Context: an optimization exercise on an open-source flow, tuned for small area, a short achievable clock period and few clock cycles per item. The choices shown serve that exercise and are no tape-out recipe.
At most, simulation tests tie the RTL to the original design; equivalence was not proved.
The series may have gaps, and a smaller design here may also do less where the tests do not look.
For runs 1 to 5, 8 to 13, 18 and 19, only the layout was checked, not whether the RTL still works.

## flow/design.v in outline (module list and top-level ports)
// module ysyx_041461_MUL: 1473 lines
module ysyx_041461_MUL(
    input  wire   [0:0]  clk             ,
    input  wire   [0:0]  rst             ,
    input  wire   [0:0]  MUL_valid_in    ,
    input  wire   [1:0]  MUL_signed      ,
    input  wire   [63:0] MUL_multiplicand,
    input  wire   [63:0] MUL_multiplier  ,
    output wire   [0:0]  MUL_valid_out   ,
    output wire   [63:0] MUL_result_hi   ,
    output wire   [63:0] MUL_result_lo
);
  // ...
==> flow/run.sh <==
#!/bin/bash
# synth_recipe.tcl (not shown) runs the flow's synth.tcl, then flattens the netlist and writes it again
# the make line also repeats each setting of config.mk as NAME=value (left out here)
make -C /OpenROAD-flow-scripts/flow DESIGN_CONFIG=/design/flow/config.mk WORK_HOME=/design/flow/orfs CLKGATE_MAP_FILE= SYNTH_SCRIPT=/design/flow/synth_recipe.tcl finish
==> flow/config.mk <==
export PLATFORM = sky130hd
export DESIGN_NAME = ysyx_041461_MUL
export DESIGN_NICKNAME = ysyx_041461_MUL
export VERILOG_FILES = /design/flow/design.v
export SDC_FILE = /design/flow/constraint.sdc
export NUM_CORES = 4
export LEC_CHECK = 0
export ABC_CLOCK_PERIOD_IN_PS = 1500
export CAP_MARGIN = 20
export CELL_PAD_IN_SITES_DETAIL_PLACEMENT = 1
export CELL_PAD_IN_SITES_GLOBAL_PLACEMENT = 2
export CORE_MARGIN = 2
export CORE_UTILIZATION = 55
export SETUP_SLACK_MARGIN = 5
export SLEW_MARGIN = 20
==> flow/constraint.sdc <==
create_clock -name core_clock -period 8.0 [get_ports {clk}]
set_input_delay 1.6000 -clock core_clock [delete_from_list [all_inputs] [get_ports {clk}]]
set_output_delay 1.6000 -clock core_clock [all_outputs]
set_load 0.01 [all_outputs]
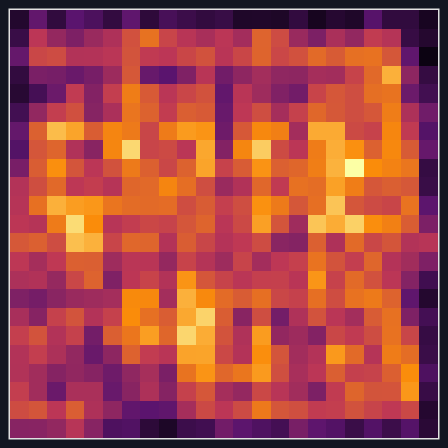
Fig. 1. Wire density map (run 1).
23 x 23 tiles, from black (low) to pale yellow (high), scaled to the fullest tile. Values are wire area over tile area, all layers added.
The fullest tile reaches 0.62. The mean over all tiles is 0.31. 54% of the tiles are over half the peak.
final wirelength: 96100 um
Avg WL per Cell: 26.4 um
Total GRT Usage: 36.1%
DR vias: 21.9k

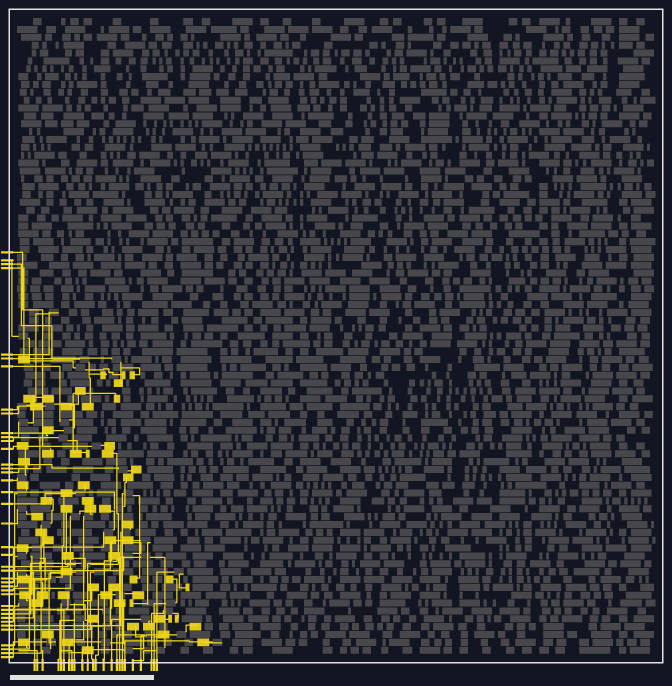
Fig. 2. Nets reached from selected ports (run 1).
The bar under the picture is 50 um long.
Key: MUL_multiplier = yellow [direction input, end cells 67, buffers 64, wire 2580 um]

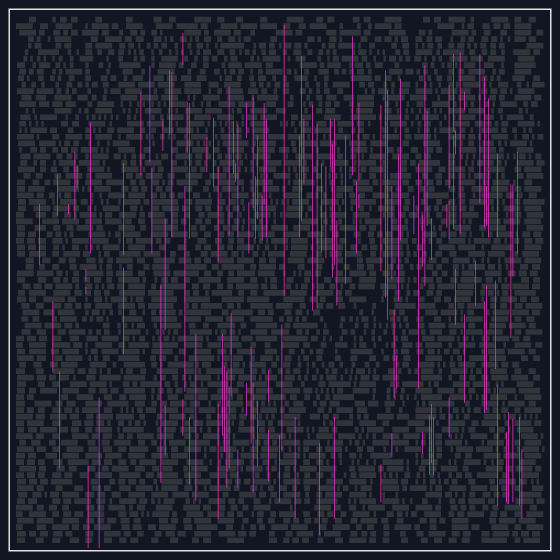
Fig. 3. Metal 4 (run 1).
Cells faint in the background.
The wires run mostly vertical. 112 nets have wire on it.

==> summary.md, run 1 <==
| Metric | Value |
|---|---|
| DRC viols | `0` |
| 1st-iter DRT viols | `1750` |
| Largest net degree at the start of global routing | `just under 80` |
| Critical path class | `reg2reg` |
| Critical Path AT | `3.68 ns` |
| Maximum fanout along the worst path | `8` |
| I/O Buffers | `about 260` |
| Final Skew | `~0.019 ns` |
| Min-delay worst type | `reg2reg` |
| Vias per cell | `6.01` |
| Cell Area, Synth | `around 27000 sq um` |
| Combinational family with the most area after synthesis | `adder cells` |
| Die area | `50900 sq um` |
| XOR/XNOR Fraction of Synth Area | `a little over a tenth` |
| CP Capture Type | `flip-flop` |
| Fill count | `5271` |
| Top-count cell post-synth | `inv_1` |
| Outcome | `no timing/DRC/antenna violations` |
| GR Util met2 | `62.4%` |
| Number of max-cap violations | `0` |
| GRT met3 Usage | `6.83%` |
| DP Wirelength | `65900 um` |
| Area contributors post-synth | `dfxtp_1 27%, fa_1 19%, a22oi_1 7.1%` |
| Yosys warns | `1` |
| Worst EP required | `8.55 ns` |
| CP max stage cell | `a2111oi_1` |
| CTS-repair resized insts | `205` |
| Final Max Slew Viols | `0` |
| Met1 Wirelength | `37300 um` |
| Ys flop type | `dfxtp_1` |
| Final #Nets | `3413` |
| Die Ht | `roughly 230 um` |
| Signal buffers | `314` |
| Cell total after placement | `~3.5k` |
| Sequential share of the synthesized area | `approximately 30%` |
| Routed wl met3 | `6410 um` |
| Top routing layer in use | `met5` |
| DRT Pass-1 Iters | `7` |
| Slew headroom | `40.2%` |
| # H-tree levels | `2` |
| CTS tree | `built` |
| Most frequent cells in the layout | `398 x inv_1, 345 x dfxtp_1, 255 x a22oi_1, 254 x fa_1, 196 x xor2_1` |
| WP buf/inv | `0` |
| RSZ-0062 raised after global routing | `yes` |
| Clk tree area frac | `under 10%` |
| CTS Hold Buffers Added | `0` |
| Post-synthesis adder-cell area fraction | `between 20 and 25%` |
| Clk root buf | `clkbuf_16` |
| WHS Path Cells | `0` |
| Share of cells above drive strength 1 | `between 10% and 20%` |
| Buffer share of cell area | `9.45%` |
| Total grt overflow | `0` |
| Yosys top cell area share | `26.7%` |
| Synth cell count leaders | `402 x inv_1, 360 x dfxtp_1, 257 x fa_1, 256 x a22oi_1, 196 x xor2_1` |
| Crit path max-delay family | `compound AO/OA/AOI/OAI gates` |
| Multi-input gate area | `16600 sq um` |
| Flops & latches, synth | `396` |
| Antenna-violating nets left | `0` |
| Initial core utilization | `between 50% and 60%` |
| ANT cells | `1` |
| CTS clk-pin slew, worst paths | `0.06 ns` |
| Clock buffers | `66` |
| Final Cycle Share | `39.2%` |
| Antenna violations before repair | `3` |
| Worst slew pin tran | `0.897 ns` |
| Post-route cell area | `31900 sq um` |
| Cell Rows | `81` |
| Async S/R FF share, synth | `under 10%` |
| Core area | `48700 sq um` |
| Vias in the first global route | `23.7k` |
| Synth area leader | `dfxtp_1` |
| Tmin final | `about 3.1 ns` |
| Clock Tree Buf Depth | `3` |
| Post-Synth Simple-Gate Area | `under 10%` |
| First-pass GRT wire length | `roughly 140000 um` |
| Io pins | `262` |
| Fraction of synthesized area in multiplexers | `2.50%` |
| Slack of the critical path | `4.87 ns` |
| Synth unique cells | `73` |
| Worst hold slack | `0.354 ns` |
| Final Core Density | `65.4%` |
| Cells after Synth | `2853` |
| Seq_cells | `396` |
| Syn_area_per_cell | `9.48 sq um` |
| TritonCTS Sinks | `396` |
| Num CTS Buffers | `47` |
| Non-Filler Instances | `roughly 3.6k` |
| Skew-Pair Late Insertion Delay | `0.62 ns` |
| Commonest non-fill, non-tap cell in the layout | `inv_1` |
| Post-synth EDFFs | `0` |
| Fmax | `0.319 GHz` |
| R2R setup slack | `4.87 ns` |
| Dpl ws | `approximately 4.2 ns` |
| Setup TNS | `0 ns` |
| Die width | `about 230 um` |
| CP Launch Type | `flip-flop` |
| Multi-input gate share of total cell area | `52.1%` |
==> run 1 -> run 2 <==
--- a/flow/config.mk
+++ b/flow/config.mk
@@ -10,6 +10,6 @@
 export CELL_PAD_IN_SITES_DETAIL_PLACEMENT = 1
 export CELL_PAD_IN_SITES_GLOBAL_PLACEMENT = 2
 export CORE_MARGIN = 2
-export CORE_UTILIZATION = 55
+export CORE_UTILIZATION = 30
 export SETUP_SLACK_MARGIN = 5
 export SLEW_MARGIN = 20
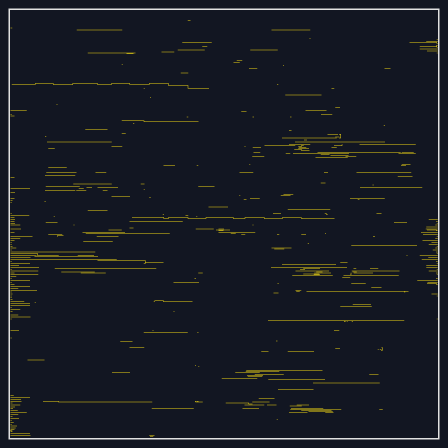
Fig. 4. The metal 3 layer (run 2).
The layer holds 4.4% of the routed length. The wires run mostly horizontal. 257 nets have wire on it.
final wirelength: 97500 um
GRT met3 Usage: 2.90%
DR vias: 20.6k

==> summary.md, run 2 <==
| Metric | Value |
|---|---|
| Dpl ws | `4.11 ns (-0.118 ns)` |
| Avg WL per Cell | `23.4 um (-11%)` |
| Vias per cell | `4.94 (-18%)` |
| Fill count | `9948 (+89%)` |
| Outcome | `no timing/DRC/antenna violations` |
| Most frequent cells in the layout | `398 x inv_1, 345 x dfxtp_1, 256 x a22oi_1, 254 x fa_1, 196 x xor2_1` |
| Final Skew | `0.0441 ns (+0.0252 ns)` |
| Total grt overflow | `0 (unchanged)` |
| Slew headroom | `34.4% (-5.8 points)` |
| Antenna violations before repair | `3 (unchanged)` |
| Cells after Synth | `2853 (unchanged)` |
| Skew-Pair Late Insertion Delay | `0.67 ns (+0.05 ns)` |
| Multi-input gate area | `16800 sq um (+1.1%)` |
| Core area | `89600 sq um (+84%)` |
| GR Util met2 | `36.8% (-26 points)` |
| CTS tree | `built` |
| Die area | `92500 sq um (+82%)` |
| Final #Nets | `3425 (+0.35%)` |
| Fmax | `0.337 GHz (+5.7%)` |
| Clk tree area frac | `5.31% (+0.023 points)` |
| Fraction of synthesized area in multiplexers | `2.50% (unchanged)` |
| Cell total after placement | `4022 (+15%)` |
| Number of max-cap violations | `0 (unchanged)` |
| WP buf/inv | `1 (+1)` |
| Flops & latches, synth | `396 (unchanged)` |
| Syn_area_per_cell | `9.48 sq um (unchanged)` |
| Met1 Wirelength | `41800 um (+12%)` |
| Post-synthesis adder-cell area fraction | `23.0% (unchanged)` |
| Commonest non-fill, non-tap cell in the layout | `inv_1` |
| Setup TNS | `0 ns (unchanged)` |
| RSZ-0062 raised after global routing | `yes` |
| Min-delay worst type | `reg2reg` |
| Yosys top cell area share | `26.7% (unchanged)` |
| Critical path class | `reg2reg` |
| CP max stage cell | `o41ai_2` |
| XOR/XNOR Fraction of Synth Area | `10.7% (unchanged)` |
| ANT cells | `2 (+1)` |
| Synth cell count leaders | `402 x inv_1, 360 x dfxtp_1, 257 x fa_1, 256 x a22oi_1, 196 x xor2_1` |
| Num CTS Buffers | `52 (+11%)` |
| Top-count cell post-synth | `inv_1` |
| Combinational family with the most area after synthesis | `adder cells` |
| Clock buffers | `69 (+4.5%)` |
| Critical Path AT | `3.56 ns (-0.12 ns)` |
| Clock Tree Buf Depth | `3 (unchanged)` |
| Routed wl met3 | `4280 um (-33%)` |
| Die Ht | `304 um (+35%)` |
| Post-synth EDFFs | `0 (unchanged)` |
| Worst slew pin tran | `0.984 ns (+0.0868 ns)` |
| Largest net degree at the start of global routing | `79 (unchanged)` |
| Ys flop type | `dfxtp_1` |
| Share of cells above drive strength 1 | `12.1% (+0.95 points)` |
| DP Wirelength | `72300 um (+9.7%)` |
| Signal buffers | `321 (+2.2%)` |
| TritonCTS Sinks | `396 (unchanged)` |
| Slack of the critical path | `5.04 ns (+0.170 ns)` |
| First-pass GRT wire length | `149000 um (+6.2%)` |
| Top routing layer in use | `met5` |
| Final Core Density | `36.7% (-29 points)` |
| Final Cycle Share | `37.1% (-2.1 points)` |
| Antenna-violating nets left | `0 (unchanged)` |
| Async S/R FF share, synth | `9.09% (unchanged)` |
| Area contributors post-synth | `dfxtp_1 27%, fa_1 19%, a22oi_1 7.1%` |
| CP Capture Type | `flip-flop` |
| Crit path max-delay family | `compound AO/OA/AOI/OAI gates` |
| Cell Area, Synth | `27000 sq um (unchanged)` |
| Buffer share of cell area | `9.56% (+0.11 points)` |
| Post-Synth Simple-Gate Area | `7.73% (unchanged)` |
| Vias in the first global route | `23.1k (-2.8%)` |
| DRT Pass-1 Iters | `5 (-2)` |
| Initial core utilization | `30.2% (-25 points)` |
| Clk root buf | `clkbuf_16` |
| Cell Rows | `110 (+36%)` |
| DRC viols | `0 (unchanged)` |
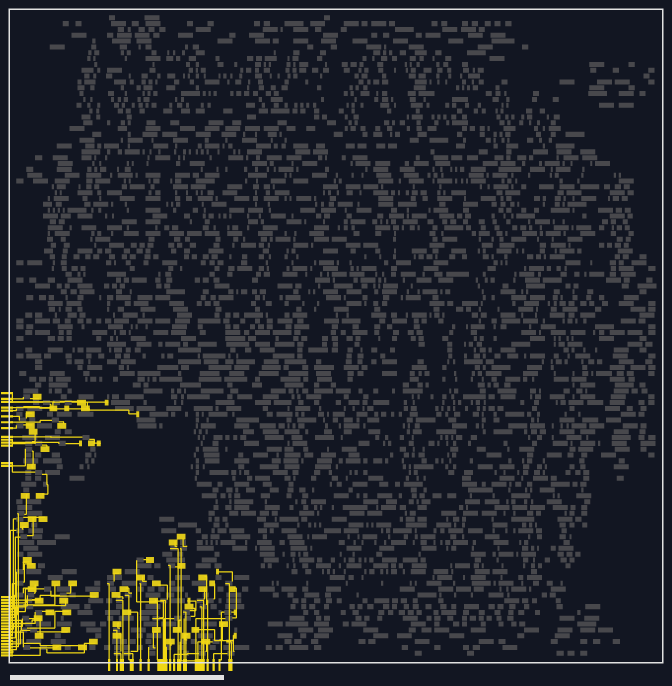
Fig. 5. Nets reached from selected ports (run 2).
The bar under the picture is 100 um long.
Key: MUL_multiplier = yellow [direction input, end cells 67, buffers 64, wire 2140 um]

==> run 2 -> run 3 <==
--- a/flow/config.mk
+++ b/flow/config.mk
@@ -5,7 +5,7 @@
 export SDC_FILE = /design/flow/constraint.sdc
 export NUM_CORES = 4
 export LEC_CHECK = 0
-export ABC_CLOCK_PERIOD_IN_PS = 1500
+export ABC_CLOCK_PERIOD_IN_PS = 600
 export CAP_MARGIN = 20
 export CELL_PAD_IN_SITES_DETAIL_PLACEMENT = 1
 export CELL_PAD_IN_SITES_GLOBAL_PLACEMENT = 2
@@ -13,3 +13,4 @@
 export CORE_UTILIZATION = 30
 export SETUP_SLACK_MARGIN = 5
 export SLEW_MARGIN = 20
+export SYNTH_HIERARCHICAL = 0
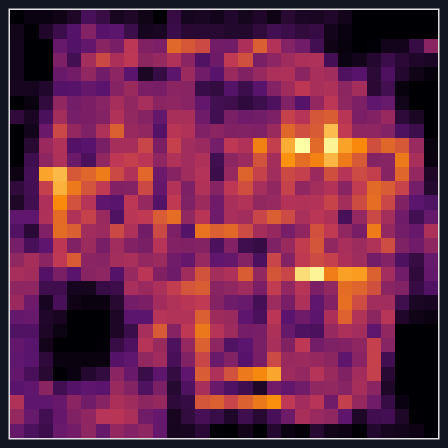
Fig. 6. Wire density map (run 3).
30 x 30 tiles, from black (low) to pale yellow (high), scaled to the fullest tile. Values are wire area over tile area, all layers added.
The mean over all tiles is 0.17. 7.9% of the tiles are nearly empty. 17% of the tiles are over half the peak.
Total GRT Usage: 21.1%
Avg WL per Cell: 23.4 um

==> summary.md, run 3 <==
| Metric | Value |
|---|---|
| Outcome | `no timing/DRC/antenna violations` |
| First-pass GRT wire length | `149000 um (unchanged)` |
| Die area | `92500 sq um (unchanged)` |
| Critical Path AT | `3.56 ns (about the same)` |
| ANT cells | `2 (unchanged)` |
| DRT Pass-1 Iters | `5 (unchanged)` |
| Cell Area, Synth | `27000 sq um (unchanged)` |
| Async S/R FF share, synth | `9.09% (unchanged)` |
| Vias per cell | `4.94 (unchanged)` |
| Final Cycle Share | `37.1% (unchanged)` |
| Yosys top cell area share | `26.7% (unchanged)` |
| Final #Nets | `3425 (unchanged)` |
| Routed wl met3 | `4280 um (unchanged)` |
| Die width | `304 um` |
| Num CTS Buffers | `52 (unchanged)` |
| Cell Rows | `110 (unchanged)` |
| TritonCTS Sinks | `396 (unchanged)` |
| Core area | `89600 sq um (unchanged)` |
| Post-route cell area | `about 33000 sq um` |
| Ys flop type | `dfxtp_1` |
| Area contributors post-synth | `dfxtp_1 27%, fa_1 19%, a22oi_1 7.1%` |
| WP buf/inv | `1 (unchanged)` |
| Worst slew pin tran | `0.984 ns (unchanged)` |
| Slew headroom | `34.4% (unchanged)` |
| Number of max-cap violations | `0 (unchanged)` |
| Buffer share of cell area | `9.56% (unchanged)` |
| DRC viols | `0 (unchanged)` |
| Clock Tree Buf Depth | `3 (unchanged)` |
| Cells after Synth | `2853 (unchanged)` |
| Met1 Wirelength | `41800 um (unchanged)` |
| GRT met3 Usage | `2.90% (unchanged)` |
| CP Capture Type | `flip-flop` |
| Fraction of synthesized area in multiplexers | `2.50% (unchanged)` |
| Post-synthesis adder-cell area fraction | `23.0% (unchanged)` |
| Combinational family with the most area after synthesis | `adder cells` |
| XOR/XNOR Fraction of Synth Area | `10.7% (unchanged)` |
| Multi-input gate area | `16800 sq um (unchanged)` |
| Initial core utilization | `30.2% (unchanged)` |
| Top-count cell post-synth | `inv_1` |
| Share of cells above drive strength 1 | `12.1% (unchanged)` |
| Cell total after placement | `4022 (unchanged)` |
| Crit path max-delay family | `compound AO/OA/AOI/OAI gates` |
| Fill count | `9948 (unchanged)` |
| Fmax | `0.337 GHz (unchanged)` |
| Syn_area_per_cell | `9.48 sq um (unchanged)` |
| Antenna-violating nets left | `0 (unchanged)` |
| Final wirelength | `97500 um (unchanged)` |
| Clk root buf | `clkbuf_16` |
| Antenna violations before repair | `3 (unchanged)` |
| Post-Synth Simple-Gate Area | `7.73% (unchanged)` |
| Met1 Resource Use GR | `26.6%` |
| Most frequent cells in the layout | `398 x inv_1, 345 x dfxtp_1, 256 x a22oi_1, 254 x fa_1, 196 x xor2_1` |
| Largest net degree at the start of global routing | `79 (unchanged)` |
| Num tapcells | `1176` |
| CP max stage cell | `o41ai_2` |
| RSZ-0062 raised after global routing | `yes` |
| Dpl ws | `4.11 ns (unchanged)` |
| Signal buffers | `321 (unchanged)` |
| DR vias | `20.6k (unchanged)` |
| DP Wirelength | `72300 um (unchanged)` |
| Flops & latches, synth | `396 (unchanged)` |
| Clk tree area frac | `5.31% (unchanged)` |
| Clock buffers | `69 (unchanged)` |
| FF/Latch Area | `8210 sq um` |
| Commonest non-fill, non-tap cell in the layout | `inv_1` |
| Critical path class | `reg2reg` |
| Final Skew | `0.0441 ns (unchanged)` |
| Setup TNS | `0 ns (unchanged)` |
| Min-delay worst type | `reg2reg` |
| Vias in the first global route | `23.1k (unchanged)` |
| Top class by area | `multi-input gates` |
| Total grt overflow | `0 (unchanged)` |
| Synth unique cells | `73` |
| Synth cell count leaders | `402 x inv_1, 360 x dfxtp_1, 257 x fa_1, 256 x a22oi_1, 196 x xor2_1` |
| Top routing layer in use | `met5` |
| Skew-Pair Late Insertion Delay | `0.67 ns (about the same)` |
| Post-synth EDFFs | `0 (unchanged)` |
| R2R depth | `12` |
| Die Ht | `304 um (unchanged)` |
| CTS tree | `built` |
| CTS clk-pin slew, worst paths | `0.06 ns` |
| Slack of the critical path | `5.04 ns (unchanged)` |
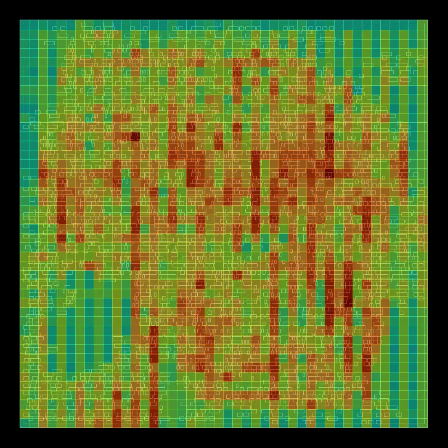
Fig. 7. Congestion heat map (run 3).
Final Core Density: 36.7%
GR Util met2: 36.8%
GR peak layer: met2

## Run 4: large edit since run 3, in outline
flow/design.v: 1473 -> 1220 lines; modules unchanged: 0
  ysyx_041461_CSA: new, 10 lines
  ysyx_041461_HA: new, 9 lines
  ysyx_041461_MUL: edited, 1473 -> 1201 lines
==> module ysyx_041461_HA as of run 4 <==
module ysyx_041461_HA(
    input  wire [0:0] a   ,
    input  wire [0:0] b   ,
    output wire [0:0] cout,
    output wire [0:0] s
);
assign s = a ^ b;
assign cout = a & b;
endmodule
==> module ysyx_041461_CSA as of run 4 <==
module ysyx_041461_CSA(
    input  wire [0:0] a   ,
    input  wire [0:0] b   ,
    input  wire [0:0] cin ,
    output wire [0:0] cout,
    output wire [0:0] s
);
assign s = a ^ b ^ cin;
assign cout = a & b | b & cin | a & cin;
endmodule
--- a/flow/config.mk
+++ b/flow/config.mk
@@ -6,5 +6,5 @@
 export NUM_CORES = 4
 export LEC_CHECK = 0
-export ABC_CLOCK_PERIOD_IN_PS = 600
+export ABC_CLOCK_PERIOD_IN_PS = 1500
 export CAP_MARGIN = 20
 export CELL_PAD_IN_SITES_DETAIL_PLACEMENT = 1
@@ -14,3 +14,3 @@
 export SETUP_SLACK_MARGIN = 5
 export SLEW_MARGIN = 20
-export SYNTH_HIERARCHICAL = 0
+export SYNTH_HIERARCHICAL = 1
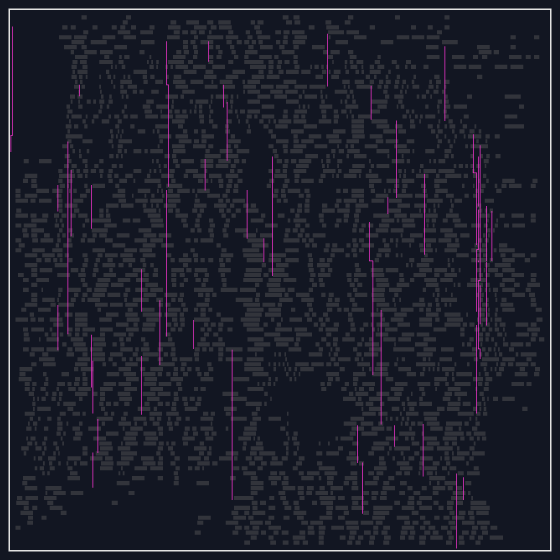
Fig. 8. Metal 4 (run 4).
Cells faint in the background.
22 nets have wire on it. The layer holds 2.0% of the routed length. The layer carries 1800 um of wire. The longest straight run is 105 um. The wires run mostly vertical.
DR vias: 18.9k
final wirelength: 90500 um

==> summary.md, run 4 <==
| Metric | Value |
|---|---|
| RSZ-0062 raised after global routing | `yes` |
| Num CTS Buffers | `51 (-1.9%)` |
| Dpl ws | `4.25 ns (+0.140 ns)` |
| Vias in the first global route | `20.8k (-10%)` |
| Clock buffers | `65 (-5.8%)` |
| Yosys top cell area share | `28.1% (+1.4 points)` |
| Min-delay worst type | `reg2reg` |
| Most frequent cells in the layout | `346 x dfxtp_1, 299 x xnor2_1, 260 x fa_1, 256 x a22oi_1, 132 x clkdlybuf4s50_1` |
| R2R depth | `16 (+4)` |
| TritonCTS Sinks | `396 (unchanged)` |
| Share of cells above drive strength 1 | `13.9% (+1.8 points)` |
| Fraction of synthesized area in multiplexers | `2.52% (+0.017 points)` |
| CP Capture Type | `flip-flop` |
| WP buf/inv | `4 (+3)` |
| GR peak layer | `met2` |
| ANT cells | `0 (-2)` |
| Avg WL per Cell | `24.1 um (+3.1%)` |
| Final Cycle Share | `40.9% (+3.8 points)` |
| Fill count | `9296 (-6.6%)` |
| Top class by area | `multi-input gates` |
| Synth Area in Compound Gates | `between 10% and 20%` |
| DRT Pass-1 Iters | `5 (unchanged)` |
| Non-Filler Instances | `3752` |
| Cells after Synth | `2458 (-14%)` |
| FF/Latch Area | `8180 sq um (-0.41%)` |
| Top routing layer in use | `met4` |
| Die width | `296 um (-2.5%)` |
| Top-count cell post-synth | `dfxtp_1` |
| Antenna violations before repair | `4 (+1)` |
| Num tapcells | `1144 (-2.7%)` |
| Flops & latches, synth | `396 (unchanged)` |
| GRT met3 Usage | `3.21% (+0.30 points)` |
| Clk root buf | `clkbuf_16` |
| Synth unique cells | `76 (+4.1%)` |
| Routed wl met3 | `4640 um (+8.5%)` |
| Crit path max-delay family | `compound AO/OA/AOI/OAI gates` |
| Outcome | `no timing/DRC/antenna violations` |
| CTS clk-pin slew, worst paths | `0.06 ns (about the same)` |
| Area contributors post-synth | `dfxtp_1 28%, fa_1 21%, xnor2_1 10%` |
| Post-synthesis adder-cell area fraction | `24.6% (+1.6 points)` |
| Clk tree area frac | `5.67% (+0.36 points)` |
| Sequential share of the synthesized area | `31.7%` |
| Buffer share of cell area | `9.80% (+0.24 points)` |
| Critical Path Stages | `16` |
| CTS tree | `built` |
| Critical Path AT | `3.78 ns (+0.22 ns)` |
| Final #Nets | `3046 (-11%)` |
| Die area | `87900 sq um (-5.0%)` |
| Multi-input gate share of total cell area | `53.1%` |
| Synth cell count leaders | `360 x dfxtp_1, 301 x xnor2_1, 263 x fa_1, 256 x a22oi_1, 148 x clkbuf_1` |
| Post-Synth Simple-Gate Area | `6.80% (-0.93 points)` |
| Worst hold slack | `0.349 ns` |
| Initial core utilization | `30.2% (about the same)` |
| Ys flop type | `dfxtp_1` |
| Gpl congestion | `roughly 0.85` |
| Number of max-cap violations | `0 (unchanged)` |
| Commonest non-fill, non-tap cell in the layout | `dfxtp_1` |
| DRC viols | `0 (unchanged)` |
| Multi-input gate area | `16700 sq um (-0.55%)` |
| Signal buffers | `328 (+2.2%)` |
| Post-route cell area | `31500 sq um (-4.3%)` |
| Slack of the critical path | `4.73 ns (-0.307 ns)` |
| Die Ht | `296 um (-2.5%)` |
| Postcts setup bufs | `29` |
| Largest net degree at the start of global routing | `80 (+1.3%)` |
| Setup TNS | `0 ns (unchanged)` |
| Total GRT Usage | `20.5% (-0.53 points)` |
| Seq_cells | `396` |
| CP max stage cell | `a2111oi_4` |
| XOR/XNOR Fraction of Synth Area | `11.4% (+0.71 points)` |
| Critical path class | `reg2reg` |
| Maximum fanout along the worst path | `3` |
| Final Skew | `0.0168 ns (-0.0273 ns)` |
| Slew headroom | `39.4% (+5.0 points)` |
| Cell Rows | `107 (-2.7%)` |
| Fin. Hold Viols | `0` |
| Fmax | `0.306 GHz (-9.4%)` |
| WHS Path Cells | `0` |
| Vias per cell | `5.03 (+1.8%)` |
| Post-synth EDFFs | `0 (unchanged)` |
| Final Core Density | `37.0% (+0.33 points)` |
| Syn_area_per_cell | `10.4 sq um (+10%)` |
| Clock Tree Buf Depth | `3 (unchanged)` |
| Combinational family with the most area after synthesis | `adder cells` |
| CTS Hold Buffers Added | `0` |
| Antenna-violating nets left | `0 (unchanged)` |
| Skew-Pair Late Insertion Delay | `0.61 ns (-0.06 ns)` |
| Worst slew pin tran | `0.908 ns (-0.0757 ns)` |
| Async S/R FF share, synth | `9.09% (unchanged)` |
| Cell total after placement | `3604 (-10%)` |
| I/O Buffers | `261` |
| First-pass GRT wire length | `136000 um (-8.7%)` |
| Core area | `85000 sq um (-5.1%)` |
| DP Wirelength | `66800 um (-7.6%)` |
| Cell Area, Synth | `25700 sq um (-5.1%)` |
| Sequential share of cell area | `26.0%` |
| Total grt overflow | `0 (unchanged)` |
| Met1 Wirelength | `41800 um (about the same)` |
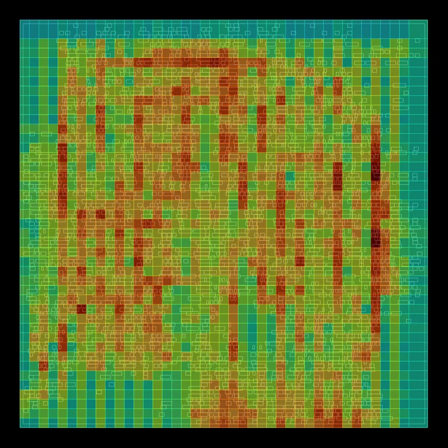
Fig. 9. Congestion heat map (run 4).
met1 Resource Use GR: 28.7%
GR Util met2: 33.5%

==> run 4 -> run 5 <==
--- a/flow/config.mk
+++ b/flow/config.mk
@@ -5,7 +5,7 @@
 export SDC_FILE = /design/flow/constraint.sdc
 export NUM_CORES = 4
 export LEC_CHECK = 0
-export ABC_CLOCK_PERIOD_IN_PS = 1500
+export ABC_CLOCK_PERIOD_IN_PS = 600
 export CAP_MARGIN = 20
 export CELL_PAD_IN_SITES_DETAIL_PLACEMENT = 1
 export CELL_PAD_IN_SITES_GLOBAL_PLACEMENT = 2
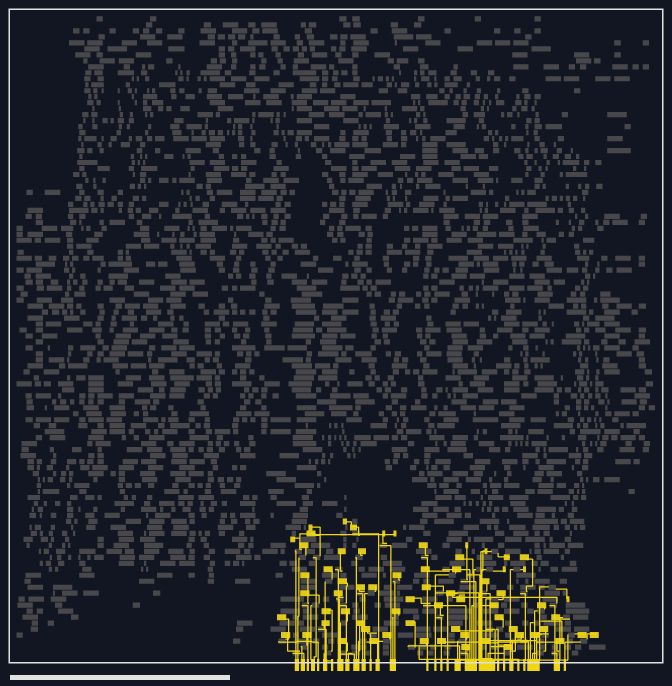
Fig. 10. Nets reached from selected ports (run 5).
The bar under the picture is 100 um long.
Key: MUL_multiplier = yellow [direction input, end cells 67, buffers 64, wire 2540 um]

==> summary.md, run 5 <==
| Metric | Value |
|---|---|
| Multi-input gate share of total cell area | `53.1% (unchanged)` |
| Dpl ws | `4.25 ns (unchanged)` |
| DR vias | `18.9k (unchanged)` |
| Min-delay worst type | `reg2reg` |
| Synth unique cells | `76 (unchanged)` |
| Multi-input gate area | `16700 sq um (unchanged)` |
| Core area | `85000 sq um (unchanged)` |
| R2R depth | `16 (unchanged)` |
| Cell Rows | `107 (unchanged)` |
| Post-synth EDFFs | `0 (unchanged)` |
| Ys flop type | `dfxtp_1` |
| Seq_cells | `396 (unchanged)` |
| Outcome | `no timing/DRC/antenna violations` |
| Number of max-cap violations | `0 (unchanged)` |
| Vias in the first global route | `20.8k (unchanged)` |
| Crit path max-delay family | `compound AO/OA/AOI/OAI gates` |
| DRT Pass-1 Iters | `5 (unchanged)` |
| Final wirelength | `90500 um (unchanged)` |
| Combinational family with the most area after synthesis | `adder cells` |
| Sequential share of the synthesized area | `31.7% (unchanged)` |
| Clk root buf | `clkbuf_16` |
| Signal buffers | `328 (unchanged)` |
| Final Skew | `0.0168 ns (unchanged)` |
| Fraction of synthesized area in multiplexers | `2.52% (unchanged)` |
| Die area | `87900 sq um (unchanged)` |
| Fin. Hold Viols | `0 (unchanged)` |
| Total GRT Usage | `20.5% (unchanged)` |
| Fmax | `0.306 GHz (unchanged)` |
| Share of cells above drive strength 1 | `13.9% (unchanged)` |
| ANT cells | `0 (unchanged)` |
| Met1 Resource Use GR | `28.7% (unchanged)` |
| Commonest non-fill, non-tap cell in the layout | `dfxtp_1` |
| Critical Path Stages | `16 (unchanged)` |
| RSZ-0062 raised after global routing | `yes` |
| CTS tree | `built` |
| Worst slew pin tran | `0.908 ns (unchanged)` |
| Non-Filler Instances | `3752 (unchanged)` |
| Post-route cell area | `31500 sq um (unchanged)` |
| Async S/R FF share, synth | `9.09% (unchanged)` |
| Antenna-violating nets left | `0 (unchanged)` |
| Largest net degree at the start of global routing | `80 (unchanged)` |
| WHS Path Cells | `0 (unchanged)` |
| Skew-Pair Late Insertion Delay | `0.61 ns (about the same)` |
| First-pass GRT wire length | `136000 um (unchanged)` |
| GR Util met2 | `33.5% (unchanged)` |
| Clock Tree Buf Depth | `3 (unchanged)` |
| Sequential share of cell area | `26.0% (unchanged)` |
| DRC viols | `0 (unchanged)` |
| Yosys top cell area share | `28.1% (unchanged)` |
| FF/Latch Area | `8180 sq um (unchanged)` |
| Met1 Wirelength | `41800 um (unchanged)` |
| Top-count cell post-synth | `dfxtp_1` |
| Final #Nets | `3046 (unchanged)` |
| Critical Path AT | `3.78 ns (about the same)` |
| Post-Synth Simple-Gate Area | `6.80% (unchanged)` |
| Die Ht | `296 um (unchanged)` |
| Die width | `296 um (unchanged)` |
| Worst hold slack | `0.349 ns (unchanged)` |
| Top routing layer in use | `met4` |
| Vias per cell | `5.03 (unchanged)` |
| Cell Area, Synth | `25700 sq um (unchanged)` |
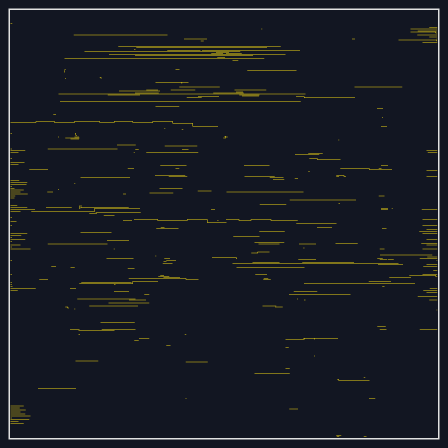
Fig. 11. The metal 3 layer (run 5).
The layer carries 4640 um of wire. The longest straight run is 171 um. The wires run mostly horizontal. 212 nets have wire on it. The layer holds 5.1% of the routed length.
GRT met3 Usage: 3.21%

## Run 6: large edit since run 5, in outline
flow/design.v: 1220 -> 1855 lines; modules unchanged: 2
  ysyx_041461_PGn: new, 11 lines
  ysyx_041461_PGp: new, 11 lines
  ysyx_041461_MUL: edited, 1201 -> 1814 lines
==> module ysyx_041461_PGn as of run 6 <==
module ysyx_041461_PGn(
    input  wire [0:0] gh,
    input  wire [0:0] ph,
    input  wire [0:0] gl,
    input  wire [0:0] pl,
    output wire [0:0] g ,
    output wire [0:0] p
);
assign g = ~(gh | ph & gl);
assign p = ~(ph & pl);
endmodule
==> module ysyx_041461_PGp as of run 6 <==
module ysyx_041461_PGp(
    input  wire [0:0] gh,
    input  wire [0:0] ph,
    input  wire [0:0] gl,
    input  wire [0:0] pl,
    output wire [0:0] g ,
    output wire [0:0] p
);
assign g = ~(gh & (ph | gl));
assign p = ~(ph | pl);
endmodule
--- a/flow/config.mk
+++ b/flow/config.mk
@@ -6,5 +6,4 @@
 export NUM_CORES = 4
 export LEC_CHECK = 0
-export ABC_CLOCK_PERIOD_IN_PS = 600
 export CAP_MARGIN = 20
 export CELL_PAD_IN_SITES_DETAIL_PLACEMENT = 1
@@ -12,4 +11,6 @@
 export CORE_MARGIN = 2
 export CORE_UTILIZATION = 30
+export CTS_CLUSTER_DIAMETER = 100
+export CTS_CLUSTER_SIZE = 25
 export SETUP_SLACK_MARGIN = 5
 export SLEW_MARGIN = 20
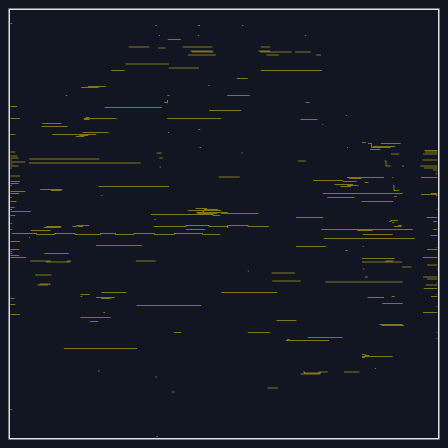
Fig. 12. The metal 3 layer (run 6).
The wires run mostly horizontal. The layer holds 3.2% of the routed length.

==> summary.md, run 6 <==
| Metric | Value |
|---|---|
| Outcome | `no timing/DRC/antenna violations` |
| Multi-input gate share of total cell area | `54.3% (+1.2 points)` |
| Post-route cell area | `29100 sq um (-7.6%)` |
| Num CTS Buffers | `26` |
| Crit path max-delay family | `flip-flops` |
| Core area | `83400 sq um (-1.9%)` |
| Comb_multi_in | `1584` |
| Top routing layer in use | `met4` |
| Signal buffers | `286 (-13%)` |
| Skew-Pair Late Insertion Delay | `0.63 ns (+0.02 ns)` |
| Critical path class | `reg2out` |
| Seq_cells | `396 (unchanged)` |
| Vias in the first global route | `19.1k (-8.2%)` |
| CTS Hold Buffers Added | `0` |
| Die area | `86300 sq um (-1.9%)` |
| WHS Path Cells | `0 (unchanged)` |
| Antenna violations before repair | `6` |
| Critical-path cell list | `dlygate4sd2_1` |
| Antenna-violating nets left | `0 (unchanged)` |
| Worst EP required | `6.40 ns` |
| Min-delay worst type | `reg2reg` |
| Final Core Density | `about a third` |
| R2R depth | `8 (-8)` |
| DR vias | `17.2k (-9.0%)` |
| Yosys warns | `7` |
| Slack of the critical path | `5.06 ns` |
| CTS-repair resized insts | `177` |
| Gpl congestion | `0.841` |
| Critical Path AT | `1.34 ns (-2.44 ns)` |
| DRC viols | `0 (unchanged)` |
| Largest net degree at the start of global routing | `80 (unchanged)` |
| Cells after Synth | `2248` |
| Buffer share of cell area | `9.33%` |
| TritonCTS Sinks | `396` |
| Most frequent cells in the layout | `346 x dfxtp_1, 309 x xnor2_1, 259 x fa_1, 256 x a22oi_1, 138 x a21oi_2` |
| Cell Rows | `106 (-0.93%)` |
| Sequential share of cell area | `28.1% (+2.1 points)` |
| Routed wl met3 | `roughly 2700 um` |
| Vias per cell | `5.01 (-0.44%)` |
| Cell total after placement | `3362` |
| Placed Area | `28000 sq um` |
| Final wirelength | `85100 um (-5.9%)` |
| Die width | `294 um (-0.93%)` |
| Non-Filler Instances | `3430 (-8.6%)` |
| RSZ-0062 raised after global routing | `yes` |
| Met1 Resource Use GR | `25.9% (-2.8 points)` |
| Maximum fanout along the worst path | `2` |
| Top class by area | `multi-input gates` |
| CP max stage cell | `dfxtp_1` |
| Total GRT Usage | `19.6% (-0.95 points)` |
| Setup TNS | `0 ns` |
| Crit-path max cell delay | `0.41 ns` |
| Final Max Slew Viols | `0` |
| Worst hold slack | `0.355 ns (+0.00506 ns)` |
| GR Util met2 | `34.8% (+1.3 points)` |
| CP Launch Type | `flip-flop` |
| Cell Area, Synth | `25200 sq um (-1.9%)` |
| Fmax | `0.340 GHz (+11%)` |
| Dpl ws | `4.35 ns (+0.103 ns)` |
| Die Ht | `294 um (-0.93%)` |
| Final #Nets | `2808 (-7.8%)` |
| Num tapcells | `between 1k and 1.5k` |
| FF/Latch Area | `8180 sq um (unchanged)` |
| Clock buffers | `29` |
| R2R setup slack | `roughly 5.1 ns` |
| DRT Pass-1 Iters | `5 (unchanged)` |
| CTS tree | `built` |
| 1st-iter DRT viols | `1094` |
| Commonest non-fill, non-tap cell in the layout | `dfxtp_1` |
| Fin. Hold Viols | `0 (unchanged)` |
| Met1 Wirelength | `37600 um (-9.9%)` |
| Final setup fails | `0` |
| Final Skew | `0.0475 ns (+0.0307 ns)` |
| ANT cells | `2 (+2)` |
| GRT met3 Usage | `1.83% (-1.4 points)` |
| First-pass GRT wire length | `127000 um (-6.4%)` |
| Worst slew pin tran | `0.909 ns (+0.000276 ns)` |
| Number of max-cap violations | `0 (unchanged)` |
| Clock Tree Buf Depth | `3 (unchanged)` |
| Clk root buf | `clkbuf_16` |
| Share of cells above drive strength 1 | `17.0% (+3.1 points)` |
| Postcts setup bufs | `10` |
| Slew headroom | `between 30 and 40%` |
| Multi-input gate area | `15800 sq um (-5.5%)` |
| Total grt overflow | `0` |
| Critical Path Stages | `1 (-15)` |
| Initial core utilization | `30.2%` |
Testbench counts for the RTL of run 6, summed over its fixed seeds: cycles 26,400, items 2,400.
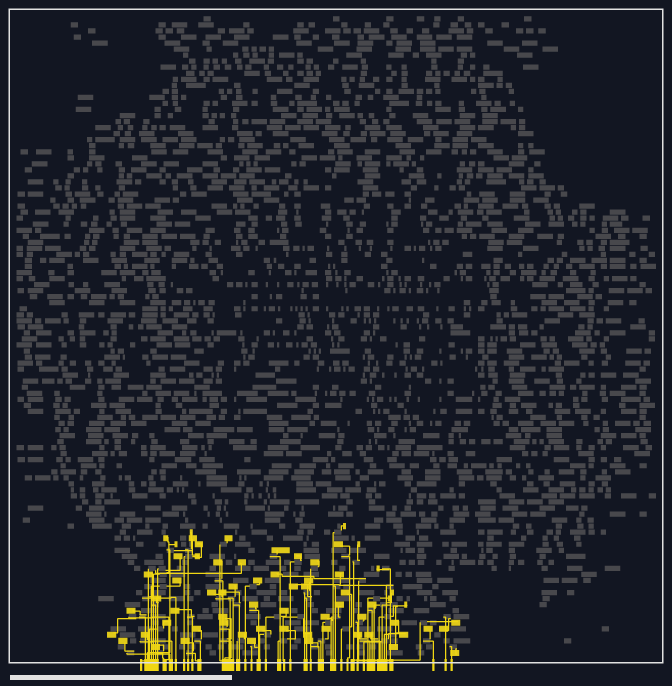
Fig. 13. Nets reached from selected ports (run 6).
The bar under the picture is 100 um long.
Key: MUL_multiplier = yellow [direction input, end cells 66, buffers 64, wire 2440 um]
I/O Buffers: 261
io pins: 262

==> run 6 -> run 7 <==
--- a/flow/config.mk
+++ b/flow/config.mk
@@ -10,8 +10,6 @@
 export CELL_PAD_IN_SITES_GLOBAL_PLACEMENT = 2
 export CORE_MARGIN = 2
 export CORE_UTILIZATION = 30
-export CTS_CLUSTER_DIAMETER = 100
-export CTS_CLUSTER_SIZE = 25
 export SETUP_SLACK_MARGIN = 5
 export SLEW_MARGIN = 20
 export SYNTH_HIERARCHICAL = 1
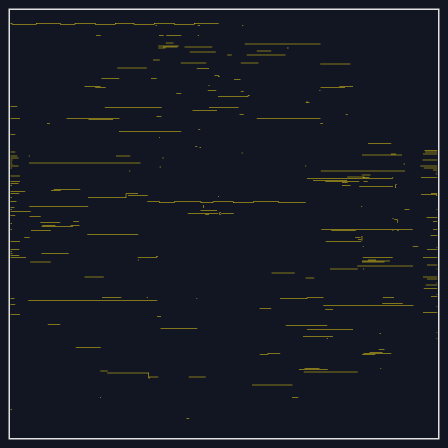
Fig. 14. The metal 3 layer (run 7).
The longest straight run is 88.3 um. The layer carries 2680 um of wire. The wires run mostly horizontal. The layer holds 3.1% of the routed length. 161 nets have wire on it.
final wirelength: 85800 um
GRT met3 Usage: 2.24%
DR vias: 17.4k

==> summary.md, run 7 <==
| Metric | Value |
|---|---|
| DRC viols | `0 (unchanged)` |
| Yosys warns | `7 (unchanged)` |
| Final Max Slew Viols | `0 (unchanged)` |
| Total grt overflow | `0 (unchanged)` |
| GR Util met2 | `35.0% (+0.26 points)` |
| Worst EP required | `6.40 ns (about the same)` |
| Final setup fails | `0 (unchanged)` |
| Gpl congestion | `0.841 (unchanged)` |
| RSZ-0062 raised after global routing | `no` |
| Cell Area, Synth | `25200 sq um (unchanged)` |
| CP max stage cell | `dfxtp_1` |
| Io pins | `262 (unchanged)` |
| Worst slew pin tran | `0.920 ns (+0.0110 ns)` |
| Seq_cells | `396 (unchanged)` |
| Signal buffers | `288 (+0.70%)` |
| Die area | `86300 sq um (unchanged)` |
| Critical Path Stages | `1 (unchanged)` |
| TritonCTS Sinks | `396 (unchanged)` |
| CP Launch Type | `flip-flop` |
| FF/Latch Area | `8180 sq um (unchanged)` |
| Slew headroom | `38.7% (-0.74 points)` |
| Setup TNS | `0 ns (unchanged)` |
| Fmax | `0.342 GHz (+0.57%)` |
| R2R setup slack | `5.08 ns (+0.02 ns)` |
| CTS tree | `built` |
| Commonest non-fill, non-tap cell in the layout | `dfxtp_1` |
| Die width | `294 um (unchanged)` |
| Dpl ws | `4.35 ns (unchanged)` |
| Worst hold slack | `0.348 ns (-0.00618 ns)` |
| Multi-input gate area | `15800 sq um (about the same)` |
| Total GRT Usage | `19.8% (+0.25 points)` |
| DRT Pass-1 Iters | `5 (unchanged)` |
| Sequential share of cell area | `27.3% (-0.83 points)` |
| Num CTS Buffers | `51 (+96%)` |
| Clock Tree Buf Depth | `3 (unchanged)` |
| Top class by area | `multi-input gates` |
| Clock buffers | `75 (+160%)` |
| Largest net degree at the start of global routing | `80 (unchanged)` |
| Vias in the first global route | `19.4k (+1.5%)` |
| Final Skew | `0.0464 ns (-0.00117 ns)` |
| Outcome | `no timing/DRC/antenna violations` |
| Routed wl met3 | `2680 um (-0.15%)` |
| Cell total after placement | `3362 (unchanged)` |
| Placed Area | `28000 sq um (unchanged)` |
| Antenna violations before repair | `6 (unchanged)` |
| Vias per cell | `4.99 (-0.32%)` |
| Post-route cell area | `30000 sq um (+3.0%)` |
| Met1 Wirelength | `37900 um (+0.68%)` |
| Comb_multi_in | `1584 (unchanged)` |
| Skew-Pair Late Insertion Delay | `0.62 ns (about the same)` |
| CTS Hold Buffers Added | `0 (unchanged)` |
| Cells after Synth | `2248 (unchanged)` |
| Multi-input gate share of total cell area | `52.7% (-1.6 points)` |
| Critical path class | `reg2out` |
| Die Ht | `294 um (unchanged)` |
| Final Core Density | `36.0% (+1.1 points)` |
| Antenna-violating nets left | `0 (unchanged)` |
| First-pass GRT wire length | `129000 um (+1.2%)` |
| Crit-path max cell delay | `0.40 ns (about the same)` |
| Core area | `83400 sq um (unchanged)` |
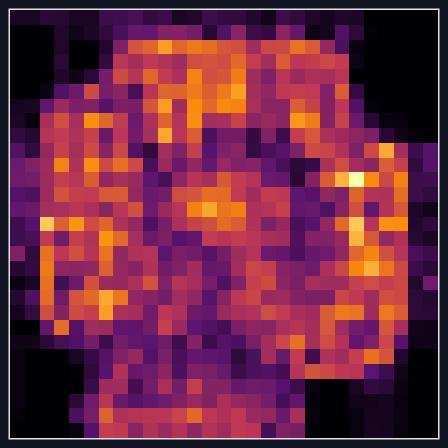
Fig. 15. Wire density map (run 7).
29 x 29 tiles, from black (low) to pale yellow (high), scaled to the fullest tile. Values are wire area over tile area, all layers added.
The emptiest ninth of the die: north-east. The fullest tile reaches 0.46. 24% of the tiles are over half the peak. 12% of the tiles are nearly empty. The mean over all tiles is 0.15.

==> run 7 -> run 8 <==
--- a/flow/design.v
+++ b/flow/design.v
@@ -75,22 +75,29 @@
 assign first[2] = first_r2;
 wire m01_in = ~MUL_signed[1] & MUL_signed[0];
 reg [64:0] X;
-reg        m01_r, ext_r;
+reg        m01_r, ext_r, b0_r;
 always @(posedge clk) begin
     X     <= {MUL_signed[1] & MUL_multiplicand[63], MUL_multiplicand};
     m01_r <= m01_in;
+    b0_r  <= MUL_multiplier[0] & ~m01_in;
     ext_r <= MUL_signed[1] & MUL_signed[0] & MUL_multiplier[63];
 end
 reg [63:0] Q;
 wire [7:0] chunk;
 always @(posedge clk) begin
-    if (idle) Q <= MUL_multiplier;
-    else      Q <= {chunk, Q[63:8]};
+    Q <= {chunk, Q[63:8]};
 end
 wire [8:0] win_in = {MUL_multiplier[8:1], 1'b0};
-wire [8:0] win_q  = {ph[7] ? ext_r : Q[16], Q[15:8]};
-wire [8:0] win    = idle ? win_in : win_q;
-wire       mz     = idle ? m01_in : m01_r;
+wire [64:0] Bx = {MUL_signed[1] & MUL_signed[0] & MUL_multiplier[63], MUL_multiplier};
+wire [8:0] win    = ({9{idle}} & win_in) |
+                     ({9{ph[1]}} & Bx[16:8]) |
+                     ({9{ph[2]}} & Bx[24:16]) |
+                     ({9{ph[3]}} & Bx[32:24]) |
+                     ({9{ph[4]}} & Bx[40:32]) |
+                     ({9{ph[5]}} & Bx[48:40]) |
+                     ({9{ph[6]}} & Bx[56:48]) |
+                     ({9{ph[7]}} & Bx[64:56]);
+wire       mz     = m01_in;
 wire [3:0] enc_neg, enc_one, enc_two;
 genvar e;
 generate for (e = 0; e < 4; e = e + 1) begin : enc
@@ -384,7 +391,7 @@
 wire [2:0] neg_in = sel_neg0[2:0];
 reg [75:0] S, C;
 reg        n3;
-wire       b0 = Q[0] & ~m01_r;
+wire       b0 = b0_r;
 wire       q0 = b0 & X[64];
 wire [66:0] b0row = {~q0, q0, q0, X[63:0] & {64{b0}}};
 wire [69:0] s_in, c_in;
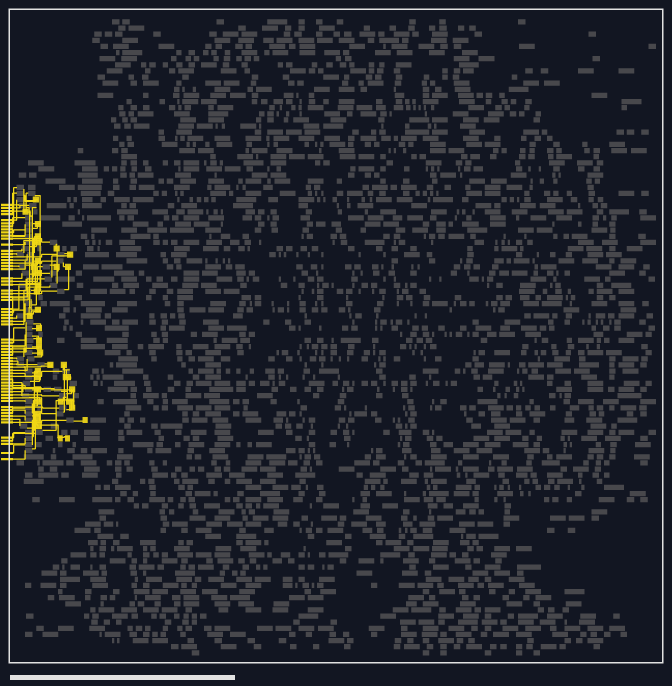
Fig. 16. Nets reached from selected ports (run 8).
The bar under the picture is 100 um long.
Key: MUL_multiplier = yellow [direction input, end cells 37, buffers 64, wire 1460 um]

==> summary.md, run 8 <==
| Metric | Value |
|---|---|
| Outcome | `no timing/DRC/antenna violations` |
| Dpl ws | `4.50 ns (+0.154 ns)` |
| Cells after Synth | `2233 (-0.67%)` |
| Sequential share of cell area | `27.6% (+0.37 points)` |
| DRC viols | `0 (unchanged)` |
| Placed Area | `27800 sq um (-0.88%)` |
| Multi-input gate area | `15400 sq um (-2.7%)` |
| Final setup fails | `0 (unchanged)` |
| Yosys warns | `7 (unchanged)` |
| Comb_multi_in | `1595 (+0.69%)` |
| GRT met3 Usage | `3.06% (+0.82 points)` |
| Gpl congestion | `0.811 (-3.6%)` |
| R2R setup slack | `5.10 ns (+0.02 ns)` |
| Vias per cell | `4.98 (-0.14%)` |
| CTS tree | `built` |
| Worst EP required | `8.46 ns (+2.06 ns)` |
| Final Core Density | `36.5% (+0.58 points)` |
| Largest net degree at the start of global routing | `62 (-23%)` |
| Num CTS Buffers | `49 (-3.9%)` |
| Routed wl met3 | `4050 um (+51%)` |
| Multi-input gate share of total cell area | `52.2% (-0.53 points)` |
| DRT Pass-1 Iters | `5 (unchanged)` |
| Total grt overflow | `0 (unchanged)` |
| GR Util met2 | `34.7% (-0.28 points)` |
| Clock buffers | `58 (-23%)` |
| Core area | `80700 sq um (-3.3%)` |
| Io pins | `262 (unchanged)` |
| Critical Path Stages | `5 (+4)` |
| Slack of the critical path | `~5.1 ns` |
| Die width | `290 um (-1.4%)` |
| Crit-path max cell delay | `0.85 ns (+0.45 ns)` |
| TritonCTS Sinks | `395 (-0.25%)` |
| FF/Latch Area | `8150 sq um (-0.40%)` |
| Slew headroom | `46.6% (+7.9 points)` |
| CTS Hold Buffers Added | `0 (unchanged)` |
| Cell Area, Synth | `24500 sq um (-2.9%)` |
| Antenna-violating nets left | `0 (unchanged)` |
| Non-Filler Instances | `about 3.5k` |
| Die area | `83800 sq um (-2.8%)` |
| Seq_cells | `395 (-0.25%)` |
| Setup TNS | `0 ns (unchanged)` |
| Die Ht | `290 um (-1.4%)` |
| Commonest non-fill, non-tap cell in the layout | `dfxtp_1` |
| Critical path class | `reg2reg` |
| RSZ-0062 raised after global routing | `yes` |
| Final Skew | `0.0151 ns (-0.0312 ns)` |
| CP Launch Type | `flip-flop` |
| Cell total after placement | `3397 (+1.0%)` |
| Clock Tree Buf Depth | `3 (unchanged)` |
| Met1 Wirelength | `36600 um (-3.3%)` |
| Vias in the first global route | `19.3k (-0.39%)` |
| Top class by area | `multi-input gates` |
| Skew-Pair Late Insertion Delay | `0.59 ns (-0.03 ns)` |
| Final Max Slew Viols | `0 (unchanged)` |
| CP max stage cell | `dfstp_2` |
| Worst slew pin tran | `0.800 ns (-0.119 ns)` |
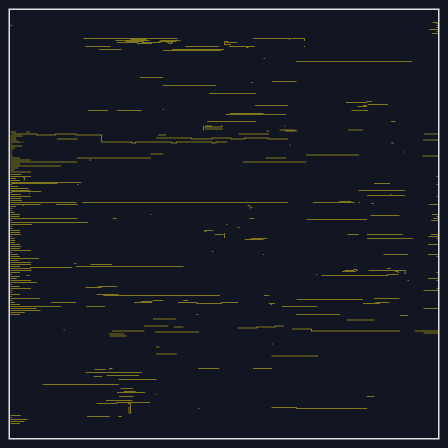
Fig. 17. The metal 3 layer (run 8).
The layer carries 4050 um of wire. The longest straight run is 139 um.

==> run 8 -> run 9 <==
--- a/flow/config.mk
+++ b/flow/config.mk
@@ -10,6 +10,8 @@
 export CELL_PAD_IN_SITES_GLOBAL_PLACEMENT = 2
 export CORE_MARGIN = 2
 export CORE_UTILIZATION = 30
+export CTS_CLUSTER_DIAMETER = 100
+export CTS_CLUSTER_SIZE = 30
 export SETUP_SLACK_MARGIN = 5
 export SLEW_MARGIN = 20
 export SYNTH_HIERARCHICAL = 1
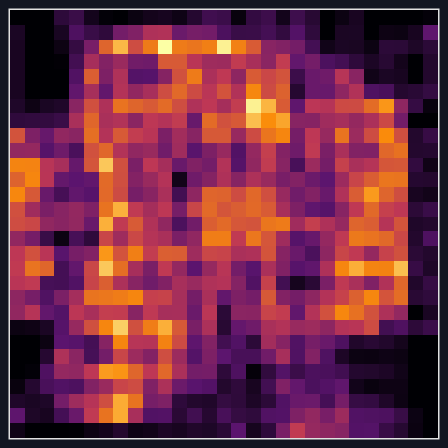
Fig. 18. Wire density map (run 9).
29 x 29 tiles, from black (low) to pale yellow (high), scaled to the fullest tile. Values are wire area over tile area, all layers added.
6.4% of the tiles are nearly empty. The mean over all tiles is 0.15. The fullest tile reaches 0.44. 27% of the tiles are over half the peak.
final wirelength: 83200 um
Avg WL per Cell: 24.1 um

==> summary.md, run 9 <==
| Metric | Value |
|---|---|
| Outcome | `no timing/DRC/antenna violations` |
| Worst slew pin tran | `0.821 ns (+0.0205 ns)` |
| Multi-input gate area | `15400 sq um (about the same)` |
| Placed Area | `27800 sq um (unchanged)` |
| Vias in the first global route | `18.9k (-1.9%)` |
| Num CTS Buffers | `27 (-45%)` |
| Worst EP required | `8.47 ns (about the same)` |
| Gpl congestion | `0.811 (unchanged)` |
| Cells after Synth | `2233 (unchanged)` |
| Crit-path max cell delay | `0.85 ns (about the same)` |
| Multi-input gate share of total cell area | `53.4% (+1.2 points)` |
| Commonest non-fill, non-tap cell in the layout | `dfxtp_1` |
| Fmax | `0.342 GHz` |
| Total grt overflow | `0 (unchanged)` |
| Top class by area | `multi-input gates` |
| TritonCTS Sinks | `395 (unchanged)` |
| CP Launch Type | `flip-flop` |
| Routed wl met3 | `3320 um (-18%)` |
| Comb_multi_in | `1595 (unchanged)` |
| Met1 Wirelength | `37000 um (+0.96%)` |
| DRC viols | `0 (unchanged)` |
| Non-Filler Instances | `3449 (-1.2%)` |
| CTS tree | `built` |
| Die area | `83800 sq um (unchanged)` |
| GR Util met2 | `34.6% (-0.20 points)` |
| Critical Path Stages | `5 (unchanged)` |
| Cell Area, Synth | `24500 sq um (unchanged)` |
| Vias per cell | `4.99 (+0.10%)` |
| Die Ht | `290 um (unchanged)` |
| R2R setup slack | `5.07 ns (-0.02 ns)` |
| Dpl ws | `4.50 ns (unchanged)` |
| Final Core Density | `35.7% (-0.81 points)` |
| Slew headroom | `45.3% (-1.4 points)` |
| Clock buffers | `28 (-52%)` |
| Seq_cells | `395 (unchanged)` |
| Cell total after placement | `3397 (unchanged)` |
| Largest net degree at the start of global routing | `62 (unchanged)` |
| Skew-Pair Late Insertion Delay | `0.62 ns (+0.03 ns)` |
| Number of max-cap violations | `0` |
| CTS Hold Buffers Added | `0 (unchanged)` |
| Setup TNS | `0 ns (unchanged)` |
| Io pins | `262 (unchanged)` |
| Clock Tree Buf Depth | `3 (unchanged)` |
| Die width | `290 um (unchanged)` |
| Slack of the critical path | `5.07 ns (-0.0241 ns)` |
| Yosys warns | `7 (unchanged)` |
| Sequential share of cell area | `28.2% (+0.61 points)` |
| Final setup fails | `0 (unchanged)` |
| Core area | `80700 sq um (unchanged)` |
| Critical path class | `reg2reg` |
| CP max stage cell | `dfxtp_2` |
| RSZ-0062 raised after global routing | `no` |
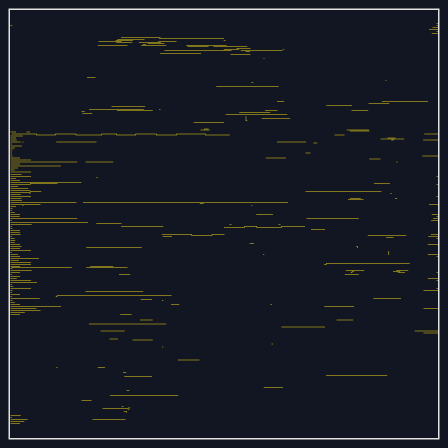
Fig. 19. The metal 3 layer (run 9).
The layer carries 3320 um of wire. 214 nets have wire on it. The layer holds 4.0% of the routed length.
GRT met3 Usage: 2.52%
DR vias: 17.2k

==> run 9 -> run 10 <==
--- a/flow/config.mk
+++ b/flow/config.mk
@@ -11,7 +11,7 @@
 export CORE_MARGIN = 2
 export CORE_UTILIZATION = 30
 export CTS_CLUSTER_DIAMETER = 100
-export CTS_CLUSTER_SIZE = 30
+export CTS_CLUSTER_SIZE = 25
 export SETUP_SLACK_MARGIN = 5
 export SLEW_MARGIN = 20
 export SYNTH_HIERARCHICAL = 1
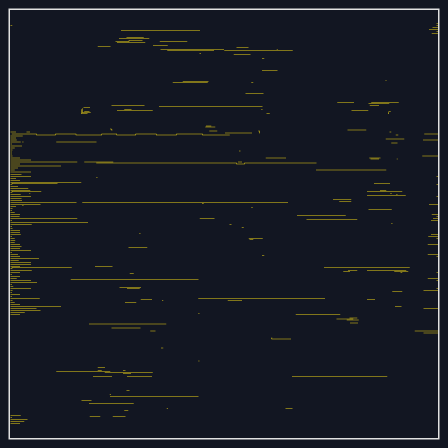
Fig. 20. The metal 3 layer (run 10).
The layer carries 3320 um of wire. 213 nets have wire on it. The longest straight run is 139 um.
DR vias: 17.2k
final wirelength: 83400 um

==> summary.md, run 10 <==
| Metric | Value |
|---|---|
| Die width | `290 um (unchanged)` |
| Critical path class | `reg2reg` |
| Core area | `80700 sq um (unchanged)` |
| Multi-input gate area | `15400 sq um (about the same)` |
| Slack of the critical path | `5.08 ns (+0.00474 ns)` |
| CTS Hold Buffers Added | `0 (unchanged)` |
| Io pins | `262 (unchanged)` |
| Crit-path max cell delay | `1.04 ns (+0.19 ns)` |
| Total grt overflow | `0 (unchanged)` |
| Die area | `83800 sq um (unchanged)` |
| Dpl ws | `4.50 ns (unchanged)` |
| Multi-input gate share of total cell area | `53.4% (+0.061 points)` |
| Avg WL per Cell | `24.2 um (+0.32%)` |
| Num CTS Buffers | `27 (unchanged)` |
| GR Util met2 | `34.7% (+0.20 points)` |
| Outcome | `no timing/DRC/antenna violations` |
| Sequential share of cell area | `28.3% (about the same)` |
| Number of max-cap violations | `0 (unchanged)` |
| Routed wl met3 | `3320 um (+0.18%)` |
| Largest net degree at the start of global routing | `62 (unchanged)` |
| TritonCTS Sinks | `395 (unchanged)` |
| Fmax | `0.342 GHz (+0.16%)` |
| Top class by area | `multi-input gates` |
| Final Core Density | `35.7% (about the same)` |
| Worst slew pin tran | `0.804 ns (-0.0167 ns)` |
| Yosys warns | `7 (unchanged)` |
| Gpl congestion | `0.811 (unchanged)` |
| Worst EP required | `8.49 ns (+0.02 ns)` |
| Clock buffers | `30 (+7.1%)` |
| RSZ-0062 raised after global routing | `yes` |
| CP max stage cell | `dfstp_2` |
| Vias per cell | `5.00 (+0.15%)` |
| Slew headroom | `46.4% (+1.1 points)` |
| Comb_multi_in | `1596 (+0.063%)` |
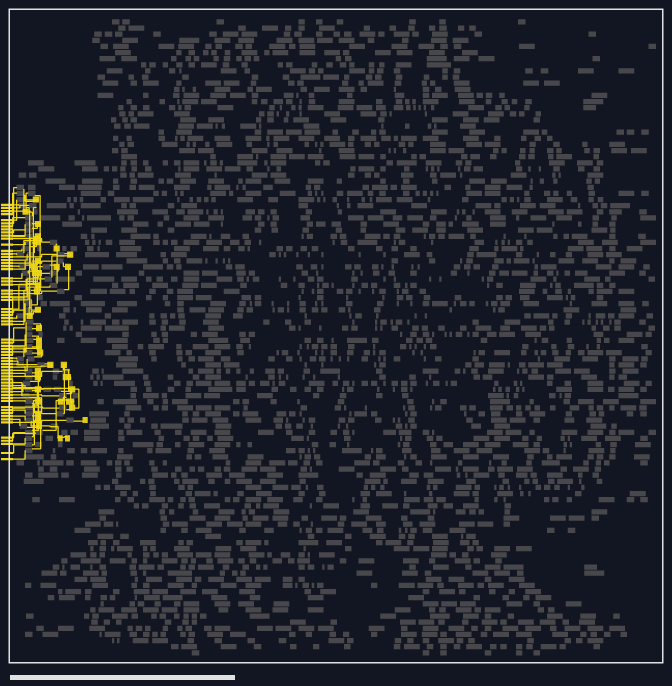
Fig. 21. Nets reached from selected ports (run 10).
The bar under the picture is 100 um long.
Key: MUL_multiplier = yellow [direction input, end cells 37, buffers 64, wire 1470 um]

--- run 11: outline of the changes from run 10 ---
flow/design.v: 1862 -> 1851 lines; modules unchanged: 4
  ysyx_041461_MUL: edited, 1821 -> 1810 lines
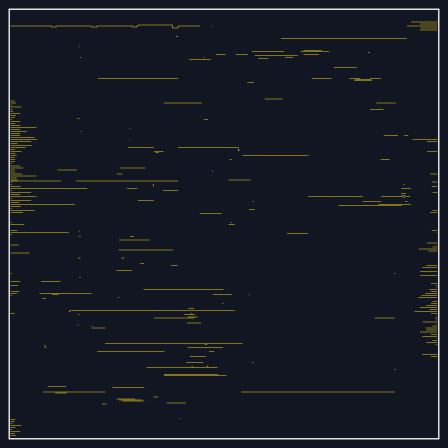
Fig. 22. The metal 3 layer (run 11).
212 nets have wire on it. The longest straight run is 111 um. The layer holds 3.6% of the routed length.

==> summary.md, run 11 <==
| Metric | Value |
|---|---|
| CTS tree | `built` |
| Die width | `287 um (-0.81%)` |
| Non-Filler Instances | `around 3.4k` |
| Clk tree area frac | `3.39%` |
| TritonCTS Sinks | `382 (-3.3%)` |
| Io pins | `262 (unchanged)` |
| Critical Path Stages | `8` |
| Antenna-violating nets left | `0` |
| Top class by area | `multi-input gates` |
| CP max stage cell | `dfrtp_4` |
| ANT cells | `1` |
| Vias per cell | `4.99 (-0.16%)` |
| # H-tree levels | `1` |
| WP buf/inv | `1` |
| GR peak layer | `met2` |
| GR Util met2 | `34.7% (-0.057 points)` |
| CP Capture Type | `flip-flop` |
| Clk root buf | `clkbuf_16` |
| Fin. Hold Viols | `0` |
| Slew headroom | `39.6% (-6.8 points)` |
| First-pass GRT wire length | `122000 um` |
| Number of max-cap violations | `0 (unchanged)` |
| Tmin final | `~3 ns` |
| Final Core Density | `35.8% (+0.098 points)` |
| Multi-input gate area | `15400 sq um (-0.23%)` |
| Yosys warns | `7 (unchanged)` |
| DP Wirelength | `63000 um` |
| Total grt overflow | `0 (unchanged)` |
| Die Ht | `287 um` |
| Met1 Resource Use GR | `24.9%` |
| CTS Hold Buffers Added | `0 (unchanged)` |
| Non-clk invs | `56` |
| Cell Area, Synth | `24100 sq um` |
| CTS clk-pin slew, worst paths | `0.10 ns` |
| CTS-repair resized insts | `approximately 150` |
| Crit path max-delay family | `adder cells` |
| Cell total after placement | `3353` |
| Largest net degree at the start of global routing | `50 (-19%)` |
| Routed wl met3 | `2910 um (-12%)` |
| Maximum fanout along the worst path | `32` |
| Seq_cells | `382` |
| Num CTS Buffers | `27 (unchanged)` |
| CP dominant cell by count | `fa_1` |
| Fill count | `~8.6k` |
| Share of cells above drive strength 1 | `13.3%` |
| GRT met3 Usage | `2.36%` |
| RSZ-0062 raised after global routing | `yes` |
| 1st-iter DRT viols | `825` |
| Worst slew pin tran | `0.905 ns (+0.101 ns)` |
| Met2 Wirelength | `40700 um` |
| Outcome | `no timing/DRC/antenna violations` |
| Worst hold slack | `0.350 ns` |
| Buffer share of cell area | `9.48%` |
| Setup TNS | `0 ns` |
| Worst EP required | `8.48 ns (about the same)` |
| Die area | `82500 sq um (-1.6%)` |
| Gpl congestion | `0.815 (+0.55%)` |
| Min-delay worst type | `reg2reg` |
| Most frequent cells in the layout | `354 x dfxtp_1, 315 x xnor2_1, 288 x a22oi_1, 260 x fa_1, 138 x a21oi_2` |
| R2R depth | `8` |
| Final wirelength | `80100 um (-4.0%)` |
| DRC viols | `0` |
| Critical-path cell list | `and2_1 -> buf_12 -> nand2_1 -> o21ai_1 -> fa_1 -> fa_2 -> fa_1 -> fa_1` |
| Final #Nets | `between 2k and 3k` |
| Avg WL per Cell | `23.5 um (-2.7%)` |
| Vias in the first global route | `19.1k` |
| Slack of the critical path | `5.07 ns (-0.00938 ns)` |
| Core area | `79100 sq um (-1.9%)` |
| Critical Path AT | `3.41 ns` |
| Sequential share of cell area | `27.5% (-0.76 points)` |
| Num tapcells | `about 1.1k` |
| Postcts setup bufs | `2` |
| Final Skew | `~0.027 ns` |
| Multi-input gate share of total cell area | `54.2% (+0.77 points)` |
| Comb_multi_in | `1581 (-0.94%)` |
| Final setup fails | `0` |
| Cell Rows | `103` |
| Dpl ws | `4.57 ns (+0.0617 ns)` |
| Final Cycle Share | `36.6%` |
| WHS Path Cells | `0` |
| Crit-path max cell delay | `0.56 ns (-0.48 ns)` |
| Clock buffers | `29 (-3.3%)` |
| Syn_area_per_cell | `10.9 sq um` |
| Initial core utilization | `30.4%` |
| FF/Latch Area | `7790 sq um` |
| Critical path class | `reg2reg` |
| Signal buffers | `287` |
| Cells after Synth | `2203` |
| Commonest non-fill, non-tap cell in the layout | `dfxtp_1` |
| Fmax | `0.341 GHz (-0.32%)` |
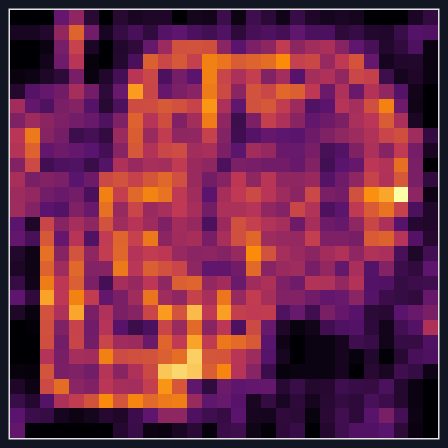
Fig. 23. Wire density map (run 11).
29 x 29 tiles, from black (low) to pale yellow (high), scaled to the fullest tile. Values are wire area over tile area, all layers added.
The emptiest ninth of the die: south-east. The mean over all tiles is 0.15. The fullest tile reaches 0.45. 23% of the tiles are over half the peak. The densest ninth of the die: centre. 5.0% of the tiles are nearly empty.
DR vias: 17.0k
Total GRT Usage: 19.3%

==> run 11 -> run 12 <==
--- a/flow/config.mk
+++ b/flow/config.mk
@@ -5,6 +5,7 @@
 export SDC_FILE = /design/flow/constraint.sdc
 export NUM_CORES = 4
 export LEC_CHECK = 0
+export ABC_AREA = 1
 export CAP_MARGIN = 20
 export CELL_PAD_IN_SITES_DETAIL_PLACEMENT = 1
 export CELL_PAD_IN_SITES_GLOBAL_PLACEMENT = 2
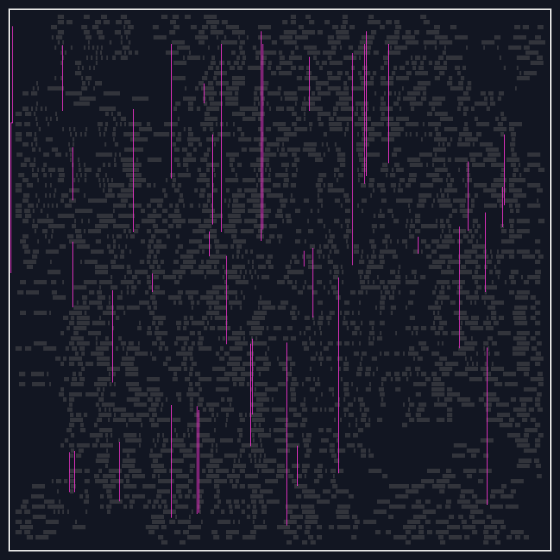
Fig. 24. Metal 4 (run 12).
Cells faint in the background.
The layer holds 2.6% of the routed length. The layer carries 2110 um of wire. The wires run mostly vertical. 29 nets have wire on it.

==> summary.md, run 12 <==
| Metric | Value |
|---|---|
| Top class by area | `multi-input gates` |
| Dpl ws | `4.41 ns (-0.154 ns)` |
| CTS Hold Buffers Added | `0 (unchanged)` |
| Slack of the critical path | `5.08 ns (+0.0146 ns)` |
| ANT cells | `1 (unchanged)` |
| Worst hold slack | `0.350 ns (-0.000150 ns)` |
| Share of cells above drive strength 1 | `13.8% (+0.46 points)` |
| Vias in the first global route | `19.9k (+4.5%)` |
| Routed wl met3 | `3000 um (+3.2%)` |
| Gpl congestion | `0.849 (+4.1%)` |
| Fill count | `9053 (+4.8%)` |
| Fin. Hold Viols | `0 (unchanged)` |
| Worst slew pin tran | `0.914 ns (+0.00888 ns)` |
| Outcome | `no timing/DRC/antenna violations` |
| Critical path class | `reg2out` |
| Final Cycle Share | `36.5% (-0.18 points)` |
| Io pins | `262 (unchanged)` |
| DRC viols | `0 (unchanged)` |
| Maximum fanout along the worst path | `2 (-94%)` |
| Clk tree area frac | `3.60% (+0.22 points)` |
| Cells after Synth | `2374 (+7.8%)` |
| Worst EP required | `6.40 ns (-2.08 ns)` |
| GR peak layer | `met2` |
| Syn_area_per_cell | `10.2 sq um (-6.7%)` |
| Most frequent cells in the layout | `352 x dfxtp_1, 289 x o22ai_1, 282 x xor2_1, 262 x fa_1, 236 x nand2_1` |
| WP buf/inv | `1 (unchanged)` |
| Die Ht | `288 um (+0.26%)` |
| Clock buffers | `31 (+6.9%)` |
| Sequential share of cell area | `27.0% (-0.50 points)` |
| Crit-path max cell delay | `0.40 ns (-0.16 ns)` |
| Total GRT Usage | `19.9% (+0.57 points)` |
| Commonest non-fill, non-tap cell in the layout | `dfxtp_1` |
| FF/Latch Area | `7790 sq um (about the same)` |
| R2R depth | `7 (-1)` |
| Buffer share of cell area | `9.77% (+0.29 points)` |
| Cell total after placement | `3606 (+7.5%)` |
| Core area | `80200 sq um (+1.3%)` |
| Cell Rows | `104 (+0.97%)` |
| Fmax | `0.343 GHz (+0.50%)` |
| WHS Path Cells | `0 (unchanged)` |
| DR vias | `17.8k (+4.9%)` |
| Final #Nets | `3072 (+9.2%)` |
| CP max stage cell | `dfrtp_1` |
| Cell Area, Synth | `24200 sq um (+0.53%)` |
| Final Core Density | `36.0% (+0.19 points)` |
| Signal buffers | `293 (+2.1%)` |
| Final Skew | `0.0404 ns (+0.0134 ns)` |
| Setup TNS | `0 ns (unchanged)` |
| CP Capture Type | `primary output` |
| Number of max-cap violations | `0 (unchanged)` |
| Critical-path cell list | `dlygate4sd2_1` |
| CTS tree | `built` |
| # H-tree levels | `1 (unchanged)` |
| Comb_multi_in | `1675 (+5.9%)` |
| Initial core utilization | `30.2% (-0.23 points)` |
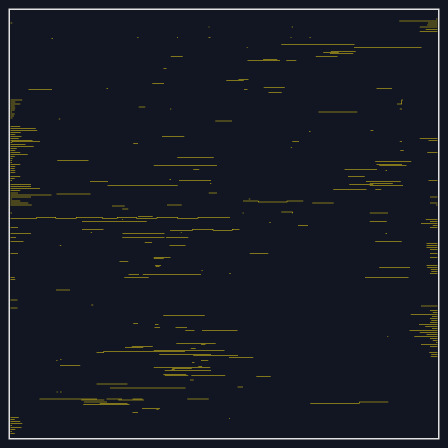
Fig. 25. The metal 3 layer (run 12).
The layer carries 3000 um of wire. The longest straight run is 54.5 um. The wires run mostly horizontal. 212 nets have wire on it.

==> run 12 -> run 13 <==
--- a/flow/design.v
+++ b/flow/design.v
@@ -62,11 +62,8 @@
     end
 end
 assign MUL_valid_out = ph[10];
-wire [1:0] first;
+wire [0:0] first;
 assign first[0] = ph[1];
-reg first_r1;
-always @(posedge clk) first_r1 <= idle & MUL_valid_in;
-assign first[1] = first_r1;
 wire m01_in = ~MUL_signed[1] & MUL_signed[0];
 reg [64:0] X;
 reg        m01_r, ext_r, b0_r;
@@ -454,76 +451,76 @@
 assign c_in[33] = first[0] ? b0row[31] : C[41];
 assign s_in[34] = S[42] & ~first[0];
 assign c_in[34] = first[0] ? b0row[32] : C[42];
-assign s_in[35] = S[43] & ~first[1];
-assign c_in[35] = first[1] ? b0row[33] : C[43];
-assign s_in[36] = S[44] & ~first[1];
-assign c_in[36] = first[1] ? b0row[34] : C[44];
-assign s_in[37] = S[45] & ~first[1];
-assign c_in[37] = first[1] ? b0row[35] : C[45];
-assign s_in[38] = S[46] & ~first[1];
-assign c_in[38] = first[1] ? b0row[36] : C[46];
-assign s_in[39] = S[47] & ~first[1];
-assign c_in[39] = first[1] ? b0row[37] : C[47];
-assign s_in[40] = S[48] & ~first[1];
-assign c_in[40] = first[1] ? b0row[38] : C[48];
-assign s_in[41] = S[49] & ~first[1];
-assign c_in[41] = first[1] ? b0row[39] : C[49];
-assign s_in[42] = S[50] & ~first[1];
-assign c_in[42] = first[1] ? b0row[40] : C[50];
-assign s_in[43] = S[51] & ~first[1];
-assign c_in[43] = first[1] ? b0row[41] : C[51];
-assign s_in[44] = S[52] & ~first[1];
-assign c_in[44] = first[1] ? b0row[42] : C[52];
-assign s_in[45] = S[53] & ~first[1];
-assign c_in[45] = first[1] ? b0row[43] : C[53];
-assign s_in[46] = S[54] & ~first[1];
-assign c_in[46] = first[1] ? b0row[44] : C[54];
-assign s_in[47] = S[55] & ~first[1];
-assign c_in[47] = first[1] ? b0row[45] : C[55];
-assign s_in[48] = S[56] & ~first[1];
-assign c_in[48] = first[1] ? b0row[46] : C[56];
-assign s_in[49] = S[57] & ~first[1];
-assign c_in[49] = first[1] ? b0row[47] : C[57];
-assign s_in[50] = S[58] & ~first[1];
-assign c_in[50] = first[1] ? b0row[48] : C[58];
-assign s_in[51] = S[59] & ~first[1];
-assign c_in[51] = first[1] ? b0row[49] : C[59];
-assign s_in[52] = S[60] & ~first[1];
-assign c_in[52] = first[1] ? b0row[50] : C[60];
-assign s_in[53] = S[61] & ~first[1];
-assign c_in[53] = first[1] ? b0row[51] : C[61];
-assign s_in[54] = S[62] & ~first[1];
-assign c_in[54] = first[1] ? b0row[52] : C[62];
-assign s_in[55] = S[63] & ~first[1];
-assign c_in[55] = first[1] ? b0row[53] : C[63];
-assign s_in[56] = S[64] & ~first[1];
-assign c_in[56] = first[1] ? b0row[54] : C[64];
-assign s_in[57] = S[65] & ~first[1];
-assign c_in[57] = first[1] ? b0row[55] : C[65];
-assign s_in[58] = S[66] & ~first[1];
-assign c_in[58] = first[1] ? b0row[56] : C[66];
-assign s_in[59] = S[67] & ~first[1];
-assign c_in[59] = first[1] ? b0row[57] : C[67];
-assign s_in[60] = S[68] & ~first[1];
-assign c_in[60] = first[1] ? b0row[58] : C[68];
-assign s_in[61] = S[69] & ~first[1];
-assign c_in[61] = first[1] ? b0row[59] : C[69];
-assign s_in[62] = S[70] & ~first[1];
-assign c_in[62] = first[1] ? b0row[60] : C[70];
-assign s_in[63] = S[71] & ~first[1];
-assign c_in[63] = first[1] ? b0row[61] : C[71];
-assign s_in[64] = S[72] & ~first[1];
-assign c_in[64] = first[1] ? b0row[62] : C[72];
-assign s_in[65] = first[1] ? ext_r : S[73];
-assign c_in[65] = first[1] ? b0row[63] : C[73];
-assign s_in[66] = S[74] & ~first[1];
-assign c_in[66] = first[1] ? b0row[64] : C[74];
-assign s_in[67] = S[75] & ~first[1];
-assign c_in[67] = first[1] ? b0row[65] : C[75];
-assign s_in[68] = 1'b0 & ~first[1];
-assign c_in[68] = first[1] ? b0row[66] : 1'b0;
-assign s_in[69] = 1'b0 & ~first[1];
-assign c_in[69] = first[1] ? 1'b0 : 1'b0;
+assign s_in[35] = S[43] & ~first[0];
+assign c_in[35] = first[0] ? b0row[33] : C[43];
+assign s_in[36] = S[44] & ~first[0];
+assign c_in[36] = first[0] ? b0row[34] : C[44];
+assign s_in[37] = S[45] & ~first[0];
+assign c_in[37] = first[0] ? b0row[35] : C[45];
+assign s_in[38] = S[46] & ~first[0];
+assign c_in[38] = first[0] ? b0row[36] : C[46];
+assign s_in[39] = S[47] & ~first[0];
+assign c_in[39] = first[0] ? b0row[37] : C[47];
+assign s_in[40] = S[48] & ~first[0];
+assign c_in[40] = first[0] ? b0row[38] : C[48];
+assign s_in[41] = S[49] & ~first[0];
+assign c_in[41] = first[0] ? b0row[39] : C[49];
+assign s_in[42] = S[50] & ~first[0];
+assign c_in[42] = first[0] ? b0row[40] : C[50];
+assign s_in[43] = S[51] & ~first[0];
+assign c_in[43] = first[0] ? b0row[41] : C[51];
+assign s_in[44] = S[52] & ~first[0];
+assign c_in[44] = first[0] ? b0row[42] : C[52];
+assign s_in[45] = S[53] & ~first[0];
+assign c_in[45] = first[0] ? b0row[43] : C[53];
+assign s_in[46] = S[54] & ~first[0];
+assign c_in[46] = first[0] ? b0row[44] : C[54];
+assign s_in[47] = S[55] & ~first[0];
+assign c_in[47] = first[0] ? b0row[45] : C[55];
+assign s_in[48] = S[56] & ~first[0];
+assign c_in[48] = first[0] ? b0row[46] : C[56];
+assign s_in[49] = S[57] & ~first[0];
+assign c_in[49] = first[0] ? b0row[47] : C[57];
+assign s_in[50] = S[58] & ~first[0];
+assign c_in[50] = first[0] ? b0row[48] : C[58];
+assign s_in[51] = S[59] & ~first[0];
+assign c_in[51] = first[0] ? b0row[49] : C[59];
+assign s_in[52] = S[60] & ~first[0];
+assign c_in[52] = first[0] ? b0row[50] : C[60];
+assign s_in[53] = S[61] & ~first[0];
+assign c_in[53] = first[0] ? b0row[51] : C[61];
+assign s_in[54] = S[62] & ~first[0];
+assign c_in[54] = first[0] ? b0row[52] : C[62];
+assign s_in[55] = S[63] & ~first[0];
+assign c_in[55] = first[0] ? b0row[53] : C[63];
+assign s_in[56] = S[64] & ~first[0];
+assign c_in[56] = first[0] ? b0row[54] : C[64];
+assign s_in[57] = S[65] & ~first[0];
+assign c_in[57] = first[0] ? b0row[55] : C[65];
+assign s_in[58] = S[66] & ~first[0];
+assign c_in[58] = first[0] ? b0row[56] : C[66];
+assign s_in[59] = S[67] & ~first[0];
+assign c_in[59] = first[0] ? b0row[57] : C[67];
+assign s_in[60] = S[68] & ~first[0];
+assign c_in[60] = first[0] ? b0row[58] : C[68];
+assign s_in[61] = S[69] & ~first[0];
+assign c_in[61] = first[0] ? b0row[59] : C[69];
+assign s_in[62] = S[70] & ~first[0];
+assign c_in[62] = first[0] ? b0row[60] : C[70];
+assign s_in[63] = S[71] & ~first[0];
+assign c_in[63] = first[0] ? b0row[61] : C[71];
+assign s_in[64] = S[72] & ~first[0];
+assign c_in[64] = first[0] ? b0row[62] : C[72];
+assign s_in[65] = first[0] ? ext_r : S[73];
+assign c_in[65] = first[0] ? b0row[63] : C[73];
+assign s_in[66] = S[74] & ~first[0];
+assign c_in[66] = first[0] ? b0row[64] : C[74];
+assign s_in[67] = S[75] & ~first[0];
+assign c_in[67] = first[0] ? b0row[65] : C[75];
+assign s_in[68] = 1'b0 & ~first[0];
+assign c_in[68] = first[0] ? b0row[66] : 1'b0;
+assign s_in[69] = 1'b0 & ~first[0];
+assign c_in[69] = first[0] ? 1'b0 : 1'b0;
 wire n3_in = n3 & ~first[0];
 wire [73:0] hp, hg;
 ysyx_041461_HA uh0 (.a(S[0]), .b(C[0]), .cout(hg[0]), .s(hp[0]));
--- a/flow/config.mk
+++ b/flow/config.mk
@@ -5,7 +5,6 @@
 export SDC_FILE = /design/flow/constraint.sdc
 export NUM_CORES = 4
 export LEC_CHECK = 0
-export ABC_AREA = 1
 export CAP_MARGIN = 20
 export CELL_PAD_IN_SITES_DETAIL_PLACEMENT = 1
 export CELL_PAD_IN_SITES_GLOBAL_PLACEMENT = 2
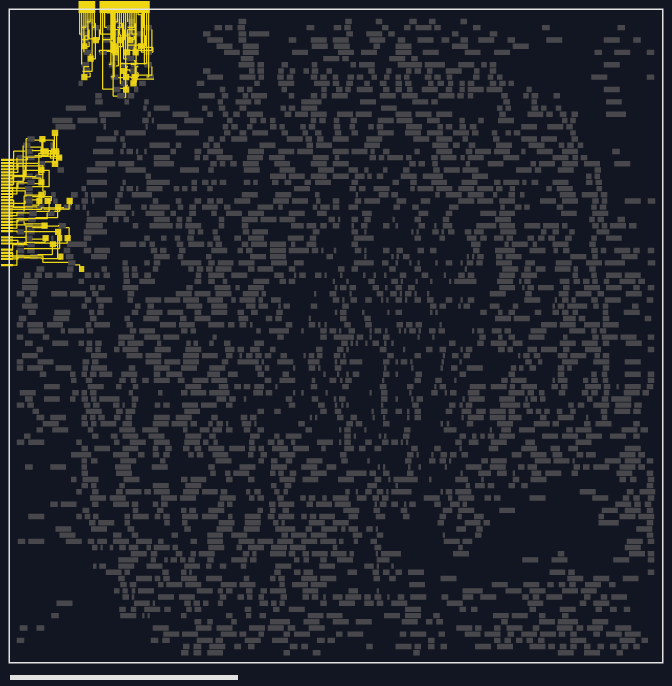
Fig. 26. Nets reached from selected ports (run 13).
The bar under the picture is 100 um long.
Key: MUL_multiplier = yellow [direction input, end cells 37, buffers 64, wire 1660 um]

==> summary.md, run 13 <==
| Metric | Value |
|---|---|
| Outcome | `no timing/DRC/antenna violations` |
| Fin. Hold Viols | `0 (unchanged)` |
| WHS Path Cells | `0 (unchanged)` |
| Slack of the critical path | `5.08 ns (-0.00175 ns)` |
| Clk tree area frac | `3.78% (+0.17 points)` |
| Critical-path cell list | `inv_2 -> buf_8 -> a22o_1 -> fa_1 -> fa_1 -> fa_1` |
| Final wirelength | `81600 um` |
| DRC viols | `0 (unchanged)` |
| Clock buffers | `30 (-3.2%)` |
| Dpl ws | `4.35 ns (-0.0568 ns)` |
| Final #Nets | `2751 (-10%)` |
| Cell total after placement | `3285 (-8.9%)` |
| CTS Hold Buffers Added | `0 (unchanged)` |
| Vias per cell | `5.09` |
| Sequential share of cell area | `27.4% (+0.40 points)` |
| Initial core utilization | `30.3% (+0.15 points)` |
| GR peak layer | `met2` |
| Io pins | `262 (unchanged)` |
| ANT cells | `1 (unchanged)` |
| FF/Latch Area | `7770 sq um (-0.22%)` |
| Total GRT Usage | `19.7% (-0.22 points)` |
| Routed wl met3 | `3300 um (+10%)` |
| Commonest non-fill, non-tap cell in the layout | `dfxtp_1` |
| Core area | `79000 sq um (-1.4%)` |
| CP max stage cell | `fa_1` |
| CP Capture Type | `flip-flop` |
| Worst EP required | `8.51 ns (+2.11 ns)` |
| WP buf/inv | `2 (+1)` |
| Top class by area | `multi-input gates` |
| Fmax | `0.343 GHz (about the same)` |
| Final Cycle Share | `36.5% (about the same)` |
| Fill count | `8591 (-5.1%)` |
| Gpl congestion | `0.828 (-2.5%)` |
| Critical Path AT | `3.42 ns` |
| Die Ht | `287 um (-0.48%)` |
| Cell Rows | `103 (-0.96%)` |
| DR vias | `17.0k (-4.5%)` |
| Setup TNS | `0 ns (unchanged)` |
| Signal buffers | `288 (-1.7%)` |
| # H-tree levels | `1 (unchanged)` |
| Cells after Synth | `2137 (-10%)` |
| Most frequent cells in the layout | `354 x dfxtp_1, 315 x xnor2_1, 288 x a22oi_1, 262 x fa_1, 136 x a21oi_2` |
| Crit-path max cell delay | `0.52 ns (+0.12 ns)` |
| Skew-Pair Late Insertion Delay | `0.64 ns` |
| CTS tree | `built` |
| Buffer share of cell area | `9.65% (-0.12 points)` |
| Worst slew pin tran | `0.947 ns (+0.0325 ns)` |
| Die area | `82100 sq um` |
| Critical path class | `reg2reg` |
| Share of cells above drive strength 1 | `13.9% (+0.096 points)` |
| Maximum fanout along the worst path | `65 (+63)` |
| Syn_area_per_cell | `11.2 sq um (+10%)` |
| Comb_multi_in | `1549 (-7.5%)` |
| Cell Area, Synth | `24000 sq um (-0.97%)` |
| Final Core Density | `35.9% (-0.090 points)` |
| Number of max-cap violations | `0 (unchanged)` |
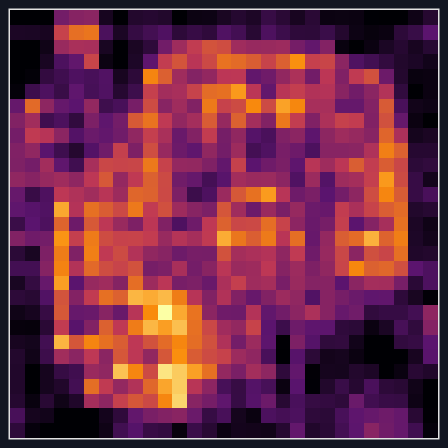
Fig. 27. Wire density map (run 13).
29 x 29 tiles, from black (low) to pale yellow (high), scaled to the fullest tile. Values are wire area over tile area, all layers added.
5.6% of the tiles are nearly empty. The mean over all tiles is 0.15. 24% of the tiles are over half the peak. The emptiest ninth of the die: south-east.

==> run 14: too many edits to list; what changed since run 13 <==
flow/design.v: 1848 -> 1843 lines; modules unchanged: 4
  ysyx_041461_MUL: edited, 1807 -> 1802 lines
--- a/flow/config.mk
+++ b/flow/config.mk
@@ -6,4 +6,5 @@
 export NUM_CORES = 4
 export LEC_CHECK = 0
+export ABC_AREA = 1
 export CAP_MARGIN = 20
 export CELL_PAD_IN_SITES_DETAIL_PLACEMENT = 1
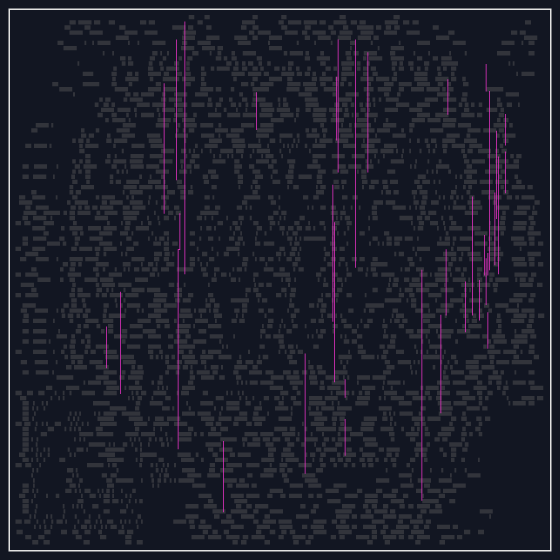
Fig. 28. Metal 4 (run 14).
Cells faint in the background.
The wires run mostly vertical. The longest straight run is 133 um. The layer holds 2.1% of the routed length.

==> summary.md, run 14 <==
| Metric | Value |
|---|---|
| CP Launch Type | `flip-flop` |
| Critical path class | `reg2reg` |
| Crit-path max cell delay | `0.55 ns (+0.03 ns)` |
| Clock buffers | `29 (-3.3%)` |
| Seq_cells | `369` |
| Slack of the critical path | `5.04 ns (-0.0454 ns)` |
| Sequential share of cell area | `26.2% (-1.2 points)` |
| # H-tree levels | `1 (unchanged)` |
| Comb_multi_in | `1709 (+10%)` |
| Core area | `78600 sq um (-0.49%)` |
| Skew-Pair Late Insertion Delay | `0.61 ns (-0.03 ns)` |
| CTS clk-pin slew, worst paths | `0.09 ns` |
| Final #Nets | `3047 (+11%)` |
| ANT cells | `0 (-1)` |
| Final Cycle Share | `37.0% (+0.57 points)` |
| Num CTS Buffers | `25` |
| Top class by area | `multi-input gates` |
| Die area | `81400 sq um (-0.87%)` |
| R2R depth | `7` |
| Final wirelength | `84000 um (+2.9%)` |
| Io pins | `262 (unchanged)` |
| Worst slew pin tran | `0.546 ns (-0.400 ns)` |
| GRT met3 Usage | `2.62%` |
| Final Max Slew Viols | `0` |
| Share of cells above drive strength 1 | `13.2% (-0.69 points)` |
| Tmin final | `2.96 ns` |
| Final Skew | `0.0325 ns` |
| RSZ-0062 raised after global routing | `yes` |
| Die Ht | `285 um (-0.43%)` |
| CTS tree | `built` |
| CP dominant cell by count | `fa_1` |
| Fill count | `8927 (+3.9%)` |
| Non-Filler Instances | `roughly 3.6k` |
| Fmax | `0.337 GHz (-1.5%)` |
| R2R setup slack | `5.04 ns` |
| Worst EP required | `8.47 ns (-0.04 ns)` |
| Final Core Density | `36.2% (+0.35 points)` |
| Signal buffers | `291 (+1.0%)` |
| Cell Rows | `103 (unchanged)` |
| Fin. Hold Viols | `0 (unchanged)` |
| Gpl congestion | `0.843 (+1.8%)` |
| Non-clk invs | `~170` |
| Yosys warns | `7` |
| GR Util met2 | `34.6%` |
| FF/Latch Area | `7470 sq um (-3.9%)` |
| Total GRT Usage | `20.3% (+0.60 points)` |
| Routed wl met3 | `3120 um (-5.6%)` |
| Die width | `285 um` |
| Cells after Synth | `2354 (+10%)` |
| Final setup fails | `0` |
| Dpl ws | `3.67 ns (-0.687 ns)` |
| Vias per cell | `4.86 (-4.3%)` |
| Crit path max-delay family | `adder cells` |
| Critical Path AT | `3.44 ns (+0.02 ns)` |
| Commonest non-fill, non-tap cell in the layout | `dfxtp_1` |
| CP max stage cell | `fa_1` |
| Initial core utilization | `30.2% (-0.12 points)` |
| Cell Area, Synth | `23700 sq um (-0.88%)` |
| Maximum fanout along the worst path | `36 (-45%)` |
| Outcome | `no timing/DRC/antenna violations` |
| Multi-input gate area | `approximately 15000 sq um` |
| I/O Buffers | `around 260` |
| Syn_area_per_cell | `10.1 sq um (-10%)` |
| WHS Path Cells | `0 (unchanged)` |
| Met2 Wirelength | `40800 um` |
| First-pass GRT wire length | `between 100000 and 150000 um` |
| Met1 Wirelength | `38400 um` |
| WP buf/inv | `2 (unchanged)` |
| Most frequent cells in the layout | `351 x dfxtp_1, 282 x xor2_1, 279 x nand2_1, 260 x fa_1, 256 x o22ai_1` |
| Largest net degree at the start of global routing | `65` |
| Num tapcells | `1050` |
| Clk tree area frac | `3.20% (-0.58 points)` |
| DRC viols | `0 (unchanged)` |
| Buffer share of cell area | `10.5% (+0.81 points)` |
| CTS-repair resized insts | `182` |
| CTS Hold Buffers Added | `0 (unchanged)` |
| TritonCTS Sinks | `369` |
| Avg WL per Cell | `23.1 um` |
| Cell total after placement | `3573 (+8.8%)` |
| Critical-path cell list | `inv_8 -> buf_8 -> o22ai_1 -> xor2_1 -> fa_1 -> fa_1 -> fa_1` |
| CP Capture Type | `flip-flop` |
| Placed Area | `27200 sq um` |
| Min-delay worst type | `reg2reg` |
| Number of max-cap violations | `0 (unchanged)` |
| Total grt overflow | `0` |
| Met1 Resource Use GR | `roughly 28%` |
| DR vias | `17.7k (+4.0%)` |
| GR peak layer | `met2` |
| Setup TNS | `0 ns (unchanged)` |
Testbench counts for the RTL of run 14, summed over its fixed seeds: cycles 26,400, items 2,400.
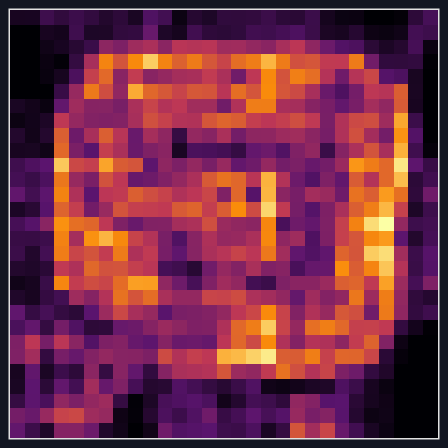
Fig. 29. Wire density map (run 14).
29 x 29 tiles, from black (low) to pale yellow (high), scaled to the fullest tile. Values are wire area over tile area, all layers added.
The fullest tile reaches 0.45. 5.5% of the tiles are nearly empty. The mean over all tiles is 0.16. 26% of the tiles are over half the peak.

==> run 14 -> run 15 <==
--- a/flow/config.mk
+++ b/flow/config.mk
@@ -5,7 +5,6 @@
 export SDC_FILE = /design/flow/constraint.sdc
 export NUM_CORES = 4
 export LEC_CHECK = 0
-export ABC_AREA = 1
 export CAP_MARGIN = 20
 export CELL_PAD_IN_SITES_DETAIL_PLACEMENT = 1
 export CELL_PAD_IN_SITES_GLOBAL_PLACEMENT = 2
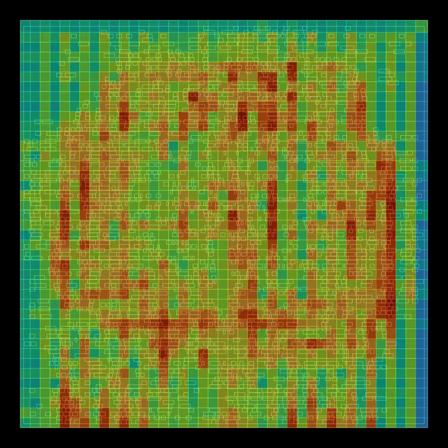
Fig. 30. Congestion heat map (run 15).
Total GRT Usage: 20.0%
GR Util met2: 34.6%
GRT met3 Usage: 2.43%
Avg WL per Cell: 24.6 um

==> summary.md, run 15 <==
| Metric | Value |
|---|---|
| Outcome | `no timing/DRC/antenna violations` |
| CP dominant cell by count | `fa_1` |
| Yosys warns | `7 (unchanged)` |
| Buffer share of cell area | `10.1% (-0.32 points)` |
| Top class by area | `multi-input gates` |
| # H-tree levels | `1 (unchanged)` |
| Share of cells above drive strength 1 | `13.7% (+0.55 points)` |
| Cell Rows | `102 (-0.97%)` |
| DR vias | `16.7k (-5.8%)` |
| Gpl congestion | `0.805 (-4.5%)` |
| Multi-input gate area | `15400 sq um (+1.6%)` |
| WP buf/inv | `1 (-1)` |
| Final setup fails | `0 (unchanged)` |
| CP Launch Type | `flip-flop` |
| Crit-path max cell delay | `0.62 ns (+0.07 ns)` |
| Sequential share of cell area | `26.8% (+0.55 points)` |
| Most frequent cells in the layout | `346 x dfxtp_1, 315 x xnor2_1, 288 x a22oi_1, 261 x fa_1, 136 x a21oi_2` |
| Dpl ws | `4.58 ns (+0.914 ns)` |
| TritonCTS Sinks | `369 (unchanged)` |
| Min-delay worst type | `reg2reg` |
| Number of max-cap violations | `0 (unchanged)` |
| Commonest non-fill, non-tap cell in the layout | `dfxtp_1` |
| CP Capture Type | `flip-flop` |
| Num CTS Buffers | `25 (unchanged)` |
| Cell Area, Synth | `23600 sq um (-0.70%)` |
| Cells after Synth | `2121 (-9.9%)` |
| CTS tree | `built` |
| Critical-path cell list | `buf_6 -> a22oi_1 -> xnor2_1 -> fa_1 -> fa_1 -> fa_1` |
| Final Cycle Share | `36.7% (-0.35 points)` |
| Num tapcells | `1040 (-0.95%)` |
| CTS clk-pin slew, worst paths | `0.10 ns (about the same)` |
| R2R setup slack | `5.06 ns (+0.03 ns)` |
| Seq_cells | `369 (unchanged)` |
| Fin. Hold Viols | `0 (unchanged)` |
| Comb_multi_in | `1549 (-9.4%)` |
| Signal buffers | `287 (-1.4%)` |
| Die area | `80800 sq um (-0.69%)` |
| Non-clk invs | `24 (-86%)` |
| Routed wl met3 | `2810 um (-9.8%)` |
| Critical Path AT | `3.41 ns (-0.03 ns)` |
| Worst EP required | `8.47 ns (about the same)` |
| CP max stage cell | `fa_1` |
| Clock buffers | `28 (-3.4%)` |
| Met1 Resource Use GR | `26.6% (-0.95 points)` |
| Critical path class | `reg2reg` |
| Maximum fanout along the worst path | `65 (+81%)` |
| Final Core Density | `36.0% (-0.25 points)` |
| Fill count | `8505 (-4.7%)` |
| Met1 Wirelength | `36600 um (-4.5%)` |
| Placed Area | `26900 sq um (-0.99%)` |
| I/O Buffers | `261 (unchanged)` |
| Final wirelength | `81600 um (-2.9%)` |
| Met2 Wirelength | `40400 um (-0.83%)` |
| DRC viols | `0 (unchanged)` |
| R2R depth | `6 (-1)` |
| FF/Latch Area | `7470 sq um (about the same)` |
| Largest net degree at the start of global routing | `85 (+31%)` |
| Die width | `284 um (-0.34%)` |
| First-pass GRT wire length | `124000 um (-2.1%)` |
| Final #Nets | `2735 (-10%)` |
| Core area | `77600 sq um (-1.3%)` |
| Worst slew pin tran | `0.963 ns (+0.416 ns)` |
| RSZ-0062 raised after global routing | `yes` |
| Syn_area_per_cell | `11.1 sq um (+10%)` |
| Initial core utilization | `30.4% (+0.18 points)` |
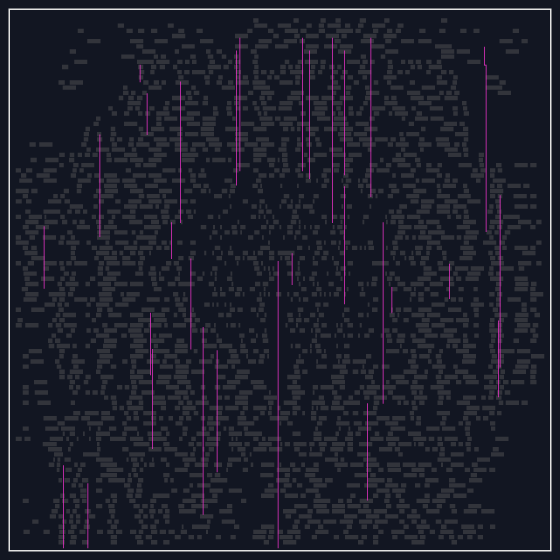
Fig. 31. Metal 4 (run 15).
Cells faint in the background.
19 nets have wire on it. The layer carries 1740 um of wire.

==> run 15 -> run 16 <==
--- a/flow/config.mk
+++ b/flow/config.mk
@@ -5,6 +5,7 @@
 export SDC_FILE = /design/flow/constraint.sdc
 export NUM_CORES = 4
 export LEC_CHECK = 0
+export ABC_CLOCK_PERIOD_IN_PS = 2000
 export CAP_MARGIN = 20
 export CELL_PAD_IN_SITES_DETAIL_PLACEMENT = 1
 export CELL_PAD_IN_SITES_GLOBAL_PLACEMENT = 2
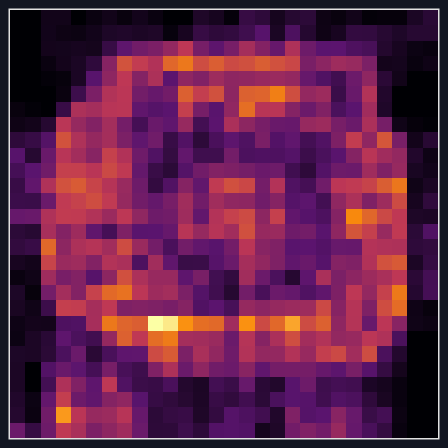
Fig. 32. Wire density map (run 16).
28 x 28 tiles, from black (low) to pale yellow (high), scaled to the fullest tile. Values are wire area over tile area, all layers added.
The mean over all tiles is 0.16. 6.5% of the tiles are nearly empty. The densest ninth of the die: west. 13% of the tiles are over half the peak. The fullest tile reaches 0.54.

==> summary.md, run 16 <==
| Metric | Value |
|---|---|
| Share of cells above drive strength 1 | `13.7% (unchanged)` |
| Seq_cells | `369 (unchanged)` |
| Critical Path AT | `3.41 ns (about the same)` |
| Dpl ws | `4.58 ns (unchanged)` |
| CP Capture Type | `flip-flop` |
| Placed Area | `26900 sq um (unchanged)` |
| # H-tree levels | `1 (unchanged)` |
| Die width | `284 um (unchanged)` |
| Final #Nets | `2735 (unchanged)` |
| Critical-path cell list | `buf_6 -> a22oi_1 -> xnor2_1 -> fa_1 -> fa_1 -> fa_1` |
| I/O Buffers | `261 (unchanged)` |
| CP dominant cell by count | `fa_1` |
| Fin. Hold Viols | `0 (unchanged)` |
| Avg WL per Cell | `24.6 um (unchanged)` |
| Commonest non-fill, non-tap cell in the layout | `dfxtp_1` |
| Core area | `77600 sq um (unchanged)` |
| Maximum fanout along the worst path | `65 (unchanged)` |
| Gpl congestion | `0.805 (unchanged)` |
| WP buf/inv | `1 (unchanged)` |
| Min-delay worst type | `reg2reg` |
| Critical path class | `reg2reg` |
| Syn_area_per_cell | `11.1 sq um (unchanged)` |
| Largest net degree at the start of global routing | `85 (unchanged)` |
| Most frequent cells in the layout | `346 x dfxtp_1, 315 x xnor2_1, 288 x a22oi_1, 261 x fa_1, 136 x a21oi_2` |
| Met1 Wirelength | `36600 um (unchanged)` |
| Num CTS Buffers | `25 (unchanged)` |
| Worst EP required | `8.47 ns (about the same)` |
| Worst slew pin tran | `0.963 ns (unchanged)` |
| CTS clk-pin slew, worst paths | `0.10 ns (about the same)` |
| GRT met3 Usage | `2.43% (unchanged)` |
| RSZ-0062 raised after global routing | `yes` |
| R2R setup slack | `5.06 ns (about the same)` |
| DRC viols | `0 (unchanged)` |
| Fill count | `8505 (unchanged)` |
| Yosys warns | `7 (unchanged)` |
| Met1 Resource Use GR | `26.6% (unchanged)` |
| Non-clk invs | `24 (unchanged)` |
| TritonCTS Sinks | `369 (unchanged)` |
| Final setup fails | `0 (unchanged)` |
| Initial core utilization | `30.4% (unchanged)` |
| Clock buffers | `28 (unchanged)` |
| Comb_multi_in | `1549 (unchanged)` |
| Number of max-cap violations | `0 (unchanged)` |
| Sequential share of cell area | `26.8% (unchanged)` |
| Total GRT Usage | `20.0% (unchanged)` |
| Outcome | `no timing/DRC/antenna violations` |
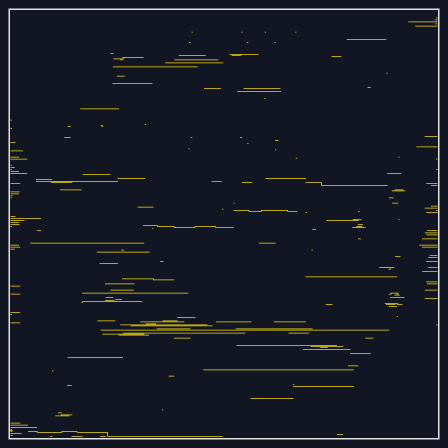
Fig. 33. The metal 3 layer (run 16).
145 nets have wire on it. The wires run mostly horizontal.
final wirelength: 81600 um
DR vias: 16.7k

==> run 16 -> run 17 <==
--- a/flow/config.mk
+++ b/flow/config.mk
@@ -5,7 +5,6 @@
 export SDC_FILE = /design/flow/constraint.sdc
 export NUM_CORES = 4
 export LEC_CHECK = 0
-export ABC_CLOCK_PERIOD_IN_PS = 2000
 export CAP_MARGIN = 20
 export CELL_PAD_IN_SITES_DETAIL_PLACEMENT = 1
 export CELL_PAD_IN_SITES_GLOBAL_PLACEMENT = 2
@@ -13,6 +12,7 @@
 export CORE_UTILIZATION = 30
 export CTS_CLUSTER_DIAMETER = 100
 export CTS_CLUSTER_SIZE = 25
+export PLACE_DENSITY = 0.75
 export SETUP_SLACK_MARGIN = 5
 export SLEW_MARGIN = 20
 export SYNTH_HIERARCHICAL = 1
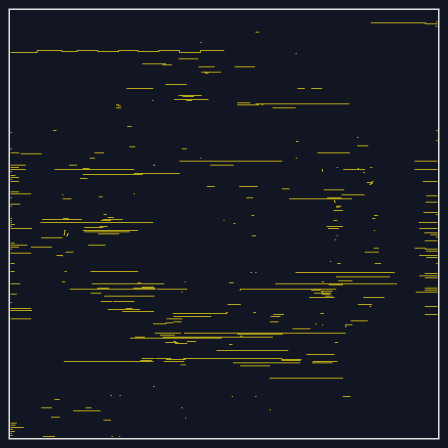
Fig. 34. The metal 3 layer (run 17).
The wires run mostly horizontal. The layer holds 4.3% of the routed length. The longest straight run is 107 um.
GRT met3 Usage: 2.05%
final wirelength: 76500 um
DR vias: 16.9k

==> summary.md, run 17 <==
| Metric | Value |
|---|---|
| I/O Buffers | `261 (unchanged)` |
| CP Launch Type | `flip-flop` |
| Critical-path cell list | `inv_2 -> buf_8 -> a22o_1 -> fa_1 -> fa_2 -> fa_1 -> fa_1` |
| Num tapcells | `around 1.0k` |
| CTS clk-pin slew, worst paths | `0.10 ns (about the same)` |
| Worst slew pin tran | `0.902 ns (-0.0604 ns)` |
| Gpl congestion | `0.831 (+3.3%)` |
| Clk tree area frac | `3.08%` |
| Critical Path AT | `3.49 ns (+0.08 ns)` |
| Fin. Hold Viols | `0 (unchanged)` |
| # H-tree levels | `1 (unchanged)` |
| Num CTS Buffers | `24 (-4.0%)` |
| Met1 Wirelength | `33300 um (-9.0%)` |
| Clock buffers | `26 (-7.1%)` |
| Sequential share of cell area | `26.8% (+0.092 points)` |
| Fill count | `8485 (-0.24%)` |
| Worst EP required | `8.47 ns (about the same)` |
| RSZ-0062 raised after global routing | `yes` |
| Setup TNS | `0 ns` |
| Total GRT Usage | `18.7% (-1.3 points)` |
| Comb_multi_in | `1548 (-0.065%)` |
| Final setup fails | `0 (unchanged)` |
| Final Skew | `around 0.030 ns` |
| Maximum fanout along the worst path | `66 (+1.5%)` |
| Crit path max-delay family | `adder cells` |
| Die width | `284 um (unchanged)` |
| CP Capture Type | `flip-flop` |
| Share of cells above drive strength 1 | `13.6% (-0.17 points)` |
| Slack of the critical path | `4.98 ns` |
| Vias in the first global route | `~19k` |
| Seq_cells | `369 (unchanged)` |
| Non-clk invs | `24 (unchanged)` |
| DRC viols | `0 (unchanged)` |
| Syn_area_per_cell | `11.1 sq um (unchanged)` |
| Placed Area | `26900 sq um (about the same)` |
| Commonest non-fill, non-tap cell in the layout | `dfxtp_1` |
| CP dominant cell by count | `fa_1` |
| Yosys warns | `7 (unchanged)` |
| Core area | `77600 sq um (unchanged)` |
| TritonCTS Sinks | `369 (unchanged)` |
| Most frequent cells in the layout | `345 x dfxtp_1, 315 x xnor2_1, 288 x a22oi_1, 260 x fa_1, 136 x a21oi_2` |
| Dpl ws | `4.60 ns (+0.0233 ns)` |
| Met1 Resource Use GR | `24.9% (-1.7 points)` |
| R2R setup slack | `4.98 ns (-0.08 ns)` |
| Initial core utilization | `30.4% (unchanged)` |
| Largest net degree at the start of global routing | `75 (-12%)` |
| CTS Hold Buffers Added | `0` |
| Outcome | `no timing/DRC/antenna violations` |
| Top routing layer in use | `met4` |
| Min-delay worst type | `reg2reg` |
| Number of max-cap violations | `0 (unchanged)` |
| WP buf/inv | `2 (+1)` |
| Non-Filler Instances | `3306` |
| Critical path class | `reg2reg` |
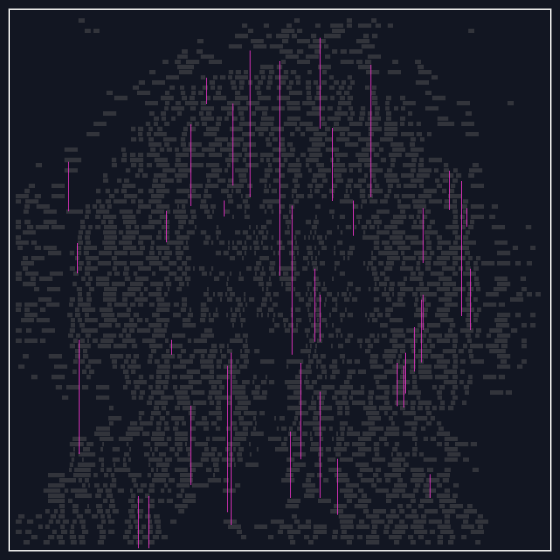
Fig. 35. Metal 4 (run 17).
Cells faint in the background.
The longest straight run is 113 um. 26 nets have wire on it. The layer holds 1.9% of the routed length. The wires run mostly vertical.

==> run 17 -> run 18 <==
--- a/flow/design.v
+++ b/flow/design.v
@@ -65,10 +65,9 @@
 wire [0:0] first;
 assign first[0] = ph[1];
 wire m01_in = ~MUL_signed[1] & MUL_signed[0];
-reg [64:0] X;
+wire [64:0] X = {MUL_signed[1] & MUL_multiplicand[63], MUL_multiplicand};
 reg        m01_r, ext_r, b0_r;
 always @(posedge clk) begin
-    X     <= {MUL_signed[1] & MUL_multiplicand[63], MUL_multiplicand};
     m01_r <= m01_in;
     b0_r  <= MUL_multiplier[0] & ~m01_in;
     ext_r <= MUL_signed[1] & MUL_signed[0] & MUL_multiplier[63];
--- a/flow/config.mk
+++ b/flow/config.mk
@@ -12,7 +12,6 @@
 export CORE_UTILIZATION = 30
 export CTS_CLUSTER_DIAMETER = 100
 export CTS_CLUSTER_SIZE = 25
-export PLACE_DENSITY = 0.75
 export SETUP_SLACK_MARGIN = 5
 export SLEW_MARGIN = 20
 export SYNTH_HIERARCHICAL = 1
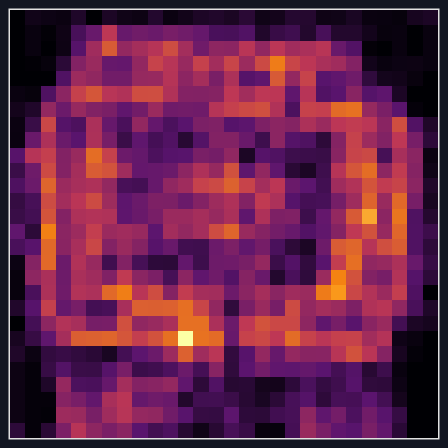
Fig. 36. Wire density map (run 18).
28 x 28 tiles, from black (low) to pale yellow (high), scaled to the fullest tile. Values are wire area over tile area, all layers added.
15% of the tiles are over half the peak. 5.7% of the tiles are nearly empty. The fullest tile reaches 0.56. The mean over all tiles is 0.17.
final wirelength: 85200 um
Total GRT Usage: 22.0%
DR vias: 16.8k
Avg WL per Cell: 26.4 um

==> summary.md, run 18 <==
| Metric | Value |
|---|---|
| Worst EP required | `8.56 ns (+0.09 ns)` |
| Num CTS Buffers | `24 (unchanged)` |
| CTS Hold Buffers Added | `0 (unchanged)` |
| Tmin final | `3.19 ns` |
| Largest net degree at the start of global routing | `67 (-11%)` |
| Placed Area | `26400 sq um (-1.9%)` |
| Share of cells above drive strength 1 | `36.6% (+23 points)` |
| TritonCTS Sinks | `304 (-18%)` |
| Worst slew pin tran | `0.900 ns (-0.00240 ns)` |
| # H-tree levels | `1 (unchanged)` |
| Signal buffers | `338` |
| Fmax | `0.313 GHz` |
| Met2 Wirelength | `42200 um` |
| Skew-Pair Late Insertion Delay | `0.61 ns` |
| Final setup fails | `0 (unchanged)` |
| R2R depth | `8` |
| Vias in the first global route | `19.2k (+1.0%)` |
| Routed wl met3 | `3050 um` |
| Io pins | `262` |
| Critical-path cell list | `buf_8 -> and2_4 -> and3_4 -> a21o_1 -> fa_2 -> fa_2 -> fa_2` |
| Gpl congestion | `0.794 (-4.5%)` |
| I/O Buffers | `261 (unchanged)` |
| Crit-path max cell delay | `0.56 ns` |
| Syn_area_per_cell | `10.8 sq um (-2.6%)` |
| Critical Path Stages | `7` |
| Seq_cells | `304 (-18%)` |
| Cells after Synth | `approximately 2.1k` |
| Die Ht | `approximately 280 um` |
| Fin. Hold Viols | `0 (unchanged)` |
| Total grt overflow | `0` |
| Crit path max-delay family | `adder cells` |
| DRC viols | `0 (unchanged)` |
| Yosys warns | `7 (unchanged)` |
| Cell Area, Synth | `between 20000 and 25000 sq um` |
| Met1 Resource Use GR | `29.2% (+4.3 points)` |
| GR peak layer | `met2` |
| Num tapcells | `959 (-7.8%)` |
| Fill count | `7739 (-8.8%)` |
| WHS Path Cells | `0` |
| Critical path class | `in2reg` |
| Initial core utilization | `30.4% (+0.033 points)` |
| R2R setup slack | `4.91 ns (-0.07 ns)` |
| Antenna-violating nets left | `0` |
| 1st-iter DRT viols | `899` |
| Multi-input gate area | `17100 sq um` |
| Antenna violations before repair | `2` |
| Min-delay worst type | `reg2reg` |
| Commonest non-fill, non-tap cell in the layout | `dfxtp_1` |
| Clock buffers | `25 (-3.8%)` |
| Number of max-cap violations | `0 (unchanged)` |
| Top class by area | `multi-input gates` |
| Final Skew | `0.0476 ns (+0.0176 ns)` |
| Sequential share of cell area | `21.1% (-5.7 points)` |
| CP Capture Type | `flip-flop` |
| Most frequent cells in the layout | `279 x dfxtp_1, 265 x xnor2_1, 170 x a22oi_2, 167 x fa_2, 135 x a21oi_2` |
| Final Core Density | `39.9%` |
| Dpl ws | `3.34 ns (-1.27 ns)` |
| Postcts setup bufs | `47` |
| Worst hold slack | `0.344 ns` |
| ANT cells | `0` |
| WP buf/inv | `1 (-1)` |
| Cell Rows | `99` |
| Maximum fanout along the worst path | `3 (-95%)` |
| CTS clk-pin slew, worst paths | `0.10 ns (about the same)` |
| Final #Nets | `2727` |
| RSZ-0062 raised after global routing | `yes` |
| CP dominant cell by count | `fa_2` |
| Non-clk invs | `25 (+4.2%)` |
| Comb_multi_in | `1555 (+0.45%)` |
| DRT Pass-1 Iters | `4` |
| Clk tree area frac | `2.99% (-0.092 points)` |
| Post-route cell area | `around 29000 sq um` |
| Met1 Wirelength | `38300 um (+15%)` |
| Non-Filler Instances | `3223 (-2.5%)` |
| Slack of the critical path | `4.81 ns (-0.179 ns)` |
| Core area | `73300 sq um (-5.5%)` |
| DP Wirelength | `60500 um` |
| CP Launch Type | `input port` |
| Outcome | `no timing/DRC/antenna violations` |
| Die area | `between 70000 and 80000 sq um` |
| Setup TNS | `0 ns (unchanged)` |
| Slew headroom | `39.9%` |
| Top routing layer in use | `met4` |
| GR Util met2 | `38.2%` |
| Multi-input gate share of total cell area | `58.5%` |
| GRT met3 Usage | `2.79% (+0.75 points)` |
| FF/Latch Area | `6180 sq um` |
| Die width | `277 um (-2.7%)` |
| First-pass GRT wire length | `about 130000 um` |
| Vias per cell | `5.21` |
| Cell total after placement | `3118` |
| CTS tree | `built` |
| Critical Path AT | `3.76 ns (+0.27 ns)` |
| Synthesis-to-finish area growth | `31.2%` |
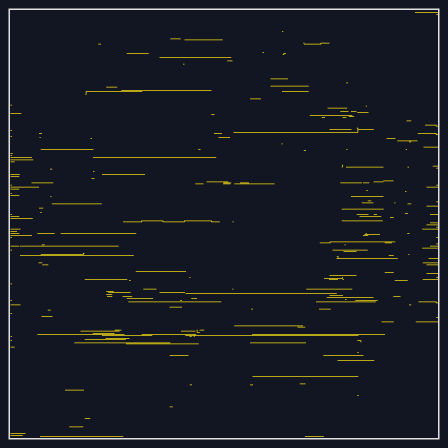
Fig. 37. The metal 3 layer (run 18).
The wires run mostly horizontal. The layer holds 3.6% of the routed length.

==> run 18 -> run 19 <==
--- a/flow/design.v
+++ b/flow/design.v
@@ -65,9 +65,10 @@
 wire [0:0] first;
 assign first[0] = ph[1];
 wire m01_in = ~MUL_signed[1] & MUL_signed[0];
-wire [64:0] X = {MUL_signed[1] & MUL_multiplicand[63], MUL_multiplicand};
+reg [64:0] X;
 reg        m01_r, ext_r, b0_r;
 always @(posedge clk) begin
+    X     <= ph[9] ? V[72:8] : {MUL_signed[1] & MUL_multiplicand[63], MUL_multiplicand};
     m01_r <= m01_in;
     b0_r  <= MUL_multiplier[0] & ~m01_in;
     ext_r <= MUL_signed[1] & MUL_signed[0] & MUL_multiplier[63];
@@ -1133,8 +1134,9 @@
 wire c8_raw = ~pg_g75;
 assign chunk = V[7:0];
 wire c8 = c8_raw & ~first[0];
-reg [65:0] hi;
-always @(posedge clk) hi <= V[73:8];
+reg hi_top;
+always @(posedge clk) hi_top <= V[73];
+wire [65:0] hi = {hi_top, X};
 assign MUL_result_hi = hi[65:2];
 assign MUL_result_lo = {hi[1:0], Q[63:2]};
 wire t1, t2;
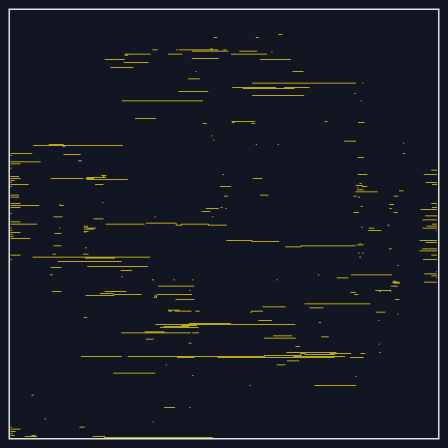
Fig. 38. The metal 3 layer (run 19).
The wires run mostly horizontal. The layer carries 2640 um of wire. The longest straight run is 91.5 um.

==> summary.md, run 19 <==
| Metric | Value |
|---|---|
| Antenna-violating nets left | `0 (unchanged)` |
| CTS clk-pin slew, worst paths | `0.10 ns (about the same)` |
| Most frequent cells in the layout | `334 x xnor2_1, 288 x a22oi_1, 256 x fa_1, 216 x dfxtp_1, 134 x a21oi_2` |
| Top routing layer in use | `met4` |
| First-pass GRT wire length | `127000 um (-0.95%)` |
| Worst hold slack | `0.327 ns (-0.0170 ns)` |
| Outcome | `no timing/DRC/antenna violations` |
| CTS tree | `built` |
| Syn_area_per_cell | `10.7 sq um (-1.3%)` |
| Die width | `281 um (+1.5%)` |
| DRT Pass-1 Iters | `5 (+1)` |
| Tmin final | `2.97 ns (-0.226 ns)` |
| Gpl congestion | `0.827 (+4.2%)` |
| Clk tree area frac | `2.92% (-0.074 points)` |
| Critical-path cell list | `buf_12 -> and2_4 -> buf_16 -> buf_4 -> a22o_1 -> fa_1 -> fa_1 -> fa_1` |
| Multi-input gate share of total cell area | `57.5% (-1.0 points)` |
| Die Ht | `281 um (+1.5%)` |
| I/O Buffers | `261 (unchanged)` |
| Comb_multi_in | `1634 (+5.1%)` |
| Num CTS Buffers | `23 (-4.2%)` |
| Setup TNS | `0 ns (unchanged)` |
| Multi-input gate area | `16100 sq um (-6.2%)` |
| Largest net degree at the start of global routing | `67 (unchanged)` |
| Io pins | `262 (unchanged)` |
| GR Util met2 | `37.0% (-1.2 points)` |
| Share of cells above drive strength 1 | `20.0% (-17 points)` |
| GRT met3 Usage | `1.78% (-1.0 points)` |
| Total GRT Usage | `21.1% (-0.90 points)` |
| Critical path class | `reg2reg` |
| Post-route cell area | `27900 sq um (-4.5%)` |
| Critical Path Stages | `8 (+1)` |
| Postcts setup bufs | `30 (-36%)` |
| Slack of the critical path | `5.03 ns (+0.226 ns)` |
| DR vias | `17.3k (+3.2%)` |
| Sequential share of cell area | `23.0% (+1.8 points)` |
| Vias per cell | `5.16 (-0.95%)` |
| Maximum fanout along the worst path | `13 (+10)` |
| Num tapcells | `1030 (+7.4%)` |
| TritonCTS Sinks | `304 (unchanged)` |
| Slew headroom | `40.8% (+0.95 points)` |
| Top class by area | `multi-input gates` |
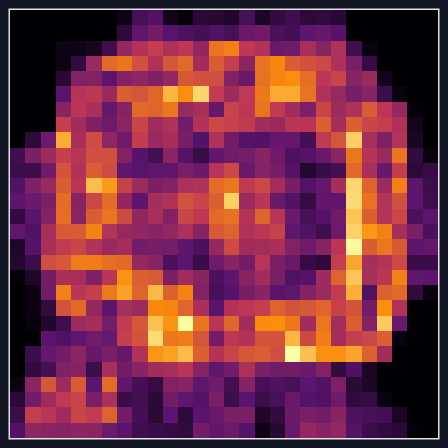
Fig. 39. Wire density map (run 19).
28 x 28 tiles, from black (low) to pale yellow (high), scaled to the fullest tile. Values are wire area over tile area, all layers added.
12% of the tiles are nearly empty. The mean over all tiles is 0.16. The emptiest ninth of the die: north-west. The fullest tile reaches 0.46.

